What follows belongs to an exercise in optimizing a design on an open flow for small area, a short achievable clock period and few clock cycles; a production flow would make more cautious choices.
Where RTL was checked, it was by simulation tests only, not by an equivalence proof against the original.
The series may have gaps, and a smaller design here may also do less where the tests do not look.
No functional check of the RTL was part of runs 1 to 3.

run_1/final_placement.png
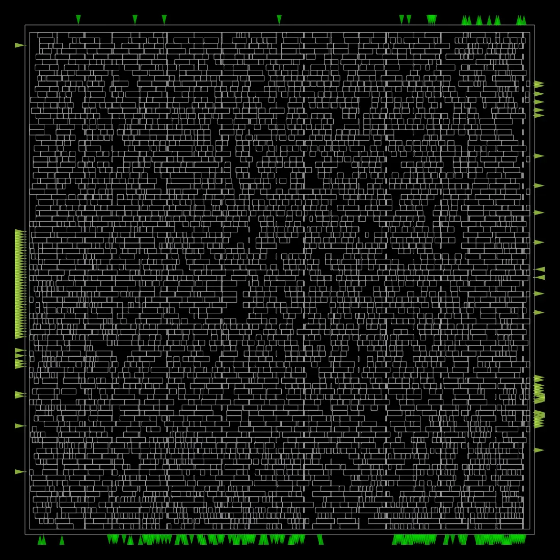
run_1/registers.png
Drawn at 1.5 px/µm.
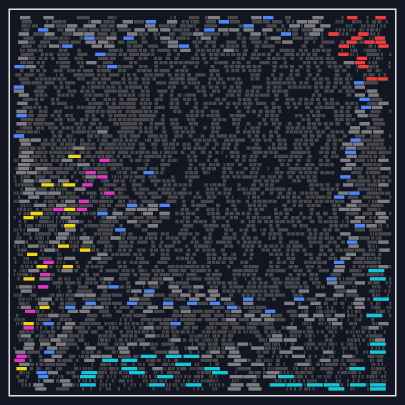
run_1/density.png
Drawn at 1.5 px/µm. The die is cut into 26 by 26 equal tiles; dark blue is low, red is high, 0 to 100% covered.
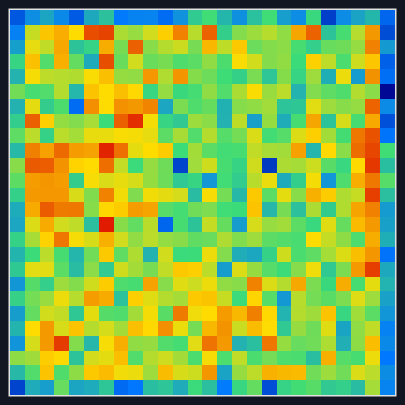
## flow/design.v in outline (module list and top-level ports)
// module neural: 2760 lines
// module accum: 548 lines
// module classfier: 16 lines
// module nnctrl: 179 lines
module nnctrl ( reset, clk, input_signal, in, category,
                ram_addr, ram_we, ram_wdata, ram_rdata, rom_addr, rom_rdata,
                done, ready, score0, score1 ) ;
	input 		reset, clk ;
	input		input_signal ;
	input[31:0] in ;
	output 		category ;
	output[10:0]	ram_addr ;
	output		ram_we ;
	output[31:0]	ram_wdata ;
	input[31:0]	ram_rdata ;
	output[16:0]	rom_addr ;
	input[31:0]	rom_rdata ;
	output reg	done ;
	output reg	ready ;
	output[31:0]	score0, score1 ;
	localparam INIT = 2'd0, IN = 2'd1, COMP = 2'd2, FIN = 2'd3 ;
	reg [1:0]	state ;
	reg [1:0]	icnt ;
	reg		isig_d ;
	reg		we ;
	reg		f0_en, f0_bias ;	 
	reg [2:1]	f_en ;
	reg [5:1]	f_bias ;
	reg [10:0]	addr_ram ;
	reg [16:0]	addr_rom ;
	reg [6:0]	m ;			 
	reg [15:0]	one_r, two_r, neg_r ;	 
	reg [14:0]	xe_r ;
	reg		sa_r ;
	reg [31:0]	wr ;
	reg [62:12]	sr, cr, tr, ur ;	 
	reg		cl_r ;	 
	reg [31:0]	acc, res ;
	assign ram_addr = addr_ram ;
	assign ram_we = we ;
	assign ram_wdata = res ;
	assign rom_addr = addr_rom ;
	assign score0 = res ;
	assign score1 = acc ;
	wire		en = f_en[2] ;
	wire [32:0]	xb = { ram_rdata, 1'b0 } ;
	wire [15:0]	one_d, two_d, neg_d ;
	genvar j ;
	generate for ( j = 0 ; j < 16 ; j = j+1 ) begin : enc
		wire x1 = xb[2*j+2], x0 = xb[2*j+1], xm = xb[2*j] ;
		assign one_d[j] = en & ( x0 ^ xm ) ;
		assign two_d[j] = ( en & ( ( x1 & ~x0 & ~xm ) | ( ~x1 & x0 & xm ) ) ) | ( j == 15 && f_bias[2] ) ;
		assign neg_d[j] = en & x1 & ~( x0 & xm ) ;
	end endgenerate
	wire [62:12]	tsr, tcr, ttr, tur ;
  // ...
==> flow/flow/run.sh <==
#!/bin/bash
set -euo pipefail
W=$(pwd)
R=$W/orfs/results/$FLOW_PLATFORM/nnctrl/base
bash standard.sh synth > synth.log 2>&1
cp $R/1_2_yosys.v $W/synth_standard.v
python3 $W/flow/polarity.py $W/synth_standard.v $W/synth_polarity.v > polarity.log 2>&1
python3 $W/flow/fastfa.py $W/synth_polarity.v $R/1_2_yosys.v 2.8 '^\\?[sctu]r\[' > fastfa.log 2>&1
rm -f $R/1_synth.odb
bash standard.sh finish SETUP_SLACK_MARGIN=7.4 TNS_END_PERCENT=100 "BUFFER_PORTS_ARGS=-buffer_cell sky130_fd_sc_hd__buf_2" > layout.log 2>&1
==> flow/flow/fastfa.py <==
#!/usr/bin/env python3
"""Replace timing-critical full adders by a faster equivalent.

A sky130 fa cell is slow from every input (about 0.4-0.5 ns).  With
p = a ^ b, a full adder is also  sum = p ^ c,  cout = maj(a, b, c): the late
input c reaches sum through one XOR2 and cout through one MAJ3.  Half adders
on those paths become XOR2 + AND2.
This script estimates arrival times with a simple delay model, and replaces
the full adders on the slowest paths by that form (with the latest input as
c) until the estimated critical path stops improving or reaches TARGET.

usage: fastfa.py in.v out.v [target_ns [endpoint_regex]] [-v]
"""
import re, sys, collections

src = open(sys.argv[1]).read()
TARGET = float(sys.argv[3]) if len(sys.argv) > 3 else 0.0
cell_re = re.compile(r'^(\s*)(sky130_fd_sc_hd__\w+)\s+(\S+)\s*\((.*?)\);\s*$', re.S | re.M)
pin_re = re.compile(r'\.(\w+)\(((?:\\\S+\s)|[^()]*?)\)', re.S)
cells = []
for m in cell_re.finditer(src):
    pins = {}
    for pm in pin_re.finditer(m.group(4)):
        pins[pm.group(1)] = pm.group(2).strip()
    cells.append([m.group(2), m.group(3), pins, m.span()])

OUTPINS = {'X', 'Y', 'SUM', 'COUT', 'Q', 'Q_N', 'HI', 'LO'}
def base(t):
    return t.split('__')[-1].rsplit('_', 1)[0]
SEQ = lambda t: base(t).startswith(('df', 'edf', 'sdf'))

driver = {}
loads = collections.defaultdict(list)
for i, c in enumerate(cells):
    for p, n in c[2].items():
        if not n:
            continue
        if p in OUTPINS:
            driver[n] = (i, p)
        else:
            loads[n].append((i, p))

DFA = {'SUM': 0.47, 'COUT': 0.40}
def cdelay(t, outpin):
    b = base(t)
    if b == 'fa':
        return DFA[outpin]
    if b == 'ha':
        return 0.30 if outpin == 'SUM' else 0.25
    if b in ('inv', 'clkinv'):
        return 0.06
    if b in ('buf', 'clkbuf'):
        return 0.15
    if b in ('xor2', 'xnor2'):
        return 0.17
    if SEQ(t):
        return 0.40
    return 0.22

def fo_pen(n):
    return 0.015 * max(0, len(loads[n]) - 1)

# fast[i] = name of the input pin used as the late input
fast = {}

def arrivals():
    arr = {}
    order = []
    # topological by DFS from each net
    sys.setrecursionlimit(100000)
    def net_arr(n):
        if n in arr:
            return arr[n]
        arr[n] = 0.0
        if n not in driver:
            arr[n] = 0.3   # primary input (port) or constant
            return arr[n]
        i, p = driver[n]
        t = cells[i][0]
        if SEQ(t):
            arr[n] = cdelay(t, p) + fo_pen(n)
            return arr[n]
        ins = {q: net_arr(m) for q, m in cells[i][2].items() if q not in OUTPINS and m}
        if i in fast and fast[i] == 'HA':
            v = max(ins.values()) + (0.17 if p == 'SUM' else 0.15)
        elif i in fast:
            L = fast[i]
            others = [q for q in ('A', 'B', 'CIN') if q != L]
            tp = max(ins[q] for q in others) + 0.17
            if p == 'SUM':
                v = max(tp, ins[L]) + 0.17
            else:
                v = max(ins.values()) + 0.33
        else:
            v = (max(ins.values()) if ins else 0.0) + cdelay(t, p)
        arr[n] = v + fo_pen(n)
        return arr[n]
    for n in list(driver):
        net_arr(n)
    return arr

EPRE = re.compile(sys.argv[4] if len(sys.argv) > 4 and not sys.argv[4].startswith('-') else '.')
def endpoints():
    eps = []
    for i, c in enumerate(cells):
        if SEQ(c[0]) and EPRE.search(c[1]):
            for p, n in c[2].items():
                if p not in OUTPINS and p not in ('CLK',) and n:
                    eps.append(n)
    return eps

def crit_fas(arr, tmax, eps):
    # required times backward
    req = collections.defaultdict(lambda: 1e9)
    for n in eps:
        req[n] = min(req[n], tmax)
    # process nets in decreasing arrival order
    nets = sorted(arr, key=lambda n: -arr[n])
    crit = []
    for n in nets:
        if n not in driver or req[n] >= 1e9:
            continue
        i, p = driver[n]
        t = cells[i][0]
        if SEQ(t):
            continue
        r_out = req[n] - fo_pen(n)
        for q, m in cells[i][2].items():
            if q in OUTPINS or not m:
                continue
            if i in fast and fast[i] == 'HA':
                d = 0.17 if p == 'SUM' else 0.15
            elif i in fast:
                d = (0.17 if q == fast[i] else 0.34) if p == 'SUM' else 0.33
            else:
                d = cdelay(t, p)
            req[m] = min(req[m], r_out - d)
        if base(t) in ('fa', 'ha') and i not in fast and arr[n] > r_out - 0.02:
            crit.append(i)
    return crit

eps = endpoints()
arr = arrivals()
t0 = max(arr[n] for n in eps if n in arr)
best = t0
for it in range(40):
    arr = arrivals()
    tmax = max(arr[n] for n in eps if n in arr)
    if tmax <= TARGET:
        break
    crit = crit_fas(arr, tmax, eps)
    if not crit:
        break
    for i in set(crit):
        if base(cells[i][0]) == 'ha':
            fast[i] = 'HA'
            continue
        ins = {q: arr.get(m, 0.0) for q, m in cells[i][2].items() if q in ('A', 'B', 'CIN')}
        fast[i] = max(ins, key=ins.get)
arr = arrivals()
t1 = max(arr[n] for n in eps if n in arr)
sys.stderr.write('fastfa: estimated critical %.2f -> %.2f ns, %d of %d full adders and %d of %d half adders replaced\n'
                 % (t0, t1, sum(1 for v in fast.values() if v != 'HA'), sum(1 for c in cells if base(c[0]) == 'fa'),
                    sum(1 for v in fast.values() if v == 'HA'), sum(1 for c in cells if base(c[0]) == 'ha')))

def q(n):
    return n + (' ' if n.startswith('\\') else '')
out = []
pos = 0
k = 0
for i, c in enumerate(cells):
    s, e = c[3]
    out.append(src[pos:s])
    pos = e
    if i not in fast:
        out.append(src[s:e])
        continue
    if fast[i] == 'HA':
        nm = c[1].lstrip('\\').strip()
        txt = ''
        if c[2].get('SUM'):
            txt += '  sky130_fd_sc_hd__xor2_1 \\%s_s  (\n    .A(%s),\n    .B(%s),\n    .X(%s)\n  );\n' % (nm, q(c[2]['A']), q(c[2]['B']), q(c[2]['SUM']))
        if c[2].get('COUT'):
            txt += '  sky130_fd_sc_hd__and2_1 \\%s_c  (\n    .A(%s),\n    .B(%s),\n    .X(%s)\n  );' % (nm, q(c[2]['A']), q(c[2]['B']), q(c[2]['COUT']))
        out.append(txt)
        continue
    L = fast[i]
    a1, a2 = [c[2][x] for x in ('A', 'B', 'CIN') if x != L]
    cc = c[2][L]
    pn = '_ffp%d_' % k
    k += 1
    nm = c[1].lstrip('\\').strip()
    txt = '  wire %s;\n' % pn
    txt += '  sky130_fd_sc_hd__xor2_1 \\%s_p  (\n    .A(%s),\n    .B(%s),\n    .X(%s)\n  );\n' % (nm, q(a1), q(a2), pn)
    if c[2].get('SUM'):
        txt += '  sky130_fd_sc_hd__xor2_1 \\%s_s  (\n    .A(%s),\n    .B(%s),\n    .X(%s)\n  );\n' % (nm, pn, q(cc), q(c[2]['SUM']))
    if c[2].get('COUT'):
        txt += '  sky130_fd_sc_hd__maj3_1 \\%s_c  (\n    .A(%s),\n    .B(%s),\n    .C(%s),\n    .X(%s)\n  );' % (nm, q(a1), q(a2), q(cc), q(c[2]['COUT']))
    out.append(txt)
out.append(src[pos:])
open(sys.argv[2], 'w').write(''.join(out))
if '-v' in sys.argv:
    n = max((n for n in eps if n in arr), key=lambda n: arr[n])
    while n in driver:
        i, p = driver[n]
        sys.stderr.write('  %.2f %s %s %s%s\n' % (arr[n], cells[i][0].split('__')[-1], cells[i][1], p, ' FAST' if i in fast else ''))
        if SEQ(cells[i][0]):
            break
        ins = [(arr.get(m, 0), m) for q2, m in cells[i][2].items() if q2 not in OUTPINS and m]
        n = max(ins)[1]
==> flow/flow/polarity.py <==
#!/usr/bin/env python3
"""Inverter removal around full adders in a flat gate-level Verilog netlist.

A full adder is self-dual: FA(~a, ~b, ~c) = (~sum, ~cout).  An XOR2 can be
swapped for an XNOR2 to complement its output.  This script chooses, for every
full adder and XOR/XNOR gate, whether to complement it so that the number of
inverters needed between cells is smallest, then rewrites the netlist.
Registers and every other cell are left as they are.

usage: polarity.py in.v out.v
"""
import re, sys, random, collections

src = open(sys.argv[1]).read()

# ---- parse the module body into cell instances
mod_m = re.search(r'^module\s+(\S+)\s*\((.*?)\);', src, re.S | re.M)
cell_re = re.compile(r'^(\s*)(sky130_fd_sc_hd__\w+)\s+(\S+)\s*\((.*?)\);\s*$', re.S | re.M)
pin_re = re.compile(r'\.(\w+)\(((?:\\\S+\s)|[^()]*?)\)', re.S)

cells = []          # [type, name, {pin: net}, span]
for m in cell_re.finditer(src):
    pins = {}
    for pm in pin_re.finditer(m.group(4)):
        pins[pm.group(1)] = pm.group(2).strip()
    cells.append([m.group(2), m.group(3), pins, m.span()])

OUTPINS = {'X', 'Y', 'SUM', 'COUT', 'Q', 'Q_N', 'HI', 'LO'}

def base(t):
    return t.split('__')[-1].rsplit('_', 1)[0]

def is_inv(c):
    return base(c[0]) in ('inv', 'clkinv')

def is_buf(c):
    return base(c[0]) in ('buf', 'clkbuf')

# nets used outside cell pins (assign statements, ports): frozen
frozen_nets = set()
for a in re.findall(r'^\s*assign\s+(.*?);', src, re.M | re.S):
    for tok in re.findall(r'(\\\S+|[A-Za-z_][\w$]*(?:\[\d+\])?)', a):
        frozen_nets.add(tok)
port_names = set(re.findall(r'(?:input|output|inout)\s+(?:\[[^\]]*\]\s*)?(\S+?)\s*;', src))

def net_frozen(n):
    b = n.split('[')[0] if not n.startswith('\\') else n
    return n in frozen_nets or b in frozen_nets or b in port_names

driver = {}
loads = collections.defaultdict(list)
for i, c in enumerate(cells):
    for p, n in c[2].items():
        if p in OUTPINS:
            driver[n] = (i, p)
        else:
            loads[n].append((i, p))

# ---- root of every net through inverter chains
def root(n):
    par = 0
    seen = 0
    while n in driver and (is_inv(cells[driver[n][0]]) or is_buf(cells[driver[n][0]])):
        par ^= is_inv(cells[driver[n][0]])
        n = cells[driver[n][0]][2]['A']
        seen += 1
        if seen > 50:
            raise SystemExit('inverter loop')
    return n, par

# ---- signals: root net -> consumers (non-inverter pins) with parity
groups = collections.defaultdict(lambda: {'cons': [], 'nets': set(), 'invs': []})
for i, c in enumerate(cells):
    if is_inv(c) or is_buf(c):
        r, par = root(c[2]['A'])
        g = groups[r]
        g['invs'].append(i)
        g['nets'].add(c[2]['Y' if is_inv(c) else 'X'])
        continue
    for p, n in c[2].items():
        if p in OUTPINS:
            continue
        r, par = root(n)
        groups[r]['cons'].append((i, p, par))
        groups[r]['nets'].add(n)

FLIPFA = lambda c: base(c[0]) == 'fa'
FLIPX = lambda c: base(c[0]) in ('xor2', 'xnor2')

flip = {}
for i, c in enumerate(cells):
    if FLIPFA(c) or FLIPX(c):
        flip[i] = 0

opt_groups = {}
for r, g in groups.items():
    if not g['invs'] and not any(cells[i][0] and FLIPFA(cells[i]) for i, p, q in g['cons']) \
            and not (r in driver and driver[r][0] in flip):
        continue
    nets = set(g['nets']) | {r}
    if any(net_frozen(n) for n in nets) or r not in driver:
        # frozen signal: its driver and consumers keep polarity only if we
        # never flip them; mark them unflippable
        for i, p, q in g['cons']:
            flip.pop(i, None)
        if r in driver:
            flip.pop(driver[r][0], None)
        continue
    opt_groups[r] = g

# consumers that are fixed-polarity are fine; flippable driver of a frozen net removed above
cell_groups = collections.defaultdict(set)
for r, g in opt_groups.items():
    d = driver[r][0]
    cell_groups[d].add(r)
    for i, p, q in g['cons']:
        cell_groups[i].add(r)

def gcost(r):
    g = opt_groups[r]
    fd = flip.get(driver[r][0], 0)
    for i, p, q in g['cons']:
        pc = flip.get(i, 0) if FLIPFA(cells[i]) else 0
        if q ^ fd ^ pc:
            return 1
    return 0

before = sum(len(g['invs']) for g in opt_groups.values())
cur = {r: gcost(r) for r in opt_groups}
random.seed(1)
import math
order = list(flip)
best = dict(flip); bestc = sum(cur.values()); total = bestc
T = 2.0
for step in range(400000):
    i = order[random.randrange(len(order))]
    gs = cell_groups[i]
    old = sum(cur[r] for r in gs)
    flip[i] ^= 1
    new = {r: gcost(r) for r in gs}
    d = sum(new.values()) - old
    if d <= 0 or random.random() < math.exp(-d / T):
        cur.update(new)
        total += d
        if total < bestc:
            bestc = total; best = dict(flip)
    else:
        flip[i] ^= 1
    T = max(0.02, 2.0 * (1 - step / 300000.0))
flip = best
cur = {r: gcost(r) for r in opt_groups}
after = sum(cur.values())
sys.stderr.write('polarity: %d signals, inverters %d -> %d, flipped %d cells\n'
                 % (len(opt_groups), before, after, sum(flip.values())))

# ---- rewrite
remove = set()
newpins = {}           # (cell, pin) -> net
newcells = []
newwires = []
k = 0
for r, g in opt_groups.items():
    remove.update(g['invs'])
    fd = flip.get(driver[r][0], 0)
    inv_net = None
    for i, p, q in g['cons']:
        pc = flip.get(i, 0) if FLIPFA(cells[i]) else 0
        if q ^ fd ^ pc:
            if inv_net is None:
                inv_net = '_pol%d_' % k
                k += 1
                newwires.append(inv_net)
                newcells.append('  sky130_fd_sc_hd__inv_1 %s_i (\n    .A(%s),\n    .Y(%s)\n  );\n'
                                % (inv_net, r + (' ' if r.startswith('\\') else ''), inv_net))
            newpins[(i, p)] = inv_net
        else:
            newpins[(i, p)] = r

out = []
pos = 0
for i, c in enumerate(cells):
    s, e = c[3]
    out.append(src[pos:s])
    pos = e
    if i in remove:
        continue
    t = c[0]
    pins = dict(c[2])
    for p in list(pins):
        if (i, p) in newpins:
            pins[p] = newpins[(i, p)]
    if FLIPX(c) and flip.get(i, 0):
        if base(t) == 'xor2':
            t = t.replace('xor2', 'xnor2')
            pins['Y'] = pins.pop('X')
        else:
            t = t.replace('xnor2', 'xor2')
            pins['X'] = pins.pop('Y')
    body = ',\n'.join('    .%s(%s%s)' % (p, n, ' ' if n.startswith('\\') else '') for p, n in pins.items())
    out.append('  %s %s (\n%s\n  );' % (t, c[1], body))
out.append(src[pos:])
res = ''.join(out)
# declare new wires and add new inverters before endmodule
decl = ''.join('  wire %s;\n' % w for w in newwires)
em = res.rfind('endmodule')
res = res[:em] + decl + ''.join(newcells) + res[em:]
open(sys.argv[2], 'w').write(res)
==> flow/standard.sh <==
#!/bin/bash
# synth_recipe.tcl (not shown) runs the flow's synth.tcl, then flattens the netlist and writes it again
# the make line also repeats each setting of config.mk as NAME=value (left out here)
make -C /OpenROAD-flow-scripts/flow DESIGN_CONFIG=/design/flow/config.mk WORK_HOME=/design/flow/orfs CLKGATE_MAP_FILE= SYNTH_SCRIPT=/design/flow/synth_recipe.tcl "${@:-finish}"
==> flow/config.mk <==
export PLATFORM = sky130hd
export DESIGN_NAME = nnctrl
export DESIGN_NICKNAME = nnctrl
export VERILOG_FILES = /design/flow/design.v
export SDC_FILE = /design/flow/constraint.sdc
export NUM_CORES = 4
export LEC_CHECK = 0
export ABC_CLOCK_PERIOD_IN_PS = 3000
export CAP_MARGIN = 20
export CORE_MARGIN = 2
export CORE_UTILIZATION = 55
export SLEW_MARGIN = 20
==> flow/constraint.sdc <==
create_clock -name core_clock -period 11.0 [get_ports {clk}]
set_input_delay 2.2000 -clock core_clock [delete_from_list [all_inputs] [get_ports {clk}]]
set_output_delay 2.2000 -clock core_clock [all_outputs]
set_load 0.01 [all_outputs]
==> metrics.yaml, run 1 <==
status: "finished clean"
dr.pass1.iters: 8
nFillCells: 5169
hpwl_um: 72050
core-area_um2: 63080
stdcell_area_um2: 40810
final-setup-viol-count: 0
grtUsageMet1_pct: 46.02
grt_pass1_vias: 29990
fin_setup_tns_ns: 0
tightest_slew_ns: 1.152
max_freq_ghz: 0.2476
met3_usage_pct: 9.440
grt_use_total_pct: 35.52
ff2ff_path_depth: 12
antenna_found_initial: 2
syn_inst: 3331
holdPathStages: 0
startpoint_type: "flop"
start_util_pct: 55.68
crit_fanout: 4
top_usage_layer: "met2"
maxCapViolCount: 0
antenna_cells: 0
syn_avg_cell_area_um2: 10.55
clock_latency_ns: 0.61
cts.clk_slew.worst_paths_ns: 0.07
rsz0062_at_grt: "yes"
gp_congestion: 0.8912
cp.arrival_ns: 4.53
grt_start_max_net_pins: 67
vias_per_cell: 6.348
num_rows: 92
worst_ep_required_time_ns: 11.49
postRouteAntennaNets: 0
synth_nets: 3898
clock_path_buffers: 3
post_dp_cell_area_um2: 37680
fp.dieArea_um2: 65900
post-route-period-util_pct: 36.71
dp.cells: 4426
slew_headroom_pct: 23.18
die_w_um: 256.7
grt_util_met2_pct: 54.88
rrSetupSlack_ns: 6.96
min_path_type: "flop to flop"
finClkSkew_ns: 0.03550
vias: 29063
cts_htree_levels: 2
drv_slew: 0
areaGrowthSynthToFinish_pct: 16.18
synth_area_um2: 35130
grt_pass1_wl_um: 180100
worstSetupPathType: "flop to flop"
yosys_warnings: 2
numCtsBuffers: 46
hold_viol: 0
die_y_um: 256.7
drtIter0Drc: 3123
grt_overflow: 0
wirelength_um: 119800
wl_per_cell_um: 26.17
cts_tree: "done"
cts.sinks: 420
fin_crit_ns: 4.038
io_buffer_count: 226
route.detailed.drc: 0
finalNetCount: 4261
boundaryPins: 227
endpoint_kind: "flop"
cts_hold_buf: 0
root_buffer: "clkbuf_16"
drive_above_1_share_pct: 15.01
## Picture notes: final_placement.png
Non-Filler Instances: 4578
Well Taps: 846
fraction of area in registers: 21.92%

## Picture notes: registers.png
two_r: shown in yellow, flops 16. sr: shown in blue, flops 51, where widely spread. addr_rom: shown in red, flops 17, where north-east. res: shown in cyan, flops 32, where a band across the bottom. xe_r: shown in magenta, flops 15.
Another 289 sequential cells are not coloured.
Reg area: 8946 µm²
utilization after layout: 64.70%

## Picture notes: density.png
The fullest tile reaches 97%. 22% of the tiles are over 75% full. 0.10% of the tiles are nearly empty. The mean over all tiles is 60%.

run 1: routing by layer:
metal	wire length [µm]	vias to the layer above	share of wire, %
met5	59	-	0.049
met2	52320	1875	44
met4	7071	2	5.9
li1	-	12500	-
met1	46060	14173	38
met3	14290	513	12
run 1: worst max-delay path, cell delays in order (launching register included):
cell,delay [ns]
dfxtp_2,0.32
fa_1,0.55
fa_1,0.43
fa_1,0.53
ha_4,0.22
a2111o_1,0.41
a31oi_4,0.25
o21ai_4,0.14
and4_4,0.22
o211ai_1,0.30
nand2_1,0.17
a311oi_2,0.30
xnor2_1,0.10
run 1: final cells by class:
class                           instances  area (µm²)  share of cell area, %
Multi-Input combinational cell       2775       26150                  64.07
Sequential cell                       420        8946                  21.92
Timing Repair Buffer                  355        2674                  6.552
Clock buffer                           73        1385                  3.394
Tap cell                              846        1059                  2.594
Inverter                               96       360.3                 0.8830
Clock inverter                         13       239.0                 0.5856
run 1: timing repair:
action	CTS	global route
pin swaps	21	39
setup endpoints to repair	23	55
gates resized for setup	98	67
gates cloned	6	5
setup buffers	27	28
run 1: layout by cell type (no fill, tap or decap), drive strengths merged, types with 18 or more instances in the layout:
cell type and count:
a21o 31, a21oi 59, a22oi 496, and2 107, buf 343, clkbuf 79
dfrtp 19, dfxtp 369, edfxtp 32, fa 309, ha 159, inv 97
maj3 170, nand2 157, nand4 22, nor2 67, nor2b 18, o21ai 99
xnor2 481, xor2 456
run 1: metrics by stage:
step / hold slack, ns / setup WS [ns]
final: 0.3473 / 6.962
after detailed placement: 0.3410 / 6.452
after global placement: 0.3338 / 6.538
after floorplan: 0.3312 / 7.225
after CTS: 0.3485 / 7.007
after global routing: 0.3543 / 6.868
--- run 2: outline of the changes from run 1 ---
flow/design.v: 3505 -> 3493 lines; modules unchanged: 1
  neural: edited, 2760 -> 2959 lines
  accum: edited, 548 -> 344 lines
  nnctrl: edited, 179 -> 172 lines
==> module accum as of run 2 <==
module accum ( r0, r1, r2, cl, a0, lc, acc_next, lo_c ) ;
	input [62:12] r0, r1, r2 ;
	input cl, lc ;
	input [31:0] a0 ;
	output [31:0] acc_next ;
	output lo_c ;
	wire afs0 ;
	wire afc0 ;
	wire afs1 ;
	wire afc1 ;
	wire afs2 ;
	wire afc2 ;
	wire afs3 ;
	wire afc3 ;
	wire afs4 ;
	wire afc4 ;
	wire afs5 ;
	wire afc5 ;
	wire afs6 ;
	wire afc6 ;
	wire afs7 ;
	wire afc7 ;
	wire afs8 ;
	wire afc8 ;
	wire afs9 ;
	wire afc9 ;
	wire afs10 ;
	wire afc10 ;
	wire afs11 ;
	wire afc11 ;
	wire afs12 ;
	wire afc12 ;
	wire afs13 ;
	wire afc13 ;
	wire afs14 ;
	wire afc14 ;
	wire afs15 ;
	wire afc15 ;
	wire afs16 ;
	wire afc16 ;
	wire afs17 ;
	wire afc17 ;
	wire afs18 ;
	wire afc18 ;
	wire afs19 ;
	wire afc19 ;
	wire afs20 ;
	wire afc20 ;
	wire afs21 ;
	wire afc21 ;
	wire afs22 ;
	wire afc22 ;
	wire afs23 ;
	wire afc23 ;
	wire afs24 ;
	wire afc24 ;
	wire afs25 ;
	wire afc25 ;
	wire afs26 ;
	wire afc26 ;
	wire afs27 ;
	wire afc27 ;
	wire afs28 ;
	wire afc28 ;
	wire afs29 ;
	wire afc29 ;
	wire afs30 ;
	wire afc30 ;
	wire afs31 ;
	wire afc31 ;
	wire afs32 ;
	wire afc32 ;
	wire afs33 ;
	wire afc33 ;
	wire afs34 ;
	wire afc34 ;
	wire afs35 ;
	wire afc35 ;
	wire afs36 ;
	wire afc36 ;
	wire afs37 ;
	wire afc37 ;
	wire afs38 ;
	wire afc38 ;
	wire afs39 ;
	wire afc39 ;
	wire afs40 ;
	wire afc40 ;
	wire afs41 ;
	wire afc41 ;
	wire afs42 ;
	wire afc42 ;
	wire afs43 ;
	wire afc43 ;
	wire afs44 ;
	wire afc44 ;
	wire afs45 ;
	wire afc45 ;
	wire afs46 ;
	wire afc46 ;
	wire afs47 ;
	wire afc47 ;
	wire afs48 ;
	wire afc48 ;
	wire afs49 ;
	wire afc49 ;
	wire afs50 ;
	wire afc50 ;
	wire afs51 ;
	wire afc51 ;
	wire afs52 ;
	wire afc52 ;
	wire afs53 ;
	wire afc53 ;
	wire afs54 ;
	wire afc54 ;
	wire afs55 ;
	wire afc55 ;
	wire afs56 ;
	wire afc56 ;
	wire afs57 ;
	wire afc57 ;
	wire afs58 ;
	wire afc58 ;
	wire afs59 ;
	wire afc59 ;
	wire afs60 ;
	wire afc60 ;
	wire afs61 ;
	wire afc61 ;
	wire afs62 ;
	wire afc62 ;
	wire afs63 ;
	wire afc63 ;
	wire afs64 ;
	wire afc64 ;
	wire afs65 ;
	wire afc65 ;
	wire afs66 ;
	wire afc66 ;
	wire afs67 ;
	wire afc67 ;
	wire afs68 ;
	wire afc68 ;
	wire afs69 ;
	wire afc69 ;
	wire afs70 ;
	wire afc70 ;
	wire afs71 ;
	wire afc71 ;
	wire afs72 ;
	wire afc72 ;
	wire afs73 ;
	wire afc73 ;
	wire afs74 ;
	wire afc74 ;
	wire afs75 ;
	wire afc75 ;
	wire afs76 ;
	wire afc76 ;
	wire afs77 ;
	wire afc77 ;
	wire afs78 ;
	wire afc78 ;
	wire afs79 ;
	wire afc79 ;
	wire afs80 ;
	wire afc80 ;
	wire afs81 ;
	wire afc81 ;
	wire afs82 ;
	wire afc82 ;
	assign afs0 = r0[12] ^ r1[12] ^ r2[12];
	assign afc0 = (r0[12] & r1[12]) | (r0[12] & r2[12]) | (r1[12] & r2[12]);
	assign afs1 = r0[13] ^ r1[13] ^ r2[13];
	assign afc1 = (r0[13] & r1[13]) | (r0[13] & r2[13]) | (r1[13] & r2[13]);
	assign afs2 = r0[14] ^ r1[14] ^ r2[14];
	assign afc2 = (r0[14] & r1[14]) | (r0[14] & r2[14]) | (r1[14] & r2[14]);
	assign afs3 = r0[15] ^ r1[15] ^ r2[15];
	assign afc3 = (r0[15] & r1[15]) | (r0[15] & r2[15]) | (r1[15] & r2[15]);
	assign afs4 = r0[16] ^ r1[16] ^ r2[16];
	assign afc4 = (r0[16] & r1[16]) | (r0[16] & r2[16]) | (r1[16] & r2[16]);
	assign afs5 = r0[17] ^ r1[17] ^ r2[17];
	assign afc5 = (r0[17] & r1[17]) | (r0[17] & r2[17]) | (r1[17] & r2[17]);
	assign afs6 = r0[18] ^ r1[18] ^ r2[18];
	assign afc6 = (r0[18] & r1[18]) | (r0[18] & r2[18]) | (r1[18] & r2[18]);
	assign afs7 = r0[19] ^ r1[19] ^ r2[19];
	assign afc7 = (r0[19] & r1[19]) | (r0[19] & r2[19]) | (r1[19] & r2[19]);
	assign afs8 = r0[20] ^ r1[20] ^ r2[20];
	assign afc8 = (r0[20] & r1[20]) | (r0[20] & r2[20]) | (r1[20] & r2[20]);
	assign afs9 = r0[21] ^ r1[21] ^ r2[21];
	assign afc9 = (r0[21] & r1[21]) | (r0[21] & r2[21]) | (r1[21] & r2[21]);
	assign afs10 = r0[22] ^ r1[22] ^ r2[22];
	assign afc10 = (r0[22] & r1[22]) | (r0[22] & r2[22]) | (r1[22] & r2[22]);
	assign afs11 = r0[23] ^ r1[23] ^ r2[23];
	assign afc11 = (r0[23] & r1[23]) | (r0[23] & r2[23]) | (r1[23] & r2[23]);
	assign afs12 = r0[24] ^ r1[24] ^ r2[24];
	assign afc12 = (r0[24] & r1[24]) | (r0[24] & r2[24]) | (r1[24] & r2[24]);
	assign afs13 = r0[25] ^ r1[25] ^ r2[25];
	assign afc13 = (r0[25] & r1[25]) | (r0[25] & r2[25]) | (r1[25] & r2[25]);
	assign afs14 = r0[26] ^ r1[26] ^ r2[26];
	assign afc14 = (r0[26] & r1[26]) | (r0[26] & r2[26]) | (r1[26] & r2[26]);
	assign afs15 = r0[27] ^ r1[27] ^ r2[27];
	assign afc15 = (r0[27] & r1[27]) | (r0[27] & r2[27]) | (r1[27] & r2[27]);
	assign afs16 = r0[28] ^ r1[28] ^ r2[28];
	assign afc16 = (r0[28] & r1[28]) | (r0[28] & r2[28]) | (r1[28] & r2[28]);
	assign afs17 = r0[29] ^ r1[29] ^ r2[29];
	assign afc17 = (r0[29] & r1[29]) | (r0[29] & r2[29]) | (r1[29] & r2[29]);
	assign afs18 = r0[30] ^ r1[30] ^ r2[30];
	assign afc18 = (r0[30] & r1[30]) | (r0[30] & r2[30]) | (r1[30] & r2[30]);
	assign afs19 = r0[31] ^ r1[31] ^ r2[31];
	assign afc19 = (r0[31] & r1[31]) | (r0[31] & r2[31]) | (r1[31] & r2[31]);
	assign afs20 = a0[0] ^ lc ^ afc18;
	assign afc20 = (a0[0] & lc) | (a0[0] & afc18) | (lc & afc18);
	assign afs21 = r0[32] ^ r1[32] ^ r2[32];
	assign afc21 = (r0[32] & r1[32]) | (r0[32] & r2[32]) | (r1[32] & r2[32]);
	assign afs22 = a0[1] ^ afc19 ^ afs21;
	assign afc22 = (a0[1] & afc19) | (a0[1] & afs21) | (afc19 & afs21);
	assign afs23 = r0[33] ^ r1[33] ^ r2[33];
	assign afc23 = (r0[33] & r1[33]) | (r0[33] & r2[33]) | (r1[33] & r2[33]);
	assign afs24 = a0[2] ^ afc21 ^ afs23;
	assign afc24 = (a0[2] & afc21) | (a0[2] & afs23) | (afc21 & afs23);
	assign afs25 = r0[34] ^ r1[34] ^ r2[34];
	assign afc25 = (r0[34] & r1[34]) | (r0[34] & r2[34]) | (r1[34] & r2[34]);
	assign afs26 = a0[3] ^ afc23 ^ afs25;
	assign afc26 = (a0[3] & afc23) | (a0[3] & afs25) | (afc23 & afs25);
	assign afs27 = r0[35] ^ r1[35] ^ r2[35];
	assign afc27 = (r0[35] & r1[35]) | (r0[35] & r2[35]) | (r1[35] & r2[35]);
	assign afs28 = a0[4] ^ afc25 ^ afs27;
	assign afc28 = (a0[4] & afc25) | (a0[4] & afs27) | (afc25 & afs27);
	assign afs29 = r0[36] ^ r1[36] ^ r2[36];
	assign afc29 = (r0[36] & r1[36]) | (r0[36] & r2[36]) | (r1[36] & r2[36]);
	assign afs30 = a0[5] ^ afc27 ^ afs29;
	assign afc30 = (a0[5] & afc27) | (a0[5] & afs29) | (afc27 & afs29);
	assign afs31 = r0[37] ^ r1[37] ^ r2[37];
	assign afc31 = (r0[37] & r1[37]) | (r0[37] & r2[37]) | (r1[37] & r2[37]);
	assign afs32 = a0[6] ^ afc29 ^ afs31;
	assign afc32 = (a0[6] & afc29) | (a0[6] & afs31) | (afc29 & afs31);
	assign afs33 = r0[38] ^ r1[38] ^ r2[38];
	assign afc33 = (r0[38] & r1[38]) | (r0[38] & r2[38]) | (r1[38] & r2[38]);
	assign afs34 = a0[7] ^ afc31 ^ afs33;
	assign afc34 = (a0[7] & afc31) | (a0[7] & afs33) | (afc31 & afs33);
	assign afs35 = r0[39] ^ r1[39] ^ r2[39];
	assign afc35 = (r0[39] & r1[39]) | (r0[39] & r2[39]) | (r1[39] & r2[39]);
	assign afs36 = a0[8] ^ afc33 ^ afs35;
	assign afc36 = (a0[8] & afc33) | (a0[8] & afs35) | (afc33 & afs35);
	assign afs37 = r0[40] ^ r1[40] ^ r2[40];
	assign afc37 = (r0[40] & r1[40]) | (r0[40] & r2[40]) | (r1[40] & r2[40]);
	assign afs38 = a0[9] ^ afc35 ^ afs37;
	assign afc38 = (a0[9] & afc35) | (a0[9] & afs37) | (afc35 & afs37);
	assign afs39 = r0[41] ^ r1[41] ^ r2[41];
	assign afc39 = (r0[41] & r1[41]) | (r0[41] & r2[41]) | (r1[41] & r2[41]);
	assign afs40 = a0[10] ^ afc37 ^ afs39;
	assign afc40 = (a0[10] & afc37) | (a0[10] & afs39) | (afc37 & afs39);
	assign afs41 = r0[42] ^ r1[42] ^ r2[42];
	assign afc41 = (r0[42] & r1[42]) | (r0[42] & r2[42]) | (r1[42] & r2[42]);
	assign afs42 = a0[11] ^ afc39 ^ afs41;
	assign afc42 = (a0[11] & afc39) | (a0[11] & afs41) | (afc39 & afs41);
	assign afs43 = r0[43] ^ r1[43] ^ r2[43];
	assign afc43 = (r0[43] & r1[43]) | (r0[43] & r2[43]) | (r1[43] & r2[43]);
	assign afs44 = a0[12] ^ afc41 ^ afs43;
	assign afc44 = (a0[12] & afc41) | (a0[12] & afs43) | (afc41 & afs43);
	assign afs45 = r0[44] ^ r1[44] ^ r2[44];
	assign afc45 = (r0[44] & r1[44]) | (r0[44] & r2[44]) | (r1[44] & r2[44]);
	assign afs46 = a0[13] ^ afc43 ^ afs45;
	assign afc46 = (a0[13] & afc43) | (a0[13] & afs45) | (afc43 & afs45);
	assign afs47 = r0[45] ^ r1[45] ^ r2[45];
	assign afc47 = (r0[45] & r1[45]) | (r0[45] & r2[45]) | (r1[45] & r2[45]);
	assign afs48 = a0[14] ^ afc45 ^ afs47;
	assign afc48 = (a0[14] & afc45) | (a0[14] & afs47) | (afc45 & afs47);
	assign afs49 = r0[46] ^ r1[46] ^ r2[46];
	assign afc49 = (r0[46] & r1[46]) | (r0[46] & r2[46]) | (r1[46] & r2[46]);
	assign afs50 = a0[15] ^ afc47 ^ afs49;
	assign afc50 = (a0[15] & afc47) | (a0[15] & afs49) | (afc47 & afs49);
	assign afs51 = r0[47] ^ r1[47] ^ r2[47];
	assign afc51 = (r0[47] & r1[47]) | (r0[47] & r2[47]) | (r1[47] & r2[47]);
	assign afs52 = a0[16] ^ afc49 ^ afs51;
	assign afc52 = (a0[16] & afc49) | (a0[16] & afs51) | (afc49 & afs51);
	assign afs53 = r0[48] ^ r1[48] ^ r2[48];
	assign afc53 = (r0[48] & r1[48]) | (r0[48] & r2[48]) | (r1[48] & r2[48]);
	assign afs54 = a0[17] ^ afc51 ^ afs53;
	assign afc54 = (a0[17] & afc51) | (a0[17] & afs53) | (afc51 & afs53);
	assign afs55 = r0[49] ^ r1[49] ^ r2[49];
	assign afc55 = (r0[49] & r1[49]) | (r0[49] & r2[49]) | (r1[49] & r2[49]);
	assign afs56 = a0[18] ^ afc53 ^ afs55;
	assign afc56 = (a0[18] & afc53) | (a0[18] & afs55) | (afc53 & afs55);
	assign afs57 = r0[50] ^ r1[50] ^ r2[50];
	assign afc57 = (r0[50] & r1[50]) | (r0[50] & r2[50]) | (r1[50] & r2[50]);
	assign afs58 = a0[19] ^ afc55 ^ afs57;
	assign afc58 = (a0[19] & afc55) | (a0[19] & afs57) | (afc55 & afs57);
	assign afs59 = r0[51] ^ r1[51] ^ r2[51];
	assign afc59 = (r0[51] & r1[51]) | (r0[51] & r2[51]) | (r1[51] & r2[51]);
	assign afs60 = a0[20] ^ afc57 ^ afs59;
	assign afc60 = (a0[20] & afc57) | (a0[20] & afs59) | (afc57 & afs59);
	assign afs61 = r0[52] ^ r1[52] ^ r2[52];
	assign afc61 = (r0[52] & r1[52]) | (r0[52] & r2[52]) | (r1[52] & r2[52]);
	assign afs62 = a0[21] ^ afc59 ^ afs61;
	assign afc62 = (a0[21] & afc59) | (a0[21] & afs61) | (afc59 & afs61);
	assign afs63 = r0[53] ^ r1[53] ^ r2[53];
	assign afc63 = (r0[53] & r1[53]) | (r0[53] & r2[53]) | (r1[53] & r2[53]);
	assign afs64 = a0[22] ^ afc61 ^ afs63;
	assign afc64 = (a0[22] & afc61) | (a0[22] & afs63) | (afc61 & afs63);
	assign afs65 = r0[54] ^ r1[54] ^ r2[54];
	assign afc65 = (r0[54] & r1[54]) | (r0[54] & r2[54]) | (r1[54] & r2[54]);
	assign afs66 = a0[23] ^ afc63 ^ afs65;
	assign afc66 = (a0[23] & afc63) | (a0[23] & afs65) | (afc63 & afs65);
	assign afs67 = r0[55] ^ r1[55] ^ r2[55];
	assign afc67 = (r0[55] & r1[55]) | (r0[55] & r2[55]) | (r1[55] & r2[55]);
	assign afs68 = a0[24] ^ afc65 ^ afs67;
	assign afc68 = (a0[24] & afc65) | (a0[24] & afs67) | (afc65 & afs67);
	assign afs69 = r0[56] ^ r1[56] ^ r2[56];
	assign afc69 = (r0[56] & r1[56]) | (r0[56] & r2[56]) | (r1[56] & r2[56]);
	assign afs70 = a0[25] ^ afc67 ^ afs69;
	assign afc70 = (a0[25] & afc67) | (a0[25] & afs69) | (afc67 & afs69);
	assign afs71 = r0[57] ^ r1[57] ^ r2[57];
	assign afc71 = (r0[57] & r1[57]) | (r0[57] & r2[57]) | (r1[57] & r2[57]);
	assign afs72 = a0[26] ^ afc69 ^ afs71;
	assign afc72 = (a0[26] & afc69) | (a0[26] & afs71) | (afc69 & afs71);
	assign afs73 = r0[58] ^ r1[58] ^ r2[58];
	assign afc73 = (r0[58] & r1[58]) | (r0[58] & r2[58]) | (r1[58] & r2[58]);
	assign afs74 = a0[27] ^ afc71 ^ afs73;
	assign afc74 = (a0[27] & afc71) | (a0[27] & afs73) | (afc71 & afs73);
	assign afs75 = r0[59] ^ r1[59] ^ r2[59];
	assign afc75 = (r0[59] & r1[59]) | (r0[59] & r2[59]) | (r1[59] & r2[59]);
	assign afs76 = a0[28] ^ afc73 ^ afs75;
	assign afc76 = (a0[28] & afc73) | (a0[28] & afs75) | (afc73 & afs75);
	assign afs77 = r0[60] ^ r1[60] ^ r2[60];
	assign afc77 = (r0[60] & r1[60]) | (r0[60] & r2[60]) | (r1[60] & r2[60]);
	assign afs78 = a0[29] ^ afc75 ^ afs77;
	assign afc78 = (a0[29] & afc75) | (a0[29] & afs77) | (afc75 & afs77);
	assign afs79 = r0[61] ^ r1[61] ^ r2[61];
	assign afc79 = (r0[61] & r1[61]) | (r0[61] & r2[61]) | (r1[61] & r2[61]);
	assign afs80 = a0[30] ^ afc77 ^ afs79;
	assign afc80 = (a0[30] & afc77) | (a0[30] & afs79) | (afc77 & afs79);
	assign afs81 = r0[62] ^ r1[62] ^ r2[62];
	assign afc81 = (r0[62] & r1[62]) | (r0[62] & r2[62]) | (r1[62] & r2[62]);
	assign afs82 = a0[31] ^ afc79 ^ afs81;
	assign afc82 = (a0[31] & afc79) | (a0[31] & afs81) | (afc79 & afs81);
	wire [18:0] l_s = { afc17, afc16, afc15, afc14, afc13, afc12, afc11, afc10, afc9, afc8, afc7, afc6, afc5, afc4, afc3, afc2, afc1, afc0, cl } ;
	wire [18:0] l_c = { afs18, afs17, afs16, afs15, afs14, afs13, afs12, afs11, afs10, afs9, afs8, afs7, afs6, afs5, afs4, afs3, afs2, afs1, afs0 } ;
	wire [18:0] l_sum ;
	assign { lo_c, l_sum } = { 1'b0, l_s } + { 1'b0, l_c } ;
	assign acc_next = { afc80, afc78, afc76, afc74, afc72, afc70, afc68, afc66, afc64, afc62, afc60, afc58, afc56, afc54, afc52, afc50, afc48, afc46, afc44, afc42, afc40, afc38, afc36, afc34, afc32, afc30, afc28, afc26, afc24, afc22, afc20, afs19 } + { afs82, afs80, afs78, afs76, afs74, afs72, afs70, afs68, afs66, afs64, afs62, afs60, afs58, afs56, afs54, afs52, afs50, afs48, afs46, afs44, afs42, afs40, afs38, afs36, afs34, afs32, afs30, afs28, afs26, afs24, afs22, afs20 } ;
endmodule
--- a/flow/flow/run.sh
+++ b/flow/flow/run.sh
@@ -8,3 +8,3 @@
 python3 $W/flow/fastfa.py $W/synth_polarity.v $R/1_2_yosys.v 2.8 '^\\?[sctu]r\[' > fastfa.log 2>&1
 rm -f $R/1_synth.odb
-bash standard.sh finish SETUP_SLACK_MARGIN=7.4 TNS_END_PERCENT=100 "BUFFER_PORTS_ARGS=-buffer_cell sky130_fd_sc_hd__buf_2" > layout.log 2>&1
+bash standard.sh finish SETUP_SLACK_MARGIN=7.2 TNS_END_PERCENT=100 > layout.log 2>&1
--- a/flow/flow/fastfa.py
+++ b/flow/flow/fastfa.py
@@ -4,6 +4,5 @@
 A sky130 fa cell is slow from every input (about 0.4-0.5 ns).  With
 p = a ^ b, a full adder is also  sum = p ^ c,  cout = maj(a, b, c): the late
-input c reaches sum through one XOR2 and cout through one MAJ3.  Half adders
-on those paths become XOR2 + AND2.
+input c reaches sum through one XOR2 and cout through one MAJ3.
 This script estimates arrival times with a simple delay model, and replaces
 the full adders on the slowest paths by that form (with the latest input as
@@ -82,7 +81,5 @@
             return arr[n]
         ins = {q: net_arr(m) for q, m in cells[i][2].items() if q not in OUTPINS and m}
-        if i in fast and fast[i] == 'HA':
-            v = max(ins.values()) + (0.17 if p == 'SUM' else 0.15)
-        elif i in fast:
+        if i in fast:
             L = fast[i]
             others = [q for q in ('A', 'B', 'CIN') if q != L]
@@ -129,12 +126,10 @@
             if q in OUTPINS or not m:
                 continue
-            if i in fast and fast[i] == 'HA':
-                d = 0.17 if p == 'SUM' else 0.15
-            elif i in fast:
+            if i in fast:
                 d = (0.17 if q == fast[i] else 0.34) if p == 'SUM' else 0.33
             else:
                 d = cdelay(t, p)
             req[m] = min(req[m], r_out - d)
-        if base(t) in ('fa', 'ha') and i not in fast and arr[n] > r_out - 0.02:
+        if base(t) == 'fa' and i not in fast and arr[n] > r_out - 0.02:
             crit.append(i)
     return crit
@@ -153,14 +148,10 @@
         break
     for i in set(crit):
-        if base(cells[i][0]) == 'ha':
-            fast[i] = 'HA'
-            continue
         ins = {q: arr.get(m, 0.0) for q, m in cells[i][2].items() if q in ('A', 'B', 'CIN')}
         fast[i] = max(ins, key=ins.get)
 arr = arrivals()
 t1 = max(arr[n] for n in eps if n in arr)
-sys.stderr.write('fastfa: estimated critical %.2f -> %.2f ns, %d of %d full adders and %d of %d half adders replaced\n'
-                 % (t0, t1, sum(1 for v in fast.values() if v != 'HA'), sum(1 for c in cells if base(c[0]) == 'fa'),
-                    sum(1 for v in fast.values() if v == 'HA'), sum(1 for c in cells if base(c[0]) == 'ha')))
+sys.stderr.write('fastfa: estimated critical %.2f -> %.2f ns, %d of %d full adders replaced\n'
+                 % (t0, t1, len(fast), sum(1 for c in cells if base(c[0]) == 'fa')))
 
 def q(n):
@@ -175,13 +166,4 @@
     if i not in fast:
         out.append(src[s:e])
-        continue
-    if fast[i] == 'HA':
-        nm = c[1].lstrip('\\').strip()
-        txt = ''
-        if c[2].get('SUM'):
-            txt += '  sky130_fd_sc_hd__xor2_1 \\%s_s  (\n    .A(%s),\n    .B(%s),\n    .X(%s)\n  );\n' % (nm, q(c[2]['A']), q(c[2]['B']), q(c[2]['SUM']))
-        if c[2].get('COUT'):
-            txt += '  sky130_fd_sc_hd__and2_1 \\%s_c  (\n    .A(%s),\n    .B(%s),\n    .X(%s)\n  );' % (nm, q(c[2]['A']), q(c[2]['B']), q(c[2]['COUT']))
-        out.append(txt)
         continue
     L = fast[i]
==> run 2 against run 1 <==
Net effect:
- non-clock buffer count fell by 31
- worst hold slack improved by 0.0050 ns
- synthesized cell count fell by 0.12%
- die area fell by 2.3%
- worst setup slack improved by 0.090 ns
- cell count fell by 1.1%
- global-route usage fell by 0.15 points
- cell area fell by 1.4%
- critical path depth rose by 6
- wire length fell by 3.7%
- largest cell class unchanged
==> metrics.yaml, run 2 <==
status: "finished clean"
route.detailed.drc: 0  # unchanged
areaGrowthSynthToFinish_pct: 17.38
grt_pass1_vias: 29605  # -1.3%
syn_inst: 3327  # -0.12%
die_y_um: 253.7  # -1.2%
tightest_slew_ns: 0.9684  # -0.1839 ns
endpoint_kind: "flop"
synth_area_um2: 34290  # -2.4%
antenna_found_initial: 2  # unchanged
syn_avg_cell_area_um2: 10.31  # -2.3%
grt_overflow: 0  # unchanged
holdPathStages: 0  # unchanged
startpoint_type: "flop"
drtIter0Drc: 3140  # +0.54%
drive_above_1_share_pct: 8.482  # -6.5 points
post-route-period-util_pct: 35.90  # -0.82 points
min_path_type: "flop to flop"
num_rows: 91  # -1.1%
cp.arrival_ns: 4.41  # -0.12 ns
root_buffer: "clkbuf_16"
start_util_pct: 55.56  # -0.12 points
hold_viol: 0  # unchanged
synth_nets: 3911  # +0.33%
fin_crit_ns: 3.949  # -0.08969 ns
worstSetupPathType: "flop to flop"
final-setup-viol-count: 0  # unchanged
clock_path_buffers: 3  # unchanged
slew_headroom_pct: 35.44  # +12 points
cts.clk_slew.worst_paths_ns: 0.06  # about the same
worst_ep_required_time_ns: 11.46  # -0.03 ns
final_common_cell: "a22oi_1"
ff2ff_path_depth: 18  # +6
hpwl_um: 73930  # +2.6%
final_cell_mix: "a22oi_1, xor2_1, xnor2_1"
dr.pass1.iters: 7  # -1
grt_use_total_pct: 35.36  # -0.15 points
die_w_um: 253.7  # -1.2%
fp.dieArea_um2: 64360  # -2.3%
maxCapViolCount: 0  # unchanged
numCtsBuffers: 43  # -6.5%
crit_fanout: 6  # +2
fin_setup_tns_ns: 0  # unchanged
max_freq_ghz: 0.2533  # +2.3%
gp_congestion: 0.9241  # +3.7%
grt_start_max_net_pins: 67  # unchanged
finalNetCount: 4242  # -0.45%
rrSetupSlack_ns: 7.05  # +0.09 ns
cts.sinks: 368  # -12%
rsz0062_at_grt: "yes"
clock_latency_ns: 0.60  # about the same
postRouteAntennaNets: 0  # unchanged
cts_htree_levels: 2  # unchanged
boundaryPins: 227  # unchanged
grt_pass1_wl_um: 174500  # -3.1%
wl_per_cell_um: 25.48  # -2.6%
io_buffer_count: 226  # unchanged
vias_per_cell: 6.377  # +0.44%
finClkSkew_ns: 0.03565  # +0.0001519 ns
yosys_warnings: 2  # unchanged
cts_tree: "done"
drv_slew: 0  # unchanged
==> run 2: repair_timing <==
item,4_1_cts,5_1_grt
endpoints found under the setup margin,94,44
hold endpoints to repair,0,0
setup buffers,13,17
pin swaps,14,31
cloned,3,1
hold buffers,0,0
gates resized for setup,68,78
==> run 2: cell type report <==
class | instances | area (µm²)
multi-input combinational | 2787 | 26190
sequential | 368 | 7899
fill | 5065 | 21460
inverter | 133 | 506.7
timing repair inverter | 1 | 7.507
antenna | 1 | 2.502
tap | 837 | 1047
timing repair buffer | 324 | 3143
clock inverter | 16 | 176.4
clock buffer | 61 | 1275
==> run 2: stage by stage <==
stage | cells | worst slack [ns] | area [µm²] | hold WS, ns
3_3_place_gp | 4416 | 6.609 | 37890 | 0.3327
6_report | 4528 | 7.051 | 40250 | 0.3523
3_5_place_dp | 4416 | 6.544 | 37890 | 0.3419
5_1_grt | 4527 | 6.918 | 40250 | 0.3589
2_1_floorplan | 3327 | 7.207 | 34330 | 0.3312
4_1_cts | 4509 | 6.970 | 39750 | 0.3571
==> run 2: worst max-delay path, cell delays in order (launching register included) <==
cell      delay [ns]
dfrtp_1         0.39
ha_2            0.21
inv_2           0.05
a211oi_4        0.22
buf_6           0.17
buf_12          0.14
buf_4           0.14
nand2_1         0.07
inv_1           0.08
fa_1            0.40
ha_1            0.40
a21oi_1         0.29
o21ai_0         0.19
a21oi_1         0.25
o211ai_1        0.16
buf_4           0.19
a31oi_4         0.22
o221ai_2        0.13
xnor2_1         0.14
==> run 2: layer usage <==
metal / GRT usage, % / vias up / share of wire (%)
li1: - / 12398 / -
met1: 45.47 / 14140 / 39
met4: 19.21 / 0 / 6.0
met2: 55.15 / 1835 / 45
met3: 8.256 / 500 / 11
met5: 0 / - / 0
run_2/registers.png
Drawn at 1.5 px/µm.
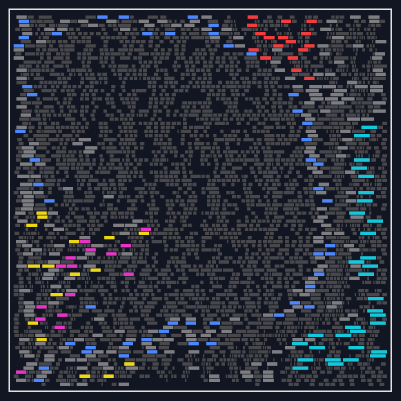
two_r: shown in yellow, flops 16. res: shown in cyan, flops 32. xe_r: shown in magenta, flops 15. addr_rom: shown in red, flops 17, where north-east. sr: shown in blue, flops 51, where widely spread.
Another 237 sequential cells are not coloured.
Reg area: 7899 µm²
utilization after layout: 65.22%

run_2/final_placement.png
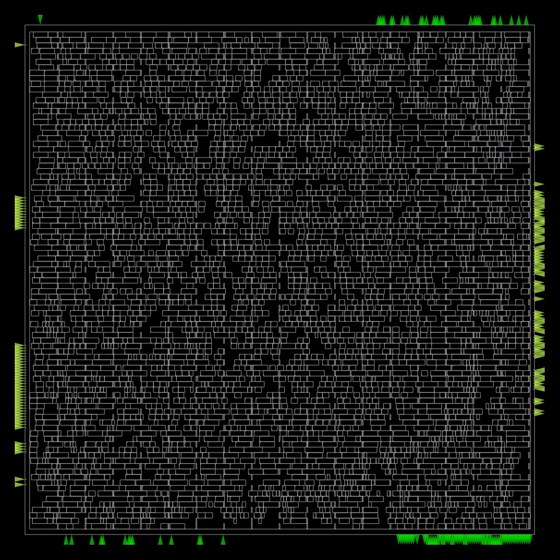
fraction of area in registers: 19.63%
core region area: 61710 µm²
Non-Filler Instances: 4528

run_2/met2.png
Drawn at 1.5 px/µm.
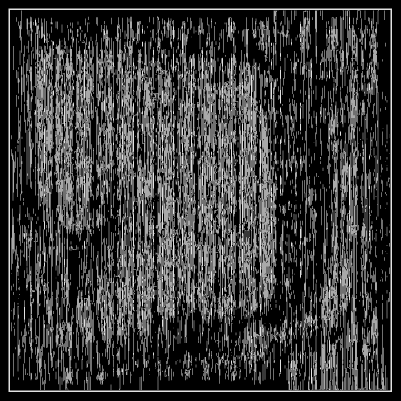
The longest straight run is 82.8 µm. The layer holds 45% of the routed length. 3595 nets have wire on it. The wires run mostly vertical.
routed via count: 28873
Detailed Route WL: 115400 µm
met2 GRT Util: 55.15%

run_2/gate_families.png
Drawn at 2 px/µm.
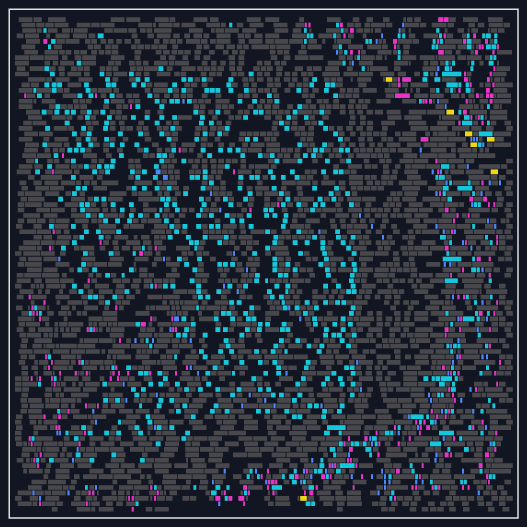
inverters: shown in blue, cells 134, where widely spread. multiplexers: shown in yellow, cells 7. NAND gates: shown in magenta, cells 237, where widely spread. inverting AOI/OAI gates: shown in cyan, cells 725, where widely spread.

==> run 3, diff against run 2 <==
--- a/flow/design.v
+++ b/flow/design.v
@@ -3375,5 +3375,9 @@
 	reg		lc ;
 	wire		resolve = f_bias[5] ;
-	wire		clr = ( resolve && state != FIN ) || done || state == INIT ;
+	reg		clr ;
+	wire		init_next = state == INIT && icnt != 2'd3 ;
+	wire		fin_next = ( state == COMP && f0_bias && m == 7'd102 ) || ( state == FIN && !resolve ) ;
+	wire		done_next = state == FIN && resolve ;
+	wire		clr_next = ( f_bias[4] && !fin_next ) || done_next || init_next ;
 	wire [31:0]	a0 = clr ? 32'd0 : acc ;
 	wire		lo_c ;
@@ -3433,7 +3437,9 @@
 			done <= 1'b0 ;
 			ready <= 1'b0 ;
+			clr <= 1'b1 ;
 		end
 		else begin
 			isig_d <= input_signal ;
+			clr <= clr_next ;
 			f_en <= { f_en[1], f0_en } ;
 			f_bias <= { f_bias[4:1], f0_bias } ;
==> run 3 against run 2 <==
Net effect:
- still clean on timing, DRC and antenna
- sequential cell count rose by 1
- clock skew fell by 0.0025 ns
- area after synthesis shrank 0.39%
- critical path type is now flop to output pin
- critical endpoint is now score1[16]
- highest routed layer is now met5
==> metrics.yaml, run 3 <==
status: "finished clean"
die_y_um: 253.2  # -0.19%
start_util_pct: 55.45  # -0.11 points
synth_nets: 3867  # -1.1%
vias: 28571  # -1.0%
maxCapViolCount: 0  # unchanged
grt_overflow: 0  # unchanged
wirelength_um: 118500  # +2.7%
areaGrowthSynthToFinish_pct: 16.97
synth_area_um2: 34150  # -0.39%
holdPathStages: 0  # unchanged
stdcell_area_um2: 39950  # -0.74%
gp_congestion: 0.8922  # -3.5%
io_buffer_count: 226  # unchanged
clock_latency_ns: 0.60  # about the same
path_delay_family: "buffers and inverters"
slowest_stage: "clkdlybuf4s50_1"
rsz0062_at_grt: "yes"
drive_above_1_share_pct: 8.167  # -0.32 points
cts_tree: "done"
cp.arrival_ns: 1.57  # -2.84 ns
fp.dieArea_um2: 64110  # -0.39%
post-route-period-util_pct: 34.27  # -1.6 points
place_ws_ns: 6.375  # -0.1688 ns
slowest_delay_ns: 0.57  # +0.17 ns
die_w_um: 253.2  # -0.19%
grt_pass1_vias: 29969  # +1.2%
cts_htree_levels: 2  # unchanged
finClkSkew_ns: 0.03319  # -0.002461 ns
vias_per_cell: 6.369  # -0.12%
cts.clk_slew.worst_paths_ns: 0.06  # about the same
antenna_cells: 0  # -1
wl_per_cell_um: 26.42  # +3.7%
hold_viol: 0  # unchanged
cts.sinks: 369  # +0.27%
startpoint_type: "flop"
worstPathCellList: "clkdlybuf4s50_1"
final_cell_mix: "a22oi_1, xor2_1, xnor2_1"
yosys_warnings: 2  # unchanged
core-area_um2: 61600  # -0.18%
nFillCells: 5060  # -0.099%
tightest_slew_ns: 0.9912  # +0.02282 ns
grt_use_total_pct: 36.73  # +1.4 points
slew_headroom_pct: 33.92  # -1.5 points
final-setup-viol-count: 0  # unchanged
fin_crit_ns: 3.770  # -0.1789 ns
holdWs_ns: 0.3492  # -0.003079 ns
root_buffer: "clkbuf_16"
cp.depth: 1  # -17
max_freq_ghz: 0.2653  # +4.7%
met2_length_um: 52620  # +2.4%
worstSetupPathType: "flop to output pin"
top_layer_used: "met5"
hpwl_um: 73880  # about the same
clock_path_buffers: 3  # unchanged
post_dp_cell_area_um2: 37830  # -0.18%
route.detailed.drc: 0  # unchanged
syn_avg_cell_area_um2: 10.41  # +1.0%
worst_ep_required_time_ns: 8.80  # -2.66 ns
dr_wl_met3_um: 14240  # +15%
boundaryPins: 227  # unchanged
rrSetupSlack_ns: 7.25  # +0.20 ns
grt_pass1_wl_um: 178100  # +2.1%
finalNetCount: 4201  # -0.97%
wl_met1_um: 44700  # +0.17%
numCtsBuffers: 44  # +2.3%
drv_slew: 0  # unchanged
dr.pass1.iters: 8  # +1
num_rows: 91  # unchanged
endpoint_kind: "output pin"
antenna_found_initial: 1  # -1
crit_fanout: 2  # -4
final_common_cell: "a22oi_1"
fin_setup_tns_ns: 0  # unchanged
cp_num_buf_inv: 1  # -5
drtIter0Drc: 2941  # -6.3%
min_path_type: "flop to flop"
ff2ff_path_depth: 14  # -4
postRouteAntennaNets: 0  # unchanged
cts_hold_buf: 0  # unchanged
setup_ws_ns: 7.230  # +0.1789 ns
## run 3: final cells by class
cell class	count	area [µm²]	area share, %
clock buffers	63	1284	3.213
clock inverters	17	172.7	0.4322
inverters	110	422.9	1.059
multi-input cells	2763	25900	64.82
flip-flops and latches	369	7933	19.86
well taps	837	1047	2.621
repair buffers	326	3188	7.980
repair inverters	1	7.507	0.01879
## run 3: repair_timing
item | in CTS | in global routing
pin swaps | 8 | 21
cloned | 1 | 0
buffers inserted | 15 | 11
gates resized for setup | 53 | 69
setup endpoints to repair | 100 | 45
## run 3: stage by stage
stage          cells  utilization (%)
2_1_floorplan   3281                -
6_report        4486            64.86
5_1_grt         4486            64.86
3_5_place_dp    4379            61.41
3_3_place_gp    4379            61.41
4_1_cts         4475            64.18
## run 3: per-layer routing
layer | up-vias | track usage, %
li1 | 12276 | -
met4 | 2 | 18.75
met5 | - | 0.4633
met3 | 524 | 9.910
met2 | 1879 | 57.28
met1 | 13890 | 46.81
run_3/density.png
Drawn at 1.5 px/µm. The die is cut into 25 by 25 equal tiles; dark blue is low, red is high, 0 to 100% covered.
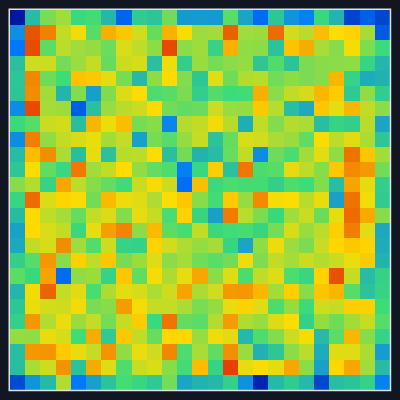
18% of the tiles are over 75% full. The mean over all tiles is 61%. The fullest tile reaches 93%.

run_3/met2.png
Drawn at 1.5 px/µm.
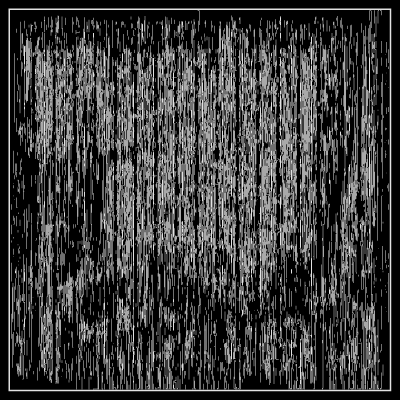
The longest straight run is 94.9 µm. The layer holds 44% of the routed length. 3585 nets have wire on it. The layer carries 52.6 mm of wire. The wires run mostly vertical.

run_3/registers.png
Drawn at 1.5 px/µm.
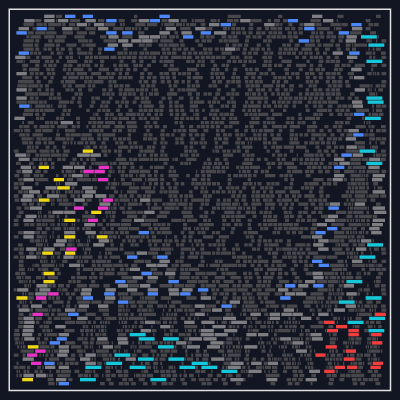
addr_rom: shown in red, flops 17, where south-east. res: shown in cyan, flops 32, where widely spread. two_r: shown in yellow, flops 16. sr: shown in blue, flops 51, where widely spread. xe_r: shown in magenta, flops 15.

run_3/gate_families.png
Drawn at 2 px/µm.
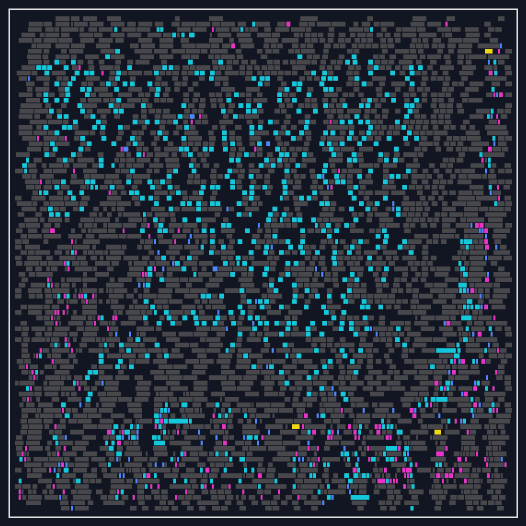
NAND gates: shown in magenta, cells 197, where widely spread. inverters: shown in blue, cells 111. multiplexers: shown in yellow, cells 3. inverting AOI/OAI gates: shown in cyan, cells 698, where widely spread.

==> run 4: too many edits to list; what changed since run 3 <==
flow/design.v: 3499 -> 3499 lines; modules unchanged: 2
  accum: edited, 344 -> 344 lines
  nnctrl: edited, 178 -> 178 lines
==> module nnctrl as of run 4 <==
module nnctrl ( reset, clk, input_signal, in, category,
                ram_addr, ram_we, ram_wdata, ram_rdata, rom_addr, rom_rdata,
                done, ready, score0, score1 ) ;
	input 		reset, clk ;
	input		input_signal ;
	input[31:0] in ;
	output 		category ;
	output[10:0]	ram_addr ;
	output		ram_we ;
	output[31:0]	ram_wdata ;
	input[31:0]	ram_rdata ;
	output[16:0]	rom_addr ;
	input[31:0]	rom_rdata ;
	output reg	done ;
	output reg	ready ;
	output[31:0]	score0, score1 ;
	localparam INIT = 2'd0, IN = 2'd1, COMP = 2'd2, FIN = 2'd3 ;
	reg [1:0]	state ;
	reg [1:0]	icnt ;
	reg		isig_d ;
	reg		we ;
	reg		f0_en, f0_bias ;	 
	reg [2:1]	f_en ;
	reg [5:1]	f_bias ;
	reg [10:0]	addr_ram ;
	reg [16:0]	addr_rom ;
	reg [6:0]	m ;			 
	reg [15:0]	one_r, two_r, neg_r ;	 
	reg [14:0]	xe_r ;
	reg		sa_r ;
	reg [31:0]	wr ;
	reg [62:12]	sr, cr, tr ;	 
	reg		cl_r ;	 
	reg [31:0]	acc, res ;
	assign ram_addr = addr_ram ;
	assign ram_we = we ;
	assign ram_wdata = res ;
	assign rom_addr = addr_rom ;
	assign score0 = res ;
	assign score1 = acc ;
	wire		en = f_en[2] ;
	wire [32:0]	xb = { ram_rdata, 1'b0 } ;
	wire [15:0]	one_d, two_d, neg_d ;
	genvar j ;
	generate for ( j = 0 ; j < 16 ; j = j+1 ) begin : enc
		wire x1 = xb[2*j+2], x0 = xb[2*j+1], xm = xb[2*j] ;
		assign one_d[j] = en & ( x0 ^ xm ) ;
		assign two_d[j] = ( en & ( ( x1 & ~x0 & ~xm ) | ( ~x1 & x0 & xm ) ) ) | ( j == 15 && f_bias[2] ) ;
		assign neg_d[j] = en & x1 & ~( x0 & xm ) ;
	end endgenerate
	wire [62:12]	tsr, tcr, ttr ;
	wire		tcl ;
	neural aNeural ( .one(one_r), .two(two_r), .neg(neg_r), .xe(xe_r), .sa(sa_r), .w(wr), .r0(tsr), .r1(tcr), .r2(ttr), .cl(tcl) ) ;
	reg		lc ;
	wire		resolve = f_bias[5] ;
	reg		keep ;
	wire		init_next = state == INIT && icnt != 2'd3 ;
	wire		fin_next = ( state == COMP && f0_bias && m == 7'd102 ) || ( state == FIN && !resolve ) ;
	wire		done_next = state == FIN && resolve ;
	wire		clr_next = ( f_bias[4] && !fin_next ) || done_next || init_next ;
	wire [31:0]	a0 = keep ? acc : 32'd0 ;
	wire		lo_c ;
	wire [31:0]	acc_next ;
	accum aAccum ( .r0(sr), .r1(cr), .r2(tr), .cl(cl_r), .a0(a0), .lc(lc), .acc_next(acc_next), .lo_c(lo_c) ) ;
	classfier classfier ( reset, clk, state == FIN && resolve, res, acc, category ) ;
	wire rise = input_signal & ~isig_d ;
	wire last = f0_en && ( addr_ram == 11'd999 || addr_ram == 11'd1124 ) ;
	always @( posedge clk ) begin
		one_r <= one_d ;
		two_r <= two_d ;
		neg_r <= neg_d ;
		xe_r <= en ? ram_rdata[14:0] : 15'd0 ;
		sa_r <= en & ram_rdata[31] ;
		wr <= rom_rdata ;
		sr <= tsr ;
		cr <= tcr ;
		tr <= ttr ;
		cl_r <= tcl ;
		acc <= acc_next ;
		lc <= lo_c ;
		if ( input_signal )
			res <= in ;
		else if ( resolve && state == COMP )
			res <= acc ;
	end
	always @( posedge clk ) begin
		if ( state == INIT || ( state == FIN && resolve ) ) begin
			addr_ram <= 11'd0 ;
			addr_rom <= 17'd0 ;
			m <= 7'd0 ;
		end
		else if ( state == IN || state == COMP ) begin
			if ( last ) begin
				addr_ram <= { 4'b1000, m } ;
				addr_rom <= addr_rom+1 ;
				m <= m+1 ;
			end
			else if ( f0_bias )
				addr_ram <= ( m >= 7'd100 ) ? 11'd1025 : 11'd0 ;
			else if ( f0_en ) begin
				addr_ram <= addr_ram+1 ;
				addr_rom <= addr_rom+1 ;
			end
		end
	end
	always @( posedge clk or posedge reset ) begin
		if ( reset ) begin
			state <= INIT ;
			icnt <= 2'd0 ;
			isig_d <= 1'b0 ;
			we <= 1'b0 ;
			f0_en <= 1'b0 ;
			f0_bias <= 1'b0 ;
			f_en <= 2'd0 ;
			f_bias <= 5'd0 ;
			done <= 1'b0 ;
			ready <= 1'b0 ;
			keep <= 1'b0 ;
		end
		else begin
			isig_d <= input_signal ;
			keep <= !clr_next ;
			f_en <= { f_en[1], f0_en } ;
			f_bias <= { f_bias[4:1], f0_bias } ;
			done <= 1'b0 ;
			case ( state )
			INIT: begin
				icnt <= icnt+1 ;
				if ( icnt == 2'd3 ) begin
					state <= IN ;
					ready <= 1'b1 ;
				end
			end
			IN: begin
				if ( last ) begin
					f0_en <= 1'b0 ;
					f0_bias <= 1'b1 ;
					we <= 1'b1 ;
					state <= COMP ;
					ready <= 1'b0 ;
				end
				else begin
					f0_en <= rise ;
					we <= rise ;
				end
			end
			COMP: begin
				if ( last ) begin
					f0_en <= 1'b0 ;
					f0_bias <= 1'b1 ;
					we <= 1'b1 ;
				end
				else if ( f0_bias ) begin
					f0_bias <= 1'b0 ;
					we <= 1'b0 ;
					if ( m == 7'd102 ) begin
						f0_en <= 1'b0 ;
						state <= FIN ;
					end
					else
						f0_en <= 1'b1 ;
				end
				else begin
					f0_en <= 1'b1 ;
					we <= ( addr_ram == 11'd1123 ) && !m[0] ;
				end
			end
			FIN: begin
				if ( resolve ) begin
					done <= 1'b1 ;
					ready <= 1'b1 ;
					state <= IN ;
				end
			end
			endcase
		end
	end
endmodule
--- a/flow/flow/run.sh
+++ b/flow/flow/run.sh
@@ -8,3 +8,3 @@
 python3 $W/flow/fastfa.py $W/synth_polarity.v $R/1_2_yosys.v 2.8 '^\\?[sctu]r\[' > fastfa.log 2>&1
 rm -f $R/1_synth.odb
-bash standard.sh finish SETUP_SLACK_MARGIN=7.2 TNS_END_PERCENT=100 > layout.log 2>&1
+bash standard.sh finish SETUP_SLACK_MARGIN=7.4 TNS_END_PERCENT=100 "BUFFER_PORTS_ARGS=-buffer_cell sky130_fd_sc_hd__buf_2" > layout.log 2>&1
--- a/flow/flow/fastfa.py
+++ b/flow/flow/fastfa.py
@@ -4,5 +4,6 @@
 A sky130 fa cell is slow from every input (about 0.4-0.5 ns).  With
 p = a ^ b, a full adder is also  sum = p ^ c,  cout = maj(a, b, c): the late
-input c reaches sum through one XOR2 and cout through one MAJ3.
+input c reaches sum through one XOR2 and cout through one MAJ3.  Half adders
+on those paths become XOR2 + AND2.
 This script estimates arrival times with a simple delay model, and replaces
 the full adders on the slowest paths by that form (with the latest input as
@@ -81,5 +82,7 @@
             return arr[n]
         ins = {q: net_arr(m) for q, m in cells[i][2].items() if q not in OUTPINS and m}
-        if i in fast:
+        if i in fast and fast[i] == 'HA':
+            v = max(ins.values()) + (0.17 if p == 'SUM' else 0.15)
+        elif i in fast:
             L = fast[i]
             others = [q for q in ('A', 'B', 'CIN') if q != L]
@@ -126,10 +129,12 @@
             if q in OUTPINS or not m:
                 continue
-            if i in fast:
+            if i in fast and fast[i] == 'HA':
+                d = 0.17 if p == 'SUM' else 0.15
+            elif i in fast:
                 d = (0.17 if q == fast[i] else 0.34) if p == 'SUM' else 0.33
             else:
                 d = cdelay(t, p)
             req[m] = min(req[m], r_out - d)
-        if base(t) == 'fa' and i not in fast and arr[n] > r_out - 0.02:
+        if base(t) in ('fa', 'ha') and i not in fast and arr[n] > r_out - 0.02:
             crit.append(i)
     return crit
@@ -148,10 +153,14 @@
         break
     for i in set(crit):
+        if base(cells[i][0]) == 'ha':
+            fast[i] = 'HA'
+            continue
         ins = {q: arr.get(m, 0.0) for q, m in cells[i][2].items() if q in ('A', 'B', 'CIN')}
         fast[i] = max(ins, key=ins.get)
 arr = arrivals()
 t1 = max(arr[n] for n in eps if n in arr)
-sys.stderr.write('fastfa: estimated critical %.2f -> %.2f ns, %d of %d full adders replaced\n'
-                 % (t0, t1, len(fast), sum(1 for c in cells if base(c[0]) == 'fa')))
+sys.stderr.write('fastfa: estimated critical %.2f -> %.2f ns, %d of %d full adders and %d of %d half adders replaced\n'
+                 % (t0, t1, sum(1 for v in fast.values() if v != 'HA'), sum(1 for c in cells if base(c[0]) == 'fa'),
+                    sum(1 for v in fast.values() if v == 'HA'), sum(1 for c in cells if base(c[0]) == 'ha')))
 
 def q(n):
@@ -166,4 +175,13 @@
     if i not in fast:
         out.append(src[s:e])
+        continue
+    if fast[i] == 'HA':
+        nm = c[1].lstrip('\\').strip()
+        txt = ''
+        if c[2].get('SUM'):
+            txt += '  sky130_fd_sc_hd__xor2_1 \\%s_s  (\n    .A(%s),\n    .B(%s),\n    .X(%s)\n  );\n' % (nm, q(c[2]['A']), q(c[2]['B']), q(c[2]['SUM']))
+        if c[2].get('COUT'):
+            txt += '  sky130_fd_sc_hd__and2_1 \\%s_c  (\n    .A(%s),\n    .B(%s),\n    .X(%s)\n  );' % (nm, q(c[2]['A']), q(c[2]['B']), q(c[2]['COUT']))
+        out.append(txt)
         continue
     L = fast[i]
==> run 4 against run 3 <==
Net effect:
- still clean on timing, DRC and antenna
- die area is 1.2% higher
- core utilization is 0.097 points lower
- clock-buffer cell count is 4 lower
- worst setup slack better by 0.089 ns
- via count is 3.1% higher
- synthesized cell count is 3.9% higher
- first-iteration DRC count is 10% higher
- sequential share of layout area is 0.077 points lower
- critical endpoint is now cl_r
==> metrics.yaml, run 4 <==
postRouteAntennaNets: 0  # unchanged
boundaryPins: 227  # unchanged
maxCapViolCount: 0  # unchanged
drv_slew: 0  # unchanged
wl_per_cell_um: 26.02  # -1.5%
min_path_type: "flop to flop"
nFillCells: 5180  # +2.4%
post-route-period-util_pct: 33.46  # -0.81 points
wl_met1_um: 47140  # +5.5%
gp_congestion: 0.8738  # -2.1%
yosys_warnings: 2  # unchanged
grt_use_total_pct: 36.33  # -0.40 points
met2_length_um: 52900  # +0.52%
cp.arrival_ns: 4.15  # +2.58 ns
holdPathStages: 0  # unchanged
multi_input_area_um2: 26360  # +1.8%
ff2ff_path_depth: 12  # -2
final-setup-viol-count: 0  # unchanged
cts.clk_slew.worst_paths_ns: 0.06  # about the same
finalNetCount: 4283  # +2.0%
dr_wl_met3_um: 13330  # -6.4%
numCtsBuffers: 42  # -4.5%
synth_nets: 3916  # +1.3%
synth_area_um2: 34570  # +1.2%
setup_ws_ns: 7.319  # +0.08905 ns
rsz0062_at_grt: "yes"
drtIter0Drc: 3247  # +10%
grt_pass1_wl_um: 178700  # +0.33%
clock_latency_ns: 0.61  # about the same
route.detailed.drc: 0  # unchanged
finClkSkew_ns: 0.04436  # +0.01117 ns
fin_setup_tns_ns: 0  # unchanged
final_common_cell: "xor2_1"
cts.sinks: 369  # unchanged
dr.pass1.iters: 7  # -1
crit_fanout: 16  # +14
grt_pass1_vias: 30086  # +0.39%
die_w_um: 254.7  # +0.60%
root_buffer: "clkbuf_16"
post_dp_cell_area_um2: 37090  # -1.9%
status: "finished clean"
slew_headroom_pct: 42.46  # +8.5 points
max_freq_ghz: 0.2717  # +2.4%
tightest_slew_ns: 0.8631  # -0.1281 ns
final_cell_mix: "xor2_1, a22oi_1, xnor2_1"
areaGrowthSynthToFinish_pct: 16.03
worstSetupPathType: "flop to flop"
cts_hold_buf: 0  # unchanged
rrSetupSlack_ns: 7.32  # +0.07 ns
hold_viol: 0  # unchanged
fp.dieArea_um2: 64880  # +1.2%
endpoint_kind: "flop"
antenna_found_initial: 4  # +3
fin_crit_ns: 3.681  # -0.08905 ns
io_buffer_count: 226  # unchanged
hpwl_um: 74360  # +0.65%
cts_tree: "done"
cts_htree_levels: 2  # unchanged
worst_ep_required_time_ns: 11.47  # +2.67 ns
holdWs_ns: 0.3502  # +0.0009590 ns
drive_above_1_share_pct: 14.36  # +6.2 points
stdcell_area_um2: 40110  # +0.40%
startpoint_type: "flop"
clock_path_buffers: 3  # unchanged
syn_avg_cell_area_um2: 10.14  # -2.6%
vias_per_cell: 6.335  # -0.53%
top_layer_used: "met5"
Testbench counts for the RTL of run 4, summed over its fixed seeds: cycles 1,215,690.
## run 4: repair_timing
action,in CTS,in global routing
resized for setup,115,67
endpoints found under the setup margin,107,23
setup buffers,22,21
cloned,13,8
pin swaps,8,24
## run 4: critical path, cell delays in order (launching register included)
cell	delay (ns)
dfxtp_4	0.39
buf_12	0.17
a22oi_1	0.29
xnor2_1	0.16
fa_1	0.56
fa_1	0.44
ha_1	0.21
ha_1	0.19
ha_1	0.31
ha_4	0.25
o211a_1	0.24
a221oi_2	0.22
o21ai_1	0.10
## run 4: area by class of cell
class,count,area share [%]
clock buffer,59,3.160
tap,837,2.611
timing repair buffer,358,7.277
multi-input combinational,2890,65.71
inverter,111,1.076
timing repair inverter,4,0.07486
antenna,3,0.01872
sequential,369,19.78
clock inverter,17,0.2963
## run 4: metrics by stage
step / std cells / util, %
floorplan: 3409 / -
global placement: 4505 / 59.88
detailed placement: 4505 / 59.88
CTS: 4616 / 63.58
global route: 4647 / 64.76
finish: 4648 / 64.76
## run 4: per-layer routing
layer | up-vias | GRT usage, %
met5 | - | 0
met4 | 2 | 20.48
met3 | 505 | 8.583
met2 | 1807 | 57.10
met1 | 14346 | 45.92
li1 | 12785 | -
run_4/final_placement.png
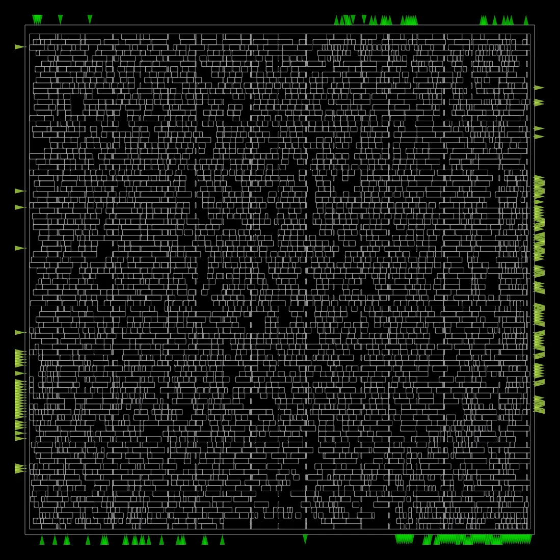
utilization after layout: 64.76%
Std-Cell Rows: 91

run_4/density.png
Drawn at 1.5 px/µm. The die is cut into 25 by 25 equal tiles; dark blue is low, red is high, 0 to 100% covered.
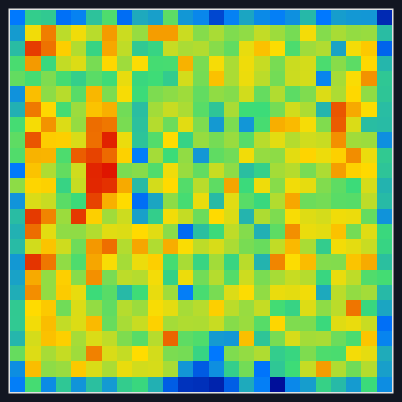
The mean over all tiles is 60%. 17% of the tiles are over 75% full. The fullest tile reaches 98%. The densest ninth of the die: west.
Initial Utilization: 55.82%
core region area: 61940 µm²

run_4/registers.png
Drawn at 1.5 px/µm.
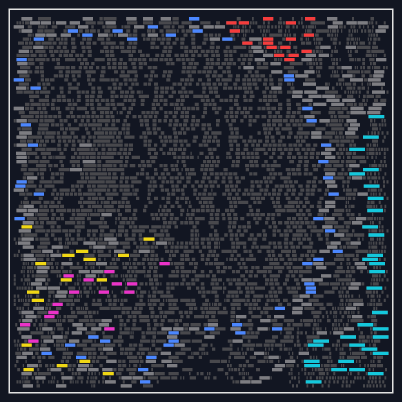
res: shown in cyan, flops 32. addr_rom: shown in red, flops 17. xe_r: shown in magenta, flops 15, where south-west. two_r: shown in yellow, flops 16. sr: shown in blue, flops 51, where widely spread.
Another 238 sequential cells are not coloured.
fraction of area in registers: 19.78%
Reg area: 7934 µm²

run_4/met2.png
Drawn at 1.5 px/µm.
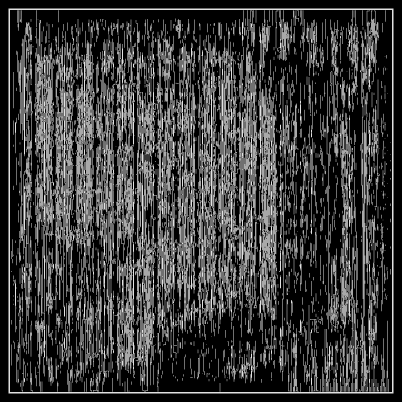
The layer holds 44% of the routed length. The wires run mostly vertical.
routed via count: 29445
met2 GRT Util: 57.10%
Detailed Route WL: 120900 µm

==> run 5, diff against run 4 <==
--- a/flow/config.mk
+++ b/flow/config.mk
@@ -9,4 +9,6 @@
 export CAP_MARGIN = 20
 export CORE_MARGIN = 2
-export CORE_UTILIZATION = 55
+export CORE_UTILIZATION = 70
+export CTS_BUF_LIST = sky130_fd_sc_hd__clkbuf_8
+export CTS_CLUSTER_SIZE = 20
 export SLEW_MARGIN = 20
==> run 5 against run 4 <==
Net effect:
- area after synthesis unchanged
- cell area down 1.6%
- worst hold slack worse by 0.0027 ns
- sequential cell count stayed put
- first-iteration DRC count increased by 33%
- synthesized cell count unchanged
- clock skew increased by 0.0036 ns
- clock-buffer cell count rose by 16
- critical endpoint unchanged
- largest cell class unchanged
==> metrics.yaml, run 5 <==
cts_tree: "done"
hold_viol: 0  # unchanged
drive_above_1_share_pct: 13.88  # -0.49 points
grt_use_total_pct: 42.70  # +6.4 points
final_cell_mix: "xor2_1, a22oi_1, xnor2_1"
die_w_um: 226.2  # -11%
hpwl_um: 70780  # -4.8%
dp.cells: 4331  # -3.9%
max_freq_ghz: 0.2736  # +0.69%
die_y_um: 226.2
syn_inst: 3409
multi_input_area_um2: 26300  # -0.23%
synth_nets: 3916  # unchanged
cts.clk_slew.worst_paths_ns: 0.06  # about the same
drv_slew: 0  # unchanged
final-setup-viol-count: 0  # unchanged
endpoint_kind: "flop"
stdcell_area_um2: 39470  # -1.6%
nFillCells: 3167  # -39%
grt_pass1_vias: 30808  # +2.4%
boundaryPins: 227  # unchanged
startpoint_type: "flop"
numCtsBuffers: 60  # +43%
rrSetupSlack_ns: 7.34  # +0.03 ns
fin_crit_ns: 3.655  # -0.02521 ns
slew_headroom_pct: 46.85  # +4.4 points
place_ws_ns: 6.529
areaGrowthSynthToFinish_pct: 14.17
wirelength_um: 114300  # -5.5%
syn_avg_cell_area_um2: 10.14  # unchanged
holdWs_ns: 0.3474  # -0.002732 ns
io_buffer_count: 226  # unchanged
route.detailed.drc: 0  # unchanged
yosys_warnings: 2  # unchanged
grt_pass1_wl_um: 168900  # -5.5%
setup_ws_ns: 7.345  # +0.02521 ns
rsz0062_at_grt: "yes"
seq_area_um2: 7923  # -0.14%
gp_congestion: 0.9794  # +12%
antenna_found_initial: 8  # +4
finalNetCount: 4289  # +0.14%
postRouteAntennaNets: 0  # unchanged
grt_start_max_net_pins: 67
vias_per_cell: 6.770  # +6.9%
dr.pass1.iters: 8  # +1
num_rows: 81  # -11%
ff2ff_path_depth: 11  # -1
core-area_um2: 48850  # -21%
worstSetupPathType: "flop to flop"
clock_path_buffers: 3  # unchanged
holdPathStages: 0  # unchanged
post-route-period-util_pct: 33.23  # -0.23 points
tightest_slew_ns: 0.7973  # -0.06576 ns
vias: 30452  # +3.4%
cts.sinks: 369  # unchanged
grt_overflow: 0
drtIter0Drc: 4330  # +33%
fin_setup_tns_ns: 0  # unchanged
cts_htree_levels: 2  # unchanged
worst_ep_required_time_ns: 11.57  # +0.10 ns
cts_hold_buf: 0  # unchanged
start_util_pct: 70.77  # +15 points
fp.dieArea_um2: 51180  # -21%
clock_latency_ns: 0.70  # +0.09 ns
root_buffer: "clkbuf_8"
status: "finished clean"
cp.arrival_ns: 4.23  # +0.08 ns
finClkSkew_ns: 0.04791  # +0.003552 ns
maxCapViolCount: 0  # unchanged
post_dp_cell_area_um2: 36850  # -0.64%
min_path_type: "flop to flop"
crit_fanout: 17  # +1
wl_per_cell_um: 25.41  # -2.3%
synth_area_um2: 34570  # unchanged
## run 5: metal layers
| metal | track usage [%] | vias up | wire length, µm |
|---|---|---|---|
| li1 | - | 12802 | - |
| met1 | 52.89 | 14484 | 40650 |
| met2 | 64.89 | 2426 | 49020 |
| met3 | 12.75 | 738 | 15980 |
| met4 | 27.50 | 2 | 8624 |
| met5 | 0 | - | 13 |
## run 5: critical path, cell delays in order, from the launching register on
cell and delay (ns):
dfxtp_4 0.40, buf_12 0.20, a22oi_2 0.12, xnor2_1 0.30, fa_2 0.50, fa_1 0.40
fa_1 0.47, ha_1 0.30, ha_1 0.34, o211a_1 0.17, a221oi_2 0.22, o21ai_1 0.11
## run 5: final cells by class
class	instances	share of cell area [%]
repair buffers	346	6.809
multi-input cells	2890	66.62
clock buffers	75	2.615
inverters	111	1.094
flip-flops and latches	369	20.07
diodes	7	0.04438
well taps	664	2.105
clock inverters	32	0.5611
repair inverters	4	0.07608
## run 5: timing repair
item | CTS | global route
cloned | 7 | 11
pin swaps | 8 | 22
resized for setup | 76 | 100
setup endpoints to repair | 106 | 19
setup buffers | 25 | 10
run_5/gate_families.png
Drawn at 2 px/µm.
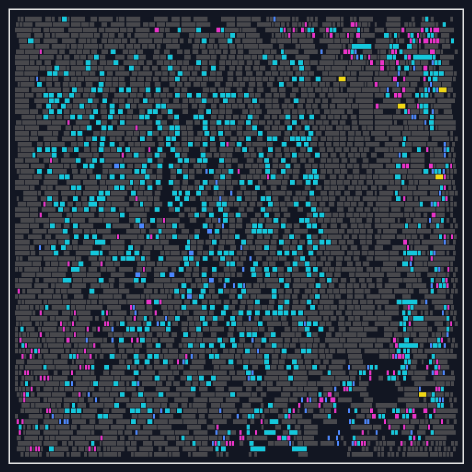
multiplexers: shown in yellow, cells 5. inverting AOI/OAI gates: shown in cyan, cells 716, where widely spread. NAND gates: shown in magenta, cells 209, where widely spread. inverters: shown in blue, cells 115, where widely spread.
Non-Filler Instances: 4498
fraction of area in multi-input gates: 66.62%
commonest non-fill, non-tap cell in the layout: xor2_1

run_5/registers.png
Drawn at 1.5 px/µm.
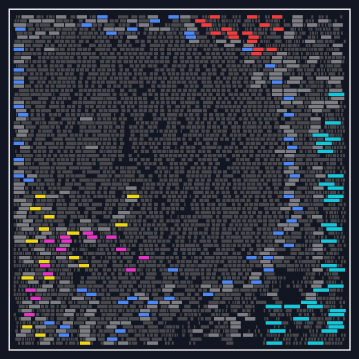
res: shown in cyan, flops 32. two_r: shown in yellow, flops 16. xe_r: shown in magenta, flops 15. addr_rom: shown in red, flops 17. sr: shown in blue, flops 51, where widely spread.
fraction of area in registers: 20.07%
utilization after layout: 80.80%

run_5/density.png
Drawn at 1.5 px/µm. The die is cut into 23 by 23 equal tiles; dark blue is low, red is high, 0 to 100% covered.
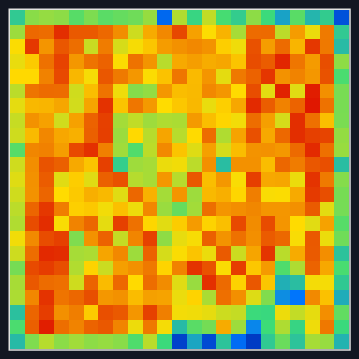
The mean over all tiles is 76%. The fullest tile reaches 97%. The emptiest ninth of the die: south-east. 60% of the tiles are over 75% full.

run_5/met2.png
Drawn at 1.5 px/µm.
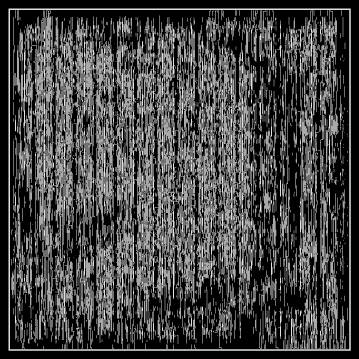
The layer holds 43% of the routed length. The wires run mostly vertical. 3768 nets have wire on it.

==> run 6, diff against run 5 <==
--- a/flow/config.mk
+++ b/flow/config.mk
@@ -9,5 +9,5 @@
 export CAP_MARGIN = 20
 export CORE_MARGIN = 2
-export CORE_UTILIZATION = 70
+export CORE_UTILIZATION = 62
 export CTS_BUF_LIST = sky130_fd_sc_hd__clkbuf_8
 export CTS_CLUSTER_SIZE = 20
==> run 6 against run 5 <==
Net effect:
- still clean
- worst setup slack improved by 0.054 ns
- clock skew down 0.0076 ns
- sequential cell count unchanged
- synthesized cell count did not move
- core utilization fell by 8.5 points
==> metrics.yaml, run 6 <==
status: "finished clean"
dp.cells: 4415  # +1.9%
holdWs_ns: 0.3487  # +0.001242 ns
grt_overflow: 0  # unchanged
root_buffer: "clkbuf_8"
vias: 29851  # -2.0%
path_delay_family: "adder cells"
die_w_um: 240.1  # +6.1%
drive_above_1_share_pct: 14.59  # +0.72 points
numCtsBuffers: 60  # unchanged
post_dp_cell_area_um2: 36970  # +0.32%
setup_ws_ns: 7.398  # +0.05372 ns
fp.dieArea_um2: 57660  # +13%
start_util_pct: 62.75  # -8.0 points
drv_slew: 0  # unchanged
cts_htree_levels: 2  # unchanged
final_common_cell: "xor2_1"
rsz0062_at_grt: "yes"
worstSetupPathType: "flop to flop"
fin_setup_tns_ns: 0  # unchanged
min_path_type: "flop to flop"
cts.clk_slew.worst_paths_ns: 0.06  # about the same
cts_hold_buf: 0  # unchanged
areaGrowthSynthToFinish_pct: 15.22
yosys_warnings: 2  # unchanged
cts.sinks: 369  # unchanged
slowest_stage: "buf_4"
crit_top_cell: "maj3_1"
hold_viol: 0  # unchanged
place_ws_ns: 6.500  # -0.02945 ns
die_y_um: 240.1  # +6.1%
ff2ff_path_depth: 8  # -3
worst_ep_required_time_ns: 11.55  # -0.02 ns
syn_inst: 3409  # unchanged
synth_nets: 3916  # unchanged
gp_congestion: 0.9045  # -7.6%
cp.arrival_ns: 4.15  # -0.08 ns
vias_per_cell: 6.503  # -3.9%
worstPathCellList: "buf_4 > xnor2_1 > maj3_1 > maj3_1 > maj3_1 > maj3_1 > maj3_1 > and2_1"
grt_start_max_net_pins: 67  # unchanged
final-setup-viol-count: 0  # unchanged
dr.pass1.iters: 8  # unchanged
slowest_delay_ns: 0.62  # +0.12 ns
wl_per_cell_um: 25.25  # -0.63%
clock_latency_ns: 0.69  # about the same
fin_crit_ns: 3.602  # -0.05372 ns
core-area_um2: 55090  # +13%
holdPathStages: 0  # unchanged
rrSetupSlack_ns: 7.40  # +0.05 ns
grt_pass1_wl_um: 174400  # +3.3%
num_rows: 86  # +6.2%
crit_fanout: 35  # +18
startpoint_type: "flop"
syn_avg_cell_area_um2: 10.14  # unchanged
slew_headroom_pct: 45.10  # -1.8 points
grt_use_total_pct: 39.50  # -3.2 points
wirelength_um: 115900  # +1.4%
hpwl_um: 71800  # +1.5%
cts_tree: "done"
finalNetCount: 4293  # +0.093%
stdcell_area_um2: 39830  # +0.92%
endpoint_kind: "flop"
antenna_found_initial: 3  # -5
max_freq_ghz: 0.2777  # +1.5%
grt_pass1_vias: 30407  # -1.3%
cp_num_buf_inv: 1  # unchanged
postRouteAntennaNets: 0  # unchanged
finClkSkew_ns: 0.04036  # -0.007556 ns
io_buffer_count: 226  # unchanged
boundaryPins: 227  # unchanged
cp.depth: 8  # -3
maxCapViolCount: 0  # unchanged
clock_path_buffers: 3  # unchanged
route.detailed.drc: 0  # unchanged
nFillCells: 4214  # +33%
synth_area_um2: 34570  # unchanged
post-route-period-util_pct: 32.74  # -0.49 points
final_cell_mix: "xor2_1, a22oi_1, xnor2_1"
tightest_slew_ns: 0.8236  # +0.02626 ns
drtIter0Drc: 3443  # -20%
[run 6: cell count changes in the layout (fill, tap and decap cells not counted), sizes merged]
| cell | before | now |
|---|---|---|
| diode | 7 | 5 |
| clkinv | 6 | 7 |
| bufbuf | 3 | 9 |
| bufinv | 3 | 6 |
| clkbuf | 87 | 81 |
| clkinvlp | 10 | 11 |
| buf | 331 | 336 |
[run 6: worst reg2reg max path: stages, from the launching register on]
cell	delay, ns
dfxtp_2	0.32
buf_4	0.62
xnor2_1	0.27
maj3_1	0.43
maj3_1	0.41
maj3_1	0.41
maj3_1	0.44
maj3_1	0.40
and2_1	0.16
[run 6: layer usage]
metal	global-route usage, %	routed length (µm)	vias to the layer above
met3	10.00	14640	612
met1	50.41	43350	14337
li1	-	-	12801
met5	0	0	-
met4	23.26	7752	0
met2	60.62	50150	2101
[run 6: final cells by class]
cell class | instances | area, µm² | share of cell area (%)
Antenna cell | 5 | 12.51 | 0.03141
Clock buffer | 76 | 1046 | 2.626
Tap cell | 748 | 935.9 | 2.350
Timing Repair inverter | 4 | 30.03 | 0.07539
Clock inverter | 37 | 336.6 | 0.8450
Timing Repair Buffer | 350 | 2788 | 6.998
Multi-Input combinational cell | 2890 | 26340 | 66.12
Sequential cell | 369 | 7916 | 19.87
Inverter | 111 | 431.7 | 1.084
[run 6: timing repair]
action	4_1_cts	5_1_grt
gates resized for setup	107	68
pin swaps	9	21
cloned	13	4
endpoints found under the setup margin	103	31
setup buffers	31	9
run_6/met2.png
Drawn at 1.5 px/µm.
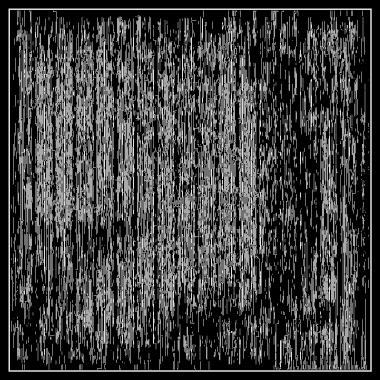
The layer holds 43% of the routed length. 3734 nets have wire on it. The longest straight run is 94.0 µm.

run_6/gate_families.png
Drawn at 2 px/µm.
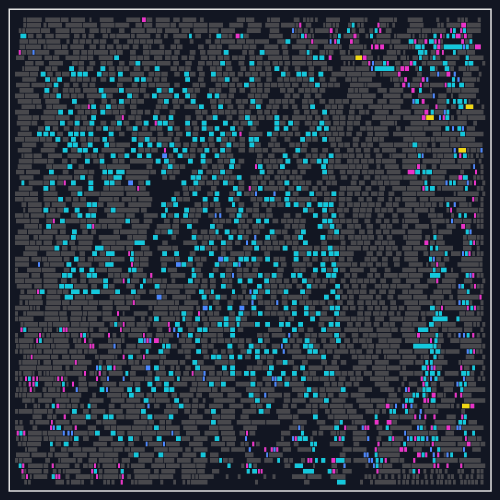
inverting AOI/OAI gates: shown in cyan, cells 716, where widely spread. multiplexers: shown in yellow, cells 5. NAND gates: shown in magenta, cells 209, where widely spread. inverters: shown in blue, cells 115, where widely spread.

run_6/final_placement.png
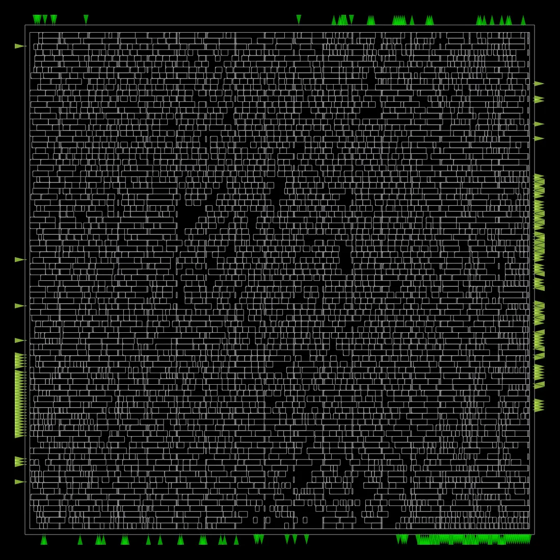
Non-Filler Instances: 4590
utilization after layout: 72.30%

run_6/density.png
Drawn at 1.5 px/µm. The die is cut into 24 by 24 equal tiles; dark blue is low, red is high, 0 to 100% covered.
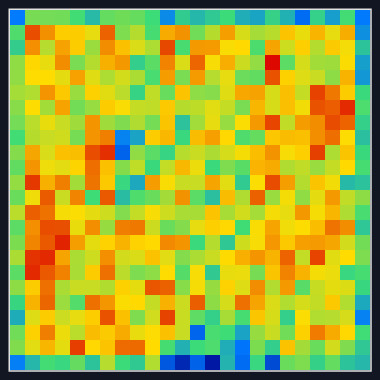
35% of the tiles are over 75% full. The fullest tile reaches 99%. The mean over all tiles is 67%.

==> run 7, diff against run 6 <==
--- a/flow/config.mk
+++ b/flow/config.mk
@@ -11,4 +11,5 @@
 export CORE_UTILIZATION = 62
 export CTS_BUF_LIST = sky130_fd_sc_hd__clkbuf_8
-export CTS_CLUSTER_SIZE = 20
+export CTS_CLUSTER_DIAMETER = 60
+export CTS_CLUSTER_SIZE = 25
 export SLEW_MARGIN = 20
==> run 7 against run 6 <==
Net effect:
- core utilization fell by 0.81 points
- non-clock buffer count rose by 9
- critical path type unchanged
==> metrics.yaml, run 7 <==
cp_num_buf_inv: 1  # unchanged
final_cell_mix: "xor2_1, a22oi_1, xnor2_1"
grt_start_max_net_pins: 67  # unchanged
grt_pass1_wl_um: 173600  # -0.45%
grt_pass1_vias: 30099  # -1.0%
top_layer_used: "met5"
cts_tree: "done"
grt_use_total_pct: 39.40  # -0.10 points
start_util_pct: 62.75  # unchanged
ff2ff_path_depth: 12  # +4
hpwl_um: 71800  # unchanged
slowest_delay_ns: 0.50  # -0.12 ns
final_common_cell: "xor2_1"
num_rows: 86  # unchanged
postRouteAntennaNets: 0  # unchanged
maxCapViolCount: 0  # unchanged
hold_viol: 0  # unchanged
clock_latency_ns: 0.69  # about the same
holdPathStages: 0  # unchanged
syn_avg_cell_area_um2: 10.14  # unchanged
endpoint_kind: "flop"
synth_nets: 3916  # unchanged
post-route-period-util_pct: 32.87  # +0.13 points
syn_inst: 3409  # unchanged
finalNetCount: 4278  # -0.35%
post_dp_cell_area_um2: 36970  # unchanged
slowest_stage: "fa_1"
dr.pass1.iters: 9  # +1
multi_input_area_um2: 26340  # about the same
max_freq_ghz: 0.2765  # -0.40%
cts.sinks: 369  # unchanged
worstPathCellList: "buf_12 > a22oi_1 > xnor2_1 > fa_1 > fa_1 > ha_1 > ha_1 > ha_1 > ha_1 > a21o_1 > a221oi_2 > o21ai_1"
die_y_um: 240.1  # unchanged
gp_congestion: 0.9045  # unchanged
drtIter0Drc: 3452  # +0.26%
tightest_slew_ns: 0.7787  # -0.04488 ns
worst_ep_required_time_ns: 11.56  # about the same
min_path_type: "flop to flop"
grt_overflow: 0  # unchanged
vias_per_cell: 6.534  # +0.47%
wl_per_cell_um: 25.22  # about the same
cp.arrival_ns: 4.18  # +0.03 ns
startpoint_type: "flop"
fin_setup_tns_ns: 0  # unchanged
fp.dieArea_um2: 57660  # unchanged
numCtsBuffers: 36  # -40%
finClkSkew_ns: 0.06484  # +0.02448 ns
fin_crit_ns: 3.616  # +0.01462 ns
cp.depth: 12  # +4
met2_length_um: 49950  # -0.41%
dr_wl_met3_um: 13980  # -4.5%
boundaryPins: 227  # unchanged
rrSetupSlack_ns: 7.38  # about the same
status: "finished clean"
worstSetupPathType: "flop to flop"
crit_fanout: 17  # -51%
slew_headroom_pct: 48.09  # +3.0 points
cts.clk_slew.worst_paths_ns: 0.11  # +0.05 ns
antenna_found_initial: 5  # +2
drive_above_1_share_pct: 14.00  # -0.59 points
wl_met1_um: 43870  # +1.2%
clock_path_buffers: 3  # unchanged
cts_htree_levels: 2  # unchanged
yosys_warnings: 2  # unchanged
areaGrowthSynthToFinish_pct: 13.92
rsz0062_at_grt: "yes"
synth_area_um2: 34570  # unchanged
io_buffer_count: 226  # unchanged
drv_slew: 0  # unchanged
stdcell_area_um2: 39390  # -1.1%
path_delay_family: "adder cells"
route.detailed.drc: 0  # unchanged
final-setup-viol-count: 0  # unchanged
crit_top_cell: "ha_1"
die_w_um: 240.1  # unchanged
root_buffer: "clkbuf_8"
-- run 7: changes by cell type in the layout (fill, tap and decap cells not counted), moves of 3 or more --
cell,delta
clkinv_8,+3
clkbuf_8,-37
bufinv_16,-3
dfxtp_2,-6
inv_1,-13
buf_6,+8
dfxtp_4,+4
inv_6,+3
-- run 7: repair_timing --
action	in CTS	in global routing
cloned	14	2
resized for setup	117	64
pin swaps	12	21
hold buffers	0	0
endpoints found under the setup margin	107	38
setup buffers	29	21
-- run 7: stage by stage --
| step | utilization (%) | hold slack, ns | cells | setup slack, ns |
|---|---|---|---|---|
| after global placement | 67.10 | 0.3367 | 4415 | 6.291 |
| final | 71.49 | 0.3489 | 4551 | 7.384 |
| after global routing | 71.48 | 0.3605 | 4550 | 7.263 |
| after detailed placement | 67.10 | 0.3347 | 4415 | 6.500 |
| after CTS | 70.43 | 0.3533 | 4524 | 7.356 |
| after floorplan | - | 0.3312 | 3409 | 7.212 |
-- run 7: layer usage --
| metal | GRT usage (%) | up-vias |
|---|---|---|
| met3 | 10.99 | 557 |
| met4 | 21.83 | 6 |
| met5 | 0 | - |
| li1 | - | 12752 |
| met2 | 60.41 | 1992 |
| met1 | 50.21 | 14430 |
-- run 7: area by class of cell --
class | instances | area share [%]
clock inverter | 27 | 0.7275
inverter | 111 | 1.096
timing repair inverter | 4 | 0.07624
timing repair buffer | 359 | 7.351
sequential | 369 | 20.12
clock buffer | 39 | 1.363
multi-input combinational | 2890 | 66.87
antenna | 4 | 0.02541
tap | 748 | 2.376
run_7/met2.png
Drawn at 1.5 px/µm.
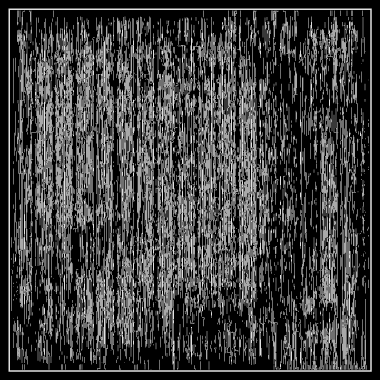
The wires run mostly vertical. The layer carries 49.9 mm of wire. 3716 nets have wire on it. The longest straight run is 102 µm. The layer holds 44% of the routed length.
routed via count: 29737
met2 GRT Util: 60.41%
Detailed Route WL: 114800 µm

run_7/gate_families.png
Drawn at 2 px/µm.
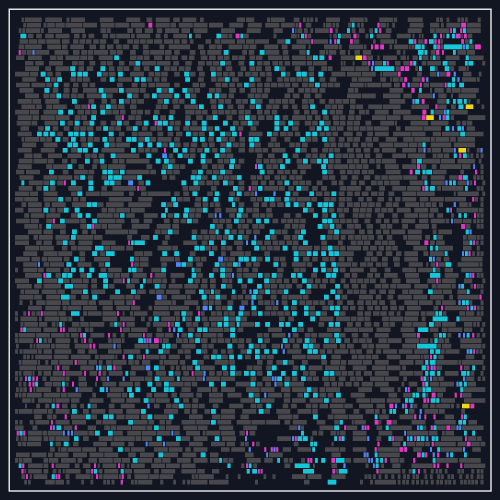
NAND gates: shown in magenta, cells 209, where widely spread. multiplexers: shown in yellow, cells 5. inverters: shown in blue, cells 115, where widely spread. inverting AOI/OAI gates: shown in cyan, cells 716, where widely spread.

run_7/registers.png
Drawn at 1.5 px/µm.
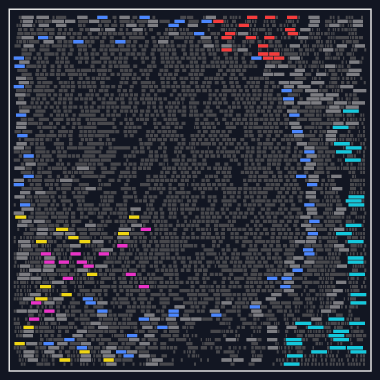
xe_r: shown in magenta, flops 15. res: shown in cyan, flops 32. two_r: shown in yellow, flops 16. addr_rom: shown in red, flops 17. sr: shown in blue, flops 51, where widely spread.
utilization after layout: 71.49%
Reg area: 7924 µm²
fraction of area in registers: 20.12%

run_7/final_placement.png
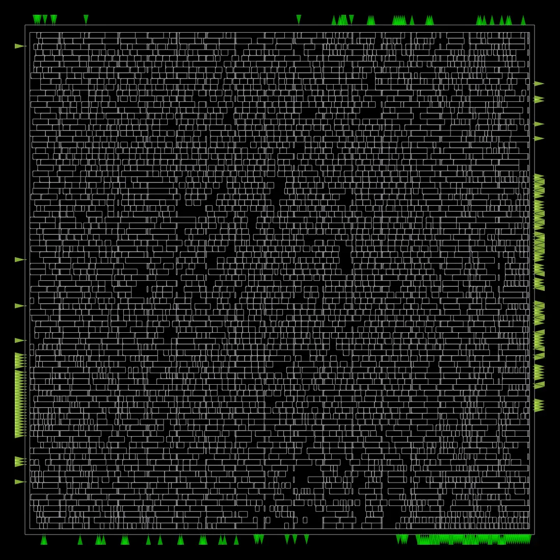
fillers: 4296
Well Taps: 748
core region area: 55090 µm²
Non-Filler Instances: 4551
FFs & Latches: 369

==> run 8, diff against run 7 <==
--- a/flow/flow/run.sh
+++ b/flow/flow/run.sh
@@ -8,3 +8,3 @@
 python3 $W/flow/fastfa.py $W/synth_polarity.v $R/1_2_yosys.v 2.8 '^\\?[sctu]r\[' > fastfa.log 2>&1
 rm -f $R/1_synth.odb
-bash standard.sh finish SETUP_SLACK_MARGIN=7.4 TNS_END_PERCENT=100 "BUFFER_PORTS_ARGS=-buffer_cell sky130_fd_sc_hd__buf_2" > layout.log 2>&1
+bash standard.sh finish SETUP_SLACK_MARGIN=7.35 TNS_END_PERCENT=10 "BUFFER_PORTS_ARGS=-buffer_cell sky130_fd_sc_hd__buf_2" > layout.log 2>&1
--- a/flow/config.mk
+++ b/flow/config.mk
@@ -11,5 +11,4 @@
 export CORE_UTILIZATION = 62
 export CTS_BUF_LIST = sky130_fd_sc_hd__clkbuf_8
-export CTS_CLUSTER_DIAMETER = 60
-export CTS_CLUSTER_SIZE = 25
+export CTS_CLUSTER_SIZE = 20
 export SLEW_MARGIN = 20
==> run 8 against run 7 <==
Net effect:
- register-to-register slack got worse by 0.10 ns
- die area unchanged
- clock-buffer cell count increased by 44
- sequential share of layout area increased by 0.15 points
- highest routed layer unchanged
- area after synthesis unchanged
- worst hold slack got worse by 0.0022 ns
- still clean on timing, DRC and antenna
- wire length decreased by 1.6%
- synthesized cell count unchanged
- critical path type unchanged
- critical path depth decreased by 3
- non-clock buffer count decreased by 33
==> metrics.yaml, run 8 <==
rrSetupSlack_ns: 7.28  # -0.10 ns
holdPathStages: 0  # unchanged
setup_ws_ns: 7.281  # -0.1028 ns
syn_avg_cell_area_um2: 10.14  # unchanged
grt_start_max_net_pins: 67  # unchanged
fin_setup_tns_ns: 0  # unchanged
final-setup-viol-count: 0  # unchanged
vias_per_cell: 6.453  # -1.2%
grt_pass1_vias: 29476  # -2.1%
slowest_delay_ns: 0.55  # +0.05 ns
root_buffer: "clkbuf_8"
slew_headroom_pct: 41.44  # -6.7 points
grt_overflow: 0  # unchanged
dr.pass1.iters: 8  # -1
numCtsBuffers: 66  # +83%
wl_per_cell_um: 24.76  # -1.8%
postRouteAntennaNets: 0  # unchanged
maxCapViolCount: 0  # unchanged
final_common_cell: "xor2_1"
yosys_warnings: 2  # unchanged
io_buffer_count: 226  # unchanged
place_ws_ns: 6.374  # -0.1264 ns
drive_above_1_share_pct: 13.25  # -0.75 points
finClkSkew_ns: 0.04485  # -0.01998 ns
grt_use_total_pct: 37.81  # -1.6 points
clock_path_buffers: 3  # unchanged
synth_area_um2: 34570  # unchanged
hold_viol: 0  # unchanged
post-route-period-util_pct: 33.81  # +0.93 points
vias: 29445  # -0.98%
cts_htree_levels: 3  # +1
endpoint_kind: "flop"
max_freq_ghz: 0.2689  # -2.8%
rsz0062_at_grt: "yes"
tightest_slew_ns: 0.8785  # +0.09978 ns
worstPathCellList: "buf_4 > a22oi_1 > xnor2_1 > maj3_1 > maj3_1 > maj3_1 > maj3_1 > maj3_1 > and2_1"
syn_inst: 3409  # unchanged
cts_tree: "done"
finalNetCount: 4272  # -0.14%
core-area_um2: 55090  # unchanged
fin_crit_ns: 3.719  # +0.1028 ns
cts.clk_slew.worst_paths_ns: 0.06  # -0.05 ns
cts.sinks: 369  # unchanged
die_y_um: 240.1  # unchanged
drtIter0Drc: 3641  # +5.5%
hpwl_um: 71960  # +0.21%
startpoint_type: "flop"
dp.cells: 4412  # -0.068%
holdWs_ns: 0.3467  # -0.002235 ns
ff2ff_path_depth: 9  # -3
boundaryPins: 227  # unchanged
gp_congestion: 0.8899  # -1.6%
worst_ep_required_time_ns: 11.52  # -0.04 ns
crit_top_cell: "maj3_1"
route.detailed.drc: 0  # unchanged
cp.arrival_ns: 4.24  # +0.06 ns
grt_pass1_wl_um: 167600  # -3.5%
final_cell_mix: "xor2_1, a22oi_1, xnor2_1"
fp.dieArea_um2: 57660  # unchanged
crit_fanout: 33  # +16
antenna_found_initial: 6  # +1
wirelength_um: 113000  # -1.6%
synth_nets: 3916  # unchanged
worstSetupPathType: "flop to flop"
clock_latency_ns: 0.67  # -0.02 ns
drv_slew: 0  # unchanged
status: "finished clean"
areaGrowthSynthToFinish_pct: 13.23
die_w_um: 240.1  # unchanged
slowest_stage: "buf_4"
min_path_type: "flop to flop"
run 8: changes by cell type in the layout (fill, tap and decap cells not counted), moves of 4 or more:
cell,before,now
buf_8,6,2
inv_1,113,130
bufbuf_16,10,0
ha_4,4,0
buf_6,32,4
dfxtp_4,21,27
clkbuf_8,39,83
ha_1,152,156
buf_4,60,64
clkbuf_16,3,9
clkinvlp_4,9,3
dfxtp_2,31,23
run 8: per-stage QoR:
step,instance area [µm²],utilization [%]
2_1_floorplan,34580,-
3_3_place_gp,36940,67.04
3_5_place_dp,36940,67.05
4_1_cts,38440,69.77
5_1_grt,39140,71.05
6_report,39150,71.06
run 8: area by class of cell:
class                      count  area (µm²)
fill                        4207       15950
timing repair inverter         1       7.507
multi-input combinational   2890       26190
antenna                        4       10.01
tap                          748       935.9
sequential                   369        7936
inverter                     111       425.4
timing repair buffer         326        2332
clock inverter                31       162.7
clock buffer                  83        1142
run 8: per-layer routing:
metal | track usage (%) | wire length [µm]
met1 | 49.05 | 43030
met2 | 57.97 | 49250
met4 | 21.63 | 7008
met3 | 8.783 | 13680
met5 | 0 | 13
run 8: repair_timing:
item	4_1_cts	5_1_grt
gates cloned	1	9
resized for setup	46	90
pin swaps	5	7
hold buffers	0	0
setup endpoints to repair	101	35
setup buffers	4	19
run 8: critical path, delay by kind of cell, from the launching register on:
kind	cells	cell delay (ns)
XOR/XNOR	1	0.22
AO/OA/AOI/OAI	1	0.23
AND/OR/NAND/NOR	1	0.18
adder cells (fa/ha/maj)	5	2.08
buffers and inverters	1	0.55
flip-flops	1	0.31
run_8/met2.png
Drawn at 1.5 px/µm.
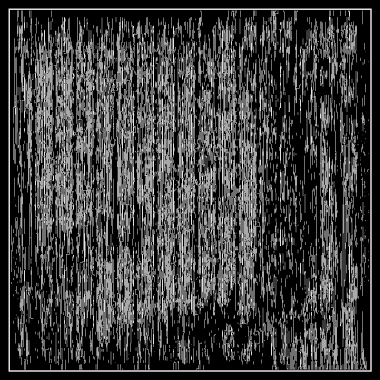
The longest straight run is 70.9 µm. 3651 nets have wire on it. The layer carries 49.3 mm of wire. The layer holds 44% of the routed length. The wires run mostly vertical.

run_8/gate_families.png
Drawn at 2 px/µm.
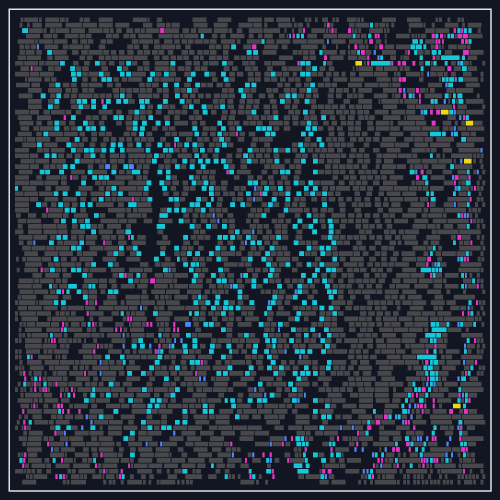
inverting AOI/OAI gates: shown in cyan, cells 716, where widely spread. NAND gates: shown in magenta, cells 209, where widely spread. multiplexers: shown in yellow, cells 5. inverters: shown in blue, cells 112, where widely spread.
fraction of area in multi-input gates: 66.91%
Non-Filler Instances: 4563

run_8/density.png
Drawn at 1.5 px/µm. The die is cut into 24 by 24 equal tiles; dark blue is low, red is high, 0 to 100% covered.
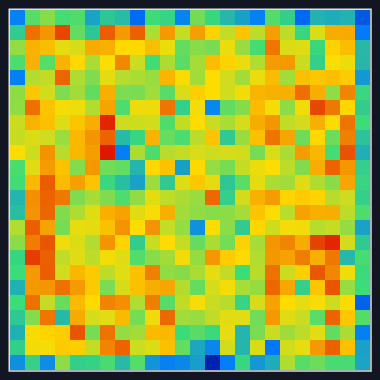
The mean over all tiles is 66%. 33% of the tiles are over 75% full. The fullest tile reaches 98%.
Initial Utilization: 62.75%
utilization after layout: 71.06%

run_8/final_placement.png
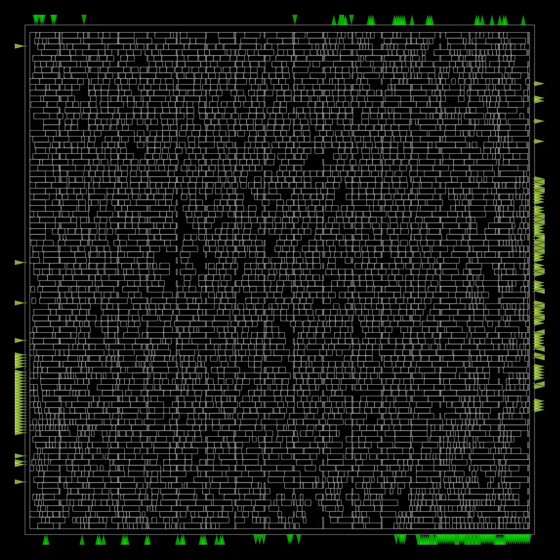
Std-Cell Rows: 86
fillers: 4207
fraction of area in registers: 20.27%

==> run 9, diff against run 8 <==
--- a/flow/flow/run.sh
+++ b/flow/flow/run.sh
@@ -8,3 +8,3 @@
 python3 $W/flow/fastfa.py $W/synth_polarity.v $R/1_2_yosys.v 2.8 '^\\?[sctu]r\[' > fastfa.log 2>&1
 rm -f $R/1_synth.odb
-bash standard.sh finish SETUP_SLACK_MARGIN=7.35 TNS_END_PERCENT=10 "BUFFER_PORTS_ARGS=-buffer_cell sky130_fd_sc_hd__buf_2" > layout.log 2>&1
+bash standard.sh finish SETUP_SLACK_MARGIN=7.6 TNS_END_PERCENT=100 "BUFFER_PORTS_ARGS=-buffer_cell sky130_fd_sc_hd__buf_2" > layout.log 2>&1
==> run 9 against run 8 <==
Net effect:
- still clean on timing, DRC and antenna
- area after synthesis stayed put
- sequential share of layout area is 0.87 points lower
- worst hold slack worse by 0.0042 ns
- core utilization is 4.5 points higher
- register-to-register slack better by 0.16 ns
- synthesized cell count stayed put
- clock-buffer cell count is 3 lower
- highest routed layer is now met4
==> metrics.yaml, run 9 <==
status: "finished clean"
route.detailed.drc: 0  # unchanged
root_buffer: "clkbuf_8"
wl_per_cell_um: 25.61  # +3.4%
grt_overflow: 0  # unchanged
syn_inst: 3409  # unchanged
cts.clk_slew.worst_paths_ns: 0.06  # about the same
hold_viol: 0  # unchanged
antenna_found_initial: 5  # -1
io_buffer_count: 226  # unchanged
final_common_cell: "xor2_1"
post_dp_cell_area_um2: 36970  # about the same
vias: 30717  # +4.3%
endpoint_kind: "flop"
crit_top_cell: "ha_4"
final_cell_mix: "xor2_1, a22oi_1, xnor2_1"
die_w_um: 240.1  # unchanged
rrSetupSlack_ns: 7.44  # +0.16 ns
die_y_um: 240.1  # unchanged
grt_start_max_net_pins: 67  # unchanged
syn_avg_cell_area_um2: 10.14  # unchanged
setup_ws_ns: 7.440  # +0.1595 ns
drv_slew: 0  # unchanged
finalNetCount: 4416  # +3.4%
holdWs_ns: 0.3425  # -0.004165 ns
multi_input_area_um2: 26540  # +1.3%
final-setup-viol-count: 0  # unchanged
slowest_stage: "fa_1"
drive_above_1_share_pct: 20.02  # +6.8 points
dr.pass1.iters: 8  # unchanged
gp_congestion: 0.8863  # -0.40%
tightest_slew_ns: 1.030  # +0.1519 ns
crit_fanout: 5  # -85%
cts_htree_levels: 2  # -1
cts_hold_buf: 0  # unchanged
fin_setup_tns_ns: 0  # unchanged
synth_nets: 3916  # unchanged
cts_tree: "done"
rsz0062_at_grt: "yes"
numCtsBuffers: 61  # -7.6%
boundaryPins: 227  # unchanged
worst_ep_required_time_ns: 11.58  # +0.06 ns
holdPathStages: 0  # unchanged
worstPathCellList: "buf_12 > buf_4 > a22oi_2 > xnor2_1 > fa_1 > fa_1 > ha_2 > ha_4 > ha_4 > ha_4 > o211a_1 > a221oi_2 > o21ai_1"
wirelength_um: 120700  # +6.8%
num_rows: 86  # unchanged
fin_crit_ns: 3.560  # -0.1595 ns
postRouteAntennaNets: 0  # unchanged
stdcell_area_um2: 41650  # +6.4%
worstSetupPathType: "flop to flop"
cp.arrival_ns: 4.14  # -0.10 ns
finClkSkew_ns: 0.06036  # +0.01550 ns
dp.cells: 4403  # -0.20%
areaGrowthSynthToFinish_pct: 20.47
maxCapViolCount: 0  # unchanged
max_freq_ghz: 0.2809  # +4.5%
min_path_type: "flop to flop"
-- run 9: critical path, delay by kind of cell (launching register included) --
kind                     cells  cell delay, ns
AO/OA/AOI/OAI                4            0.76
XOR/XNOR                     1            0.16
adder cells (fa/ha/maj)      6            1.83
flip-flops                   1            0.39
buffers and inverters        2            0.30
-- run 9: final cells by class --
cell class	count	share of cell area, %
diodes	4	0.02403
clock buffers	80	2.644
clock inverters	36	0.7600
inverters	111	1.036
multi-input cells	2890	63.73
flip-flops and latches	369	19.41
well taps	748	2.247
repair buffers	473	10.10
repair inverters	3	0.05407
-- run 9: timing repair --
action	CTS	global route
pin swaps	26	37
resized for setup	221	127
buffers inserted	110	66
gates cloned	9	6
setup endpoints to repair	235	126
-- run 9: per-layer routing --
layer | vias to the layer above | share of wire [%] | track usage (%)
li1 | 13071 | - | -
met2 | 2218 | 43 | 61.81
met4 | 0 | 7.6 | 23.60
met5 | - | 0 | 0
met1 | 14717 | 37 | 50.51
met3 | 711 | 13 | 12.03
run_9/density.png
Drawn at 1.5 px/µm. The die is cut into 24 by 24 equal tiles; dark blue is low, red is high, 0 to 100% covered.
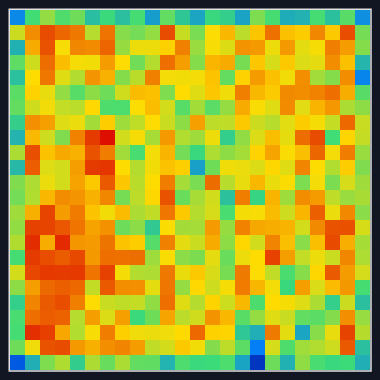
41% of the tiles are over 75% full. The fullest tile reaches 98%. The mean over all tiles is 71%.
utilization after layout: 75.60%

run_9/gate_families.png
Drawn at 2 px/µm.
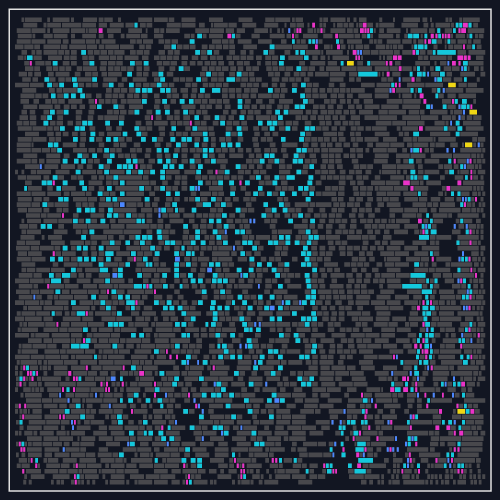
multiplexers: shown in yellow, cells 5. NAND gates: shown in magenta, cells 209, where widely spread. inverting AOI/OAI gates: shown in cyan, cells 716, where widely spread. inverters: shown in blue, cells 114, where widely spread.

run_9/final_placement.png
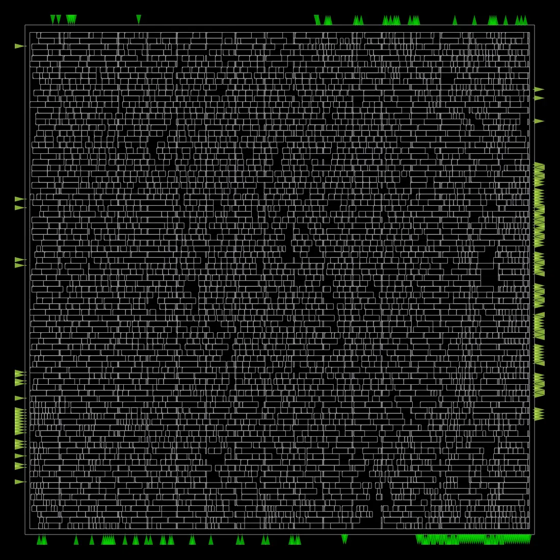
fillers: 3952
fraction of area in registers: 19.41%
Non-Filler Instances: 4714

run_9/registers.png
Drawn at 1.5 px/µm.
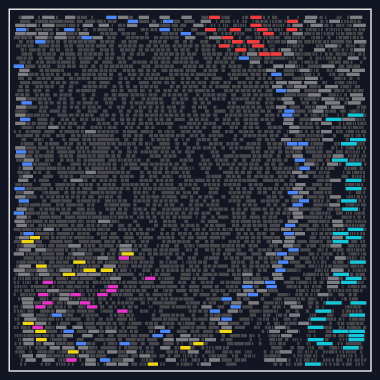
sr: shown in blue, flops 51, where widely spread. two_r: shown in yellow, flops 16. xe_r: shown in magenta, flops 15, where south-west. res: shown in cyan, flops 32. addr_rom: shown in red, flops 17.
Another 238 sequential cells are not coloured.
Reg area: 8083 µm²

## separate check: timing with driven ports
How much do the figures lean on ideal ports? The routed layouts below were timed once more, with nothing changed but the port constraints.
Step 1: set_driving_cell puts a clkbuf_16 on clk and a buf_2 on each other input, an assumption about the parent block.
Step 2 times the ports against the registers' clock, not the clock port: input delays grow and output delays shrink by t, the midpoint of the rising clock arrivals with the driver on.
Three values: ideal ports, drivers, drivers and shift; two values: the first two.
| run | t, ns | setup WS [ns] | worst setup path at the end |
|---|---|---|---|
| run 1 | 0.660 | 6.962 / 6.962 / 6.962 | register to register |
| run 2 | 0.648 | 7.051 / 7.051 / 7.051 | register to register |
| run 3 | 0.655 | 7.230 / 7.162 / 6.909 | input to register |
| run 4 | 0.651 | 7.319 / 7.319 / 7.117 | input to register |
| run 5 | 0.736 | 7.345 / 7.345 / 7.127 | input to register |
| run 6 | 0.738 | 7.398 / 7.398 / 7.132 | input to register |
| run 7 | 0.716 | 7.384 / 7.384 / 7.140 | input to register |
| run 8 | 0.707 | 7.281 / 7.281 / 7.123 | input to register |
| run 9 | 0.763 | 7.440 / 7.439 / 7.149 | input to register |
After both steps setup and hold are still met in every run listed. The setup slack of run 3, which loses most, moves by -0.068 ns with the drivers and by -0.321 ns with both steps.
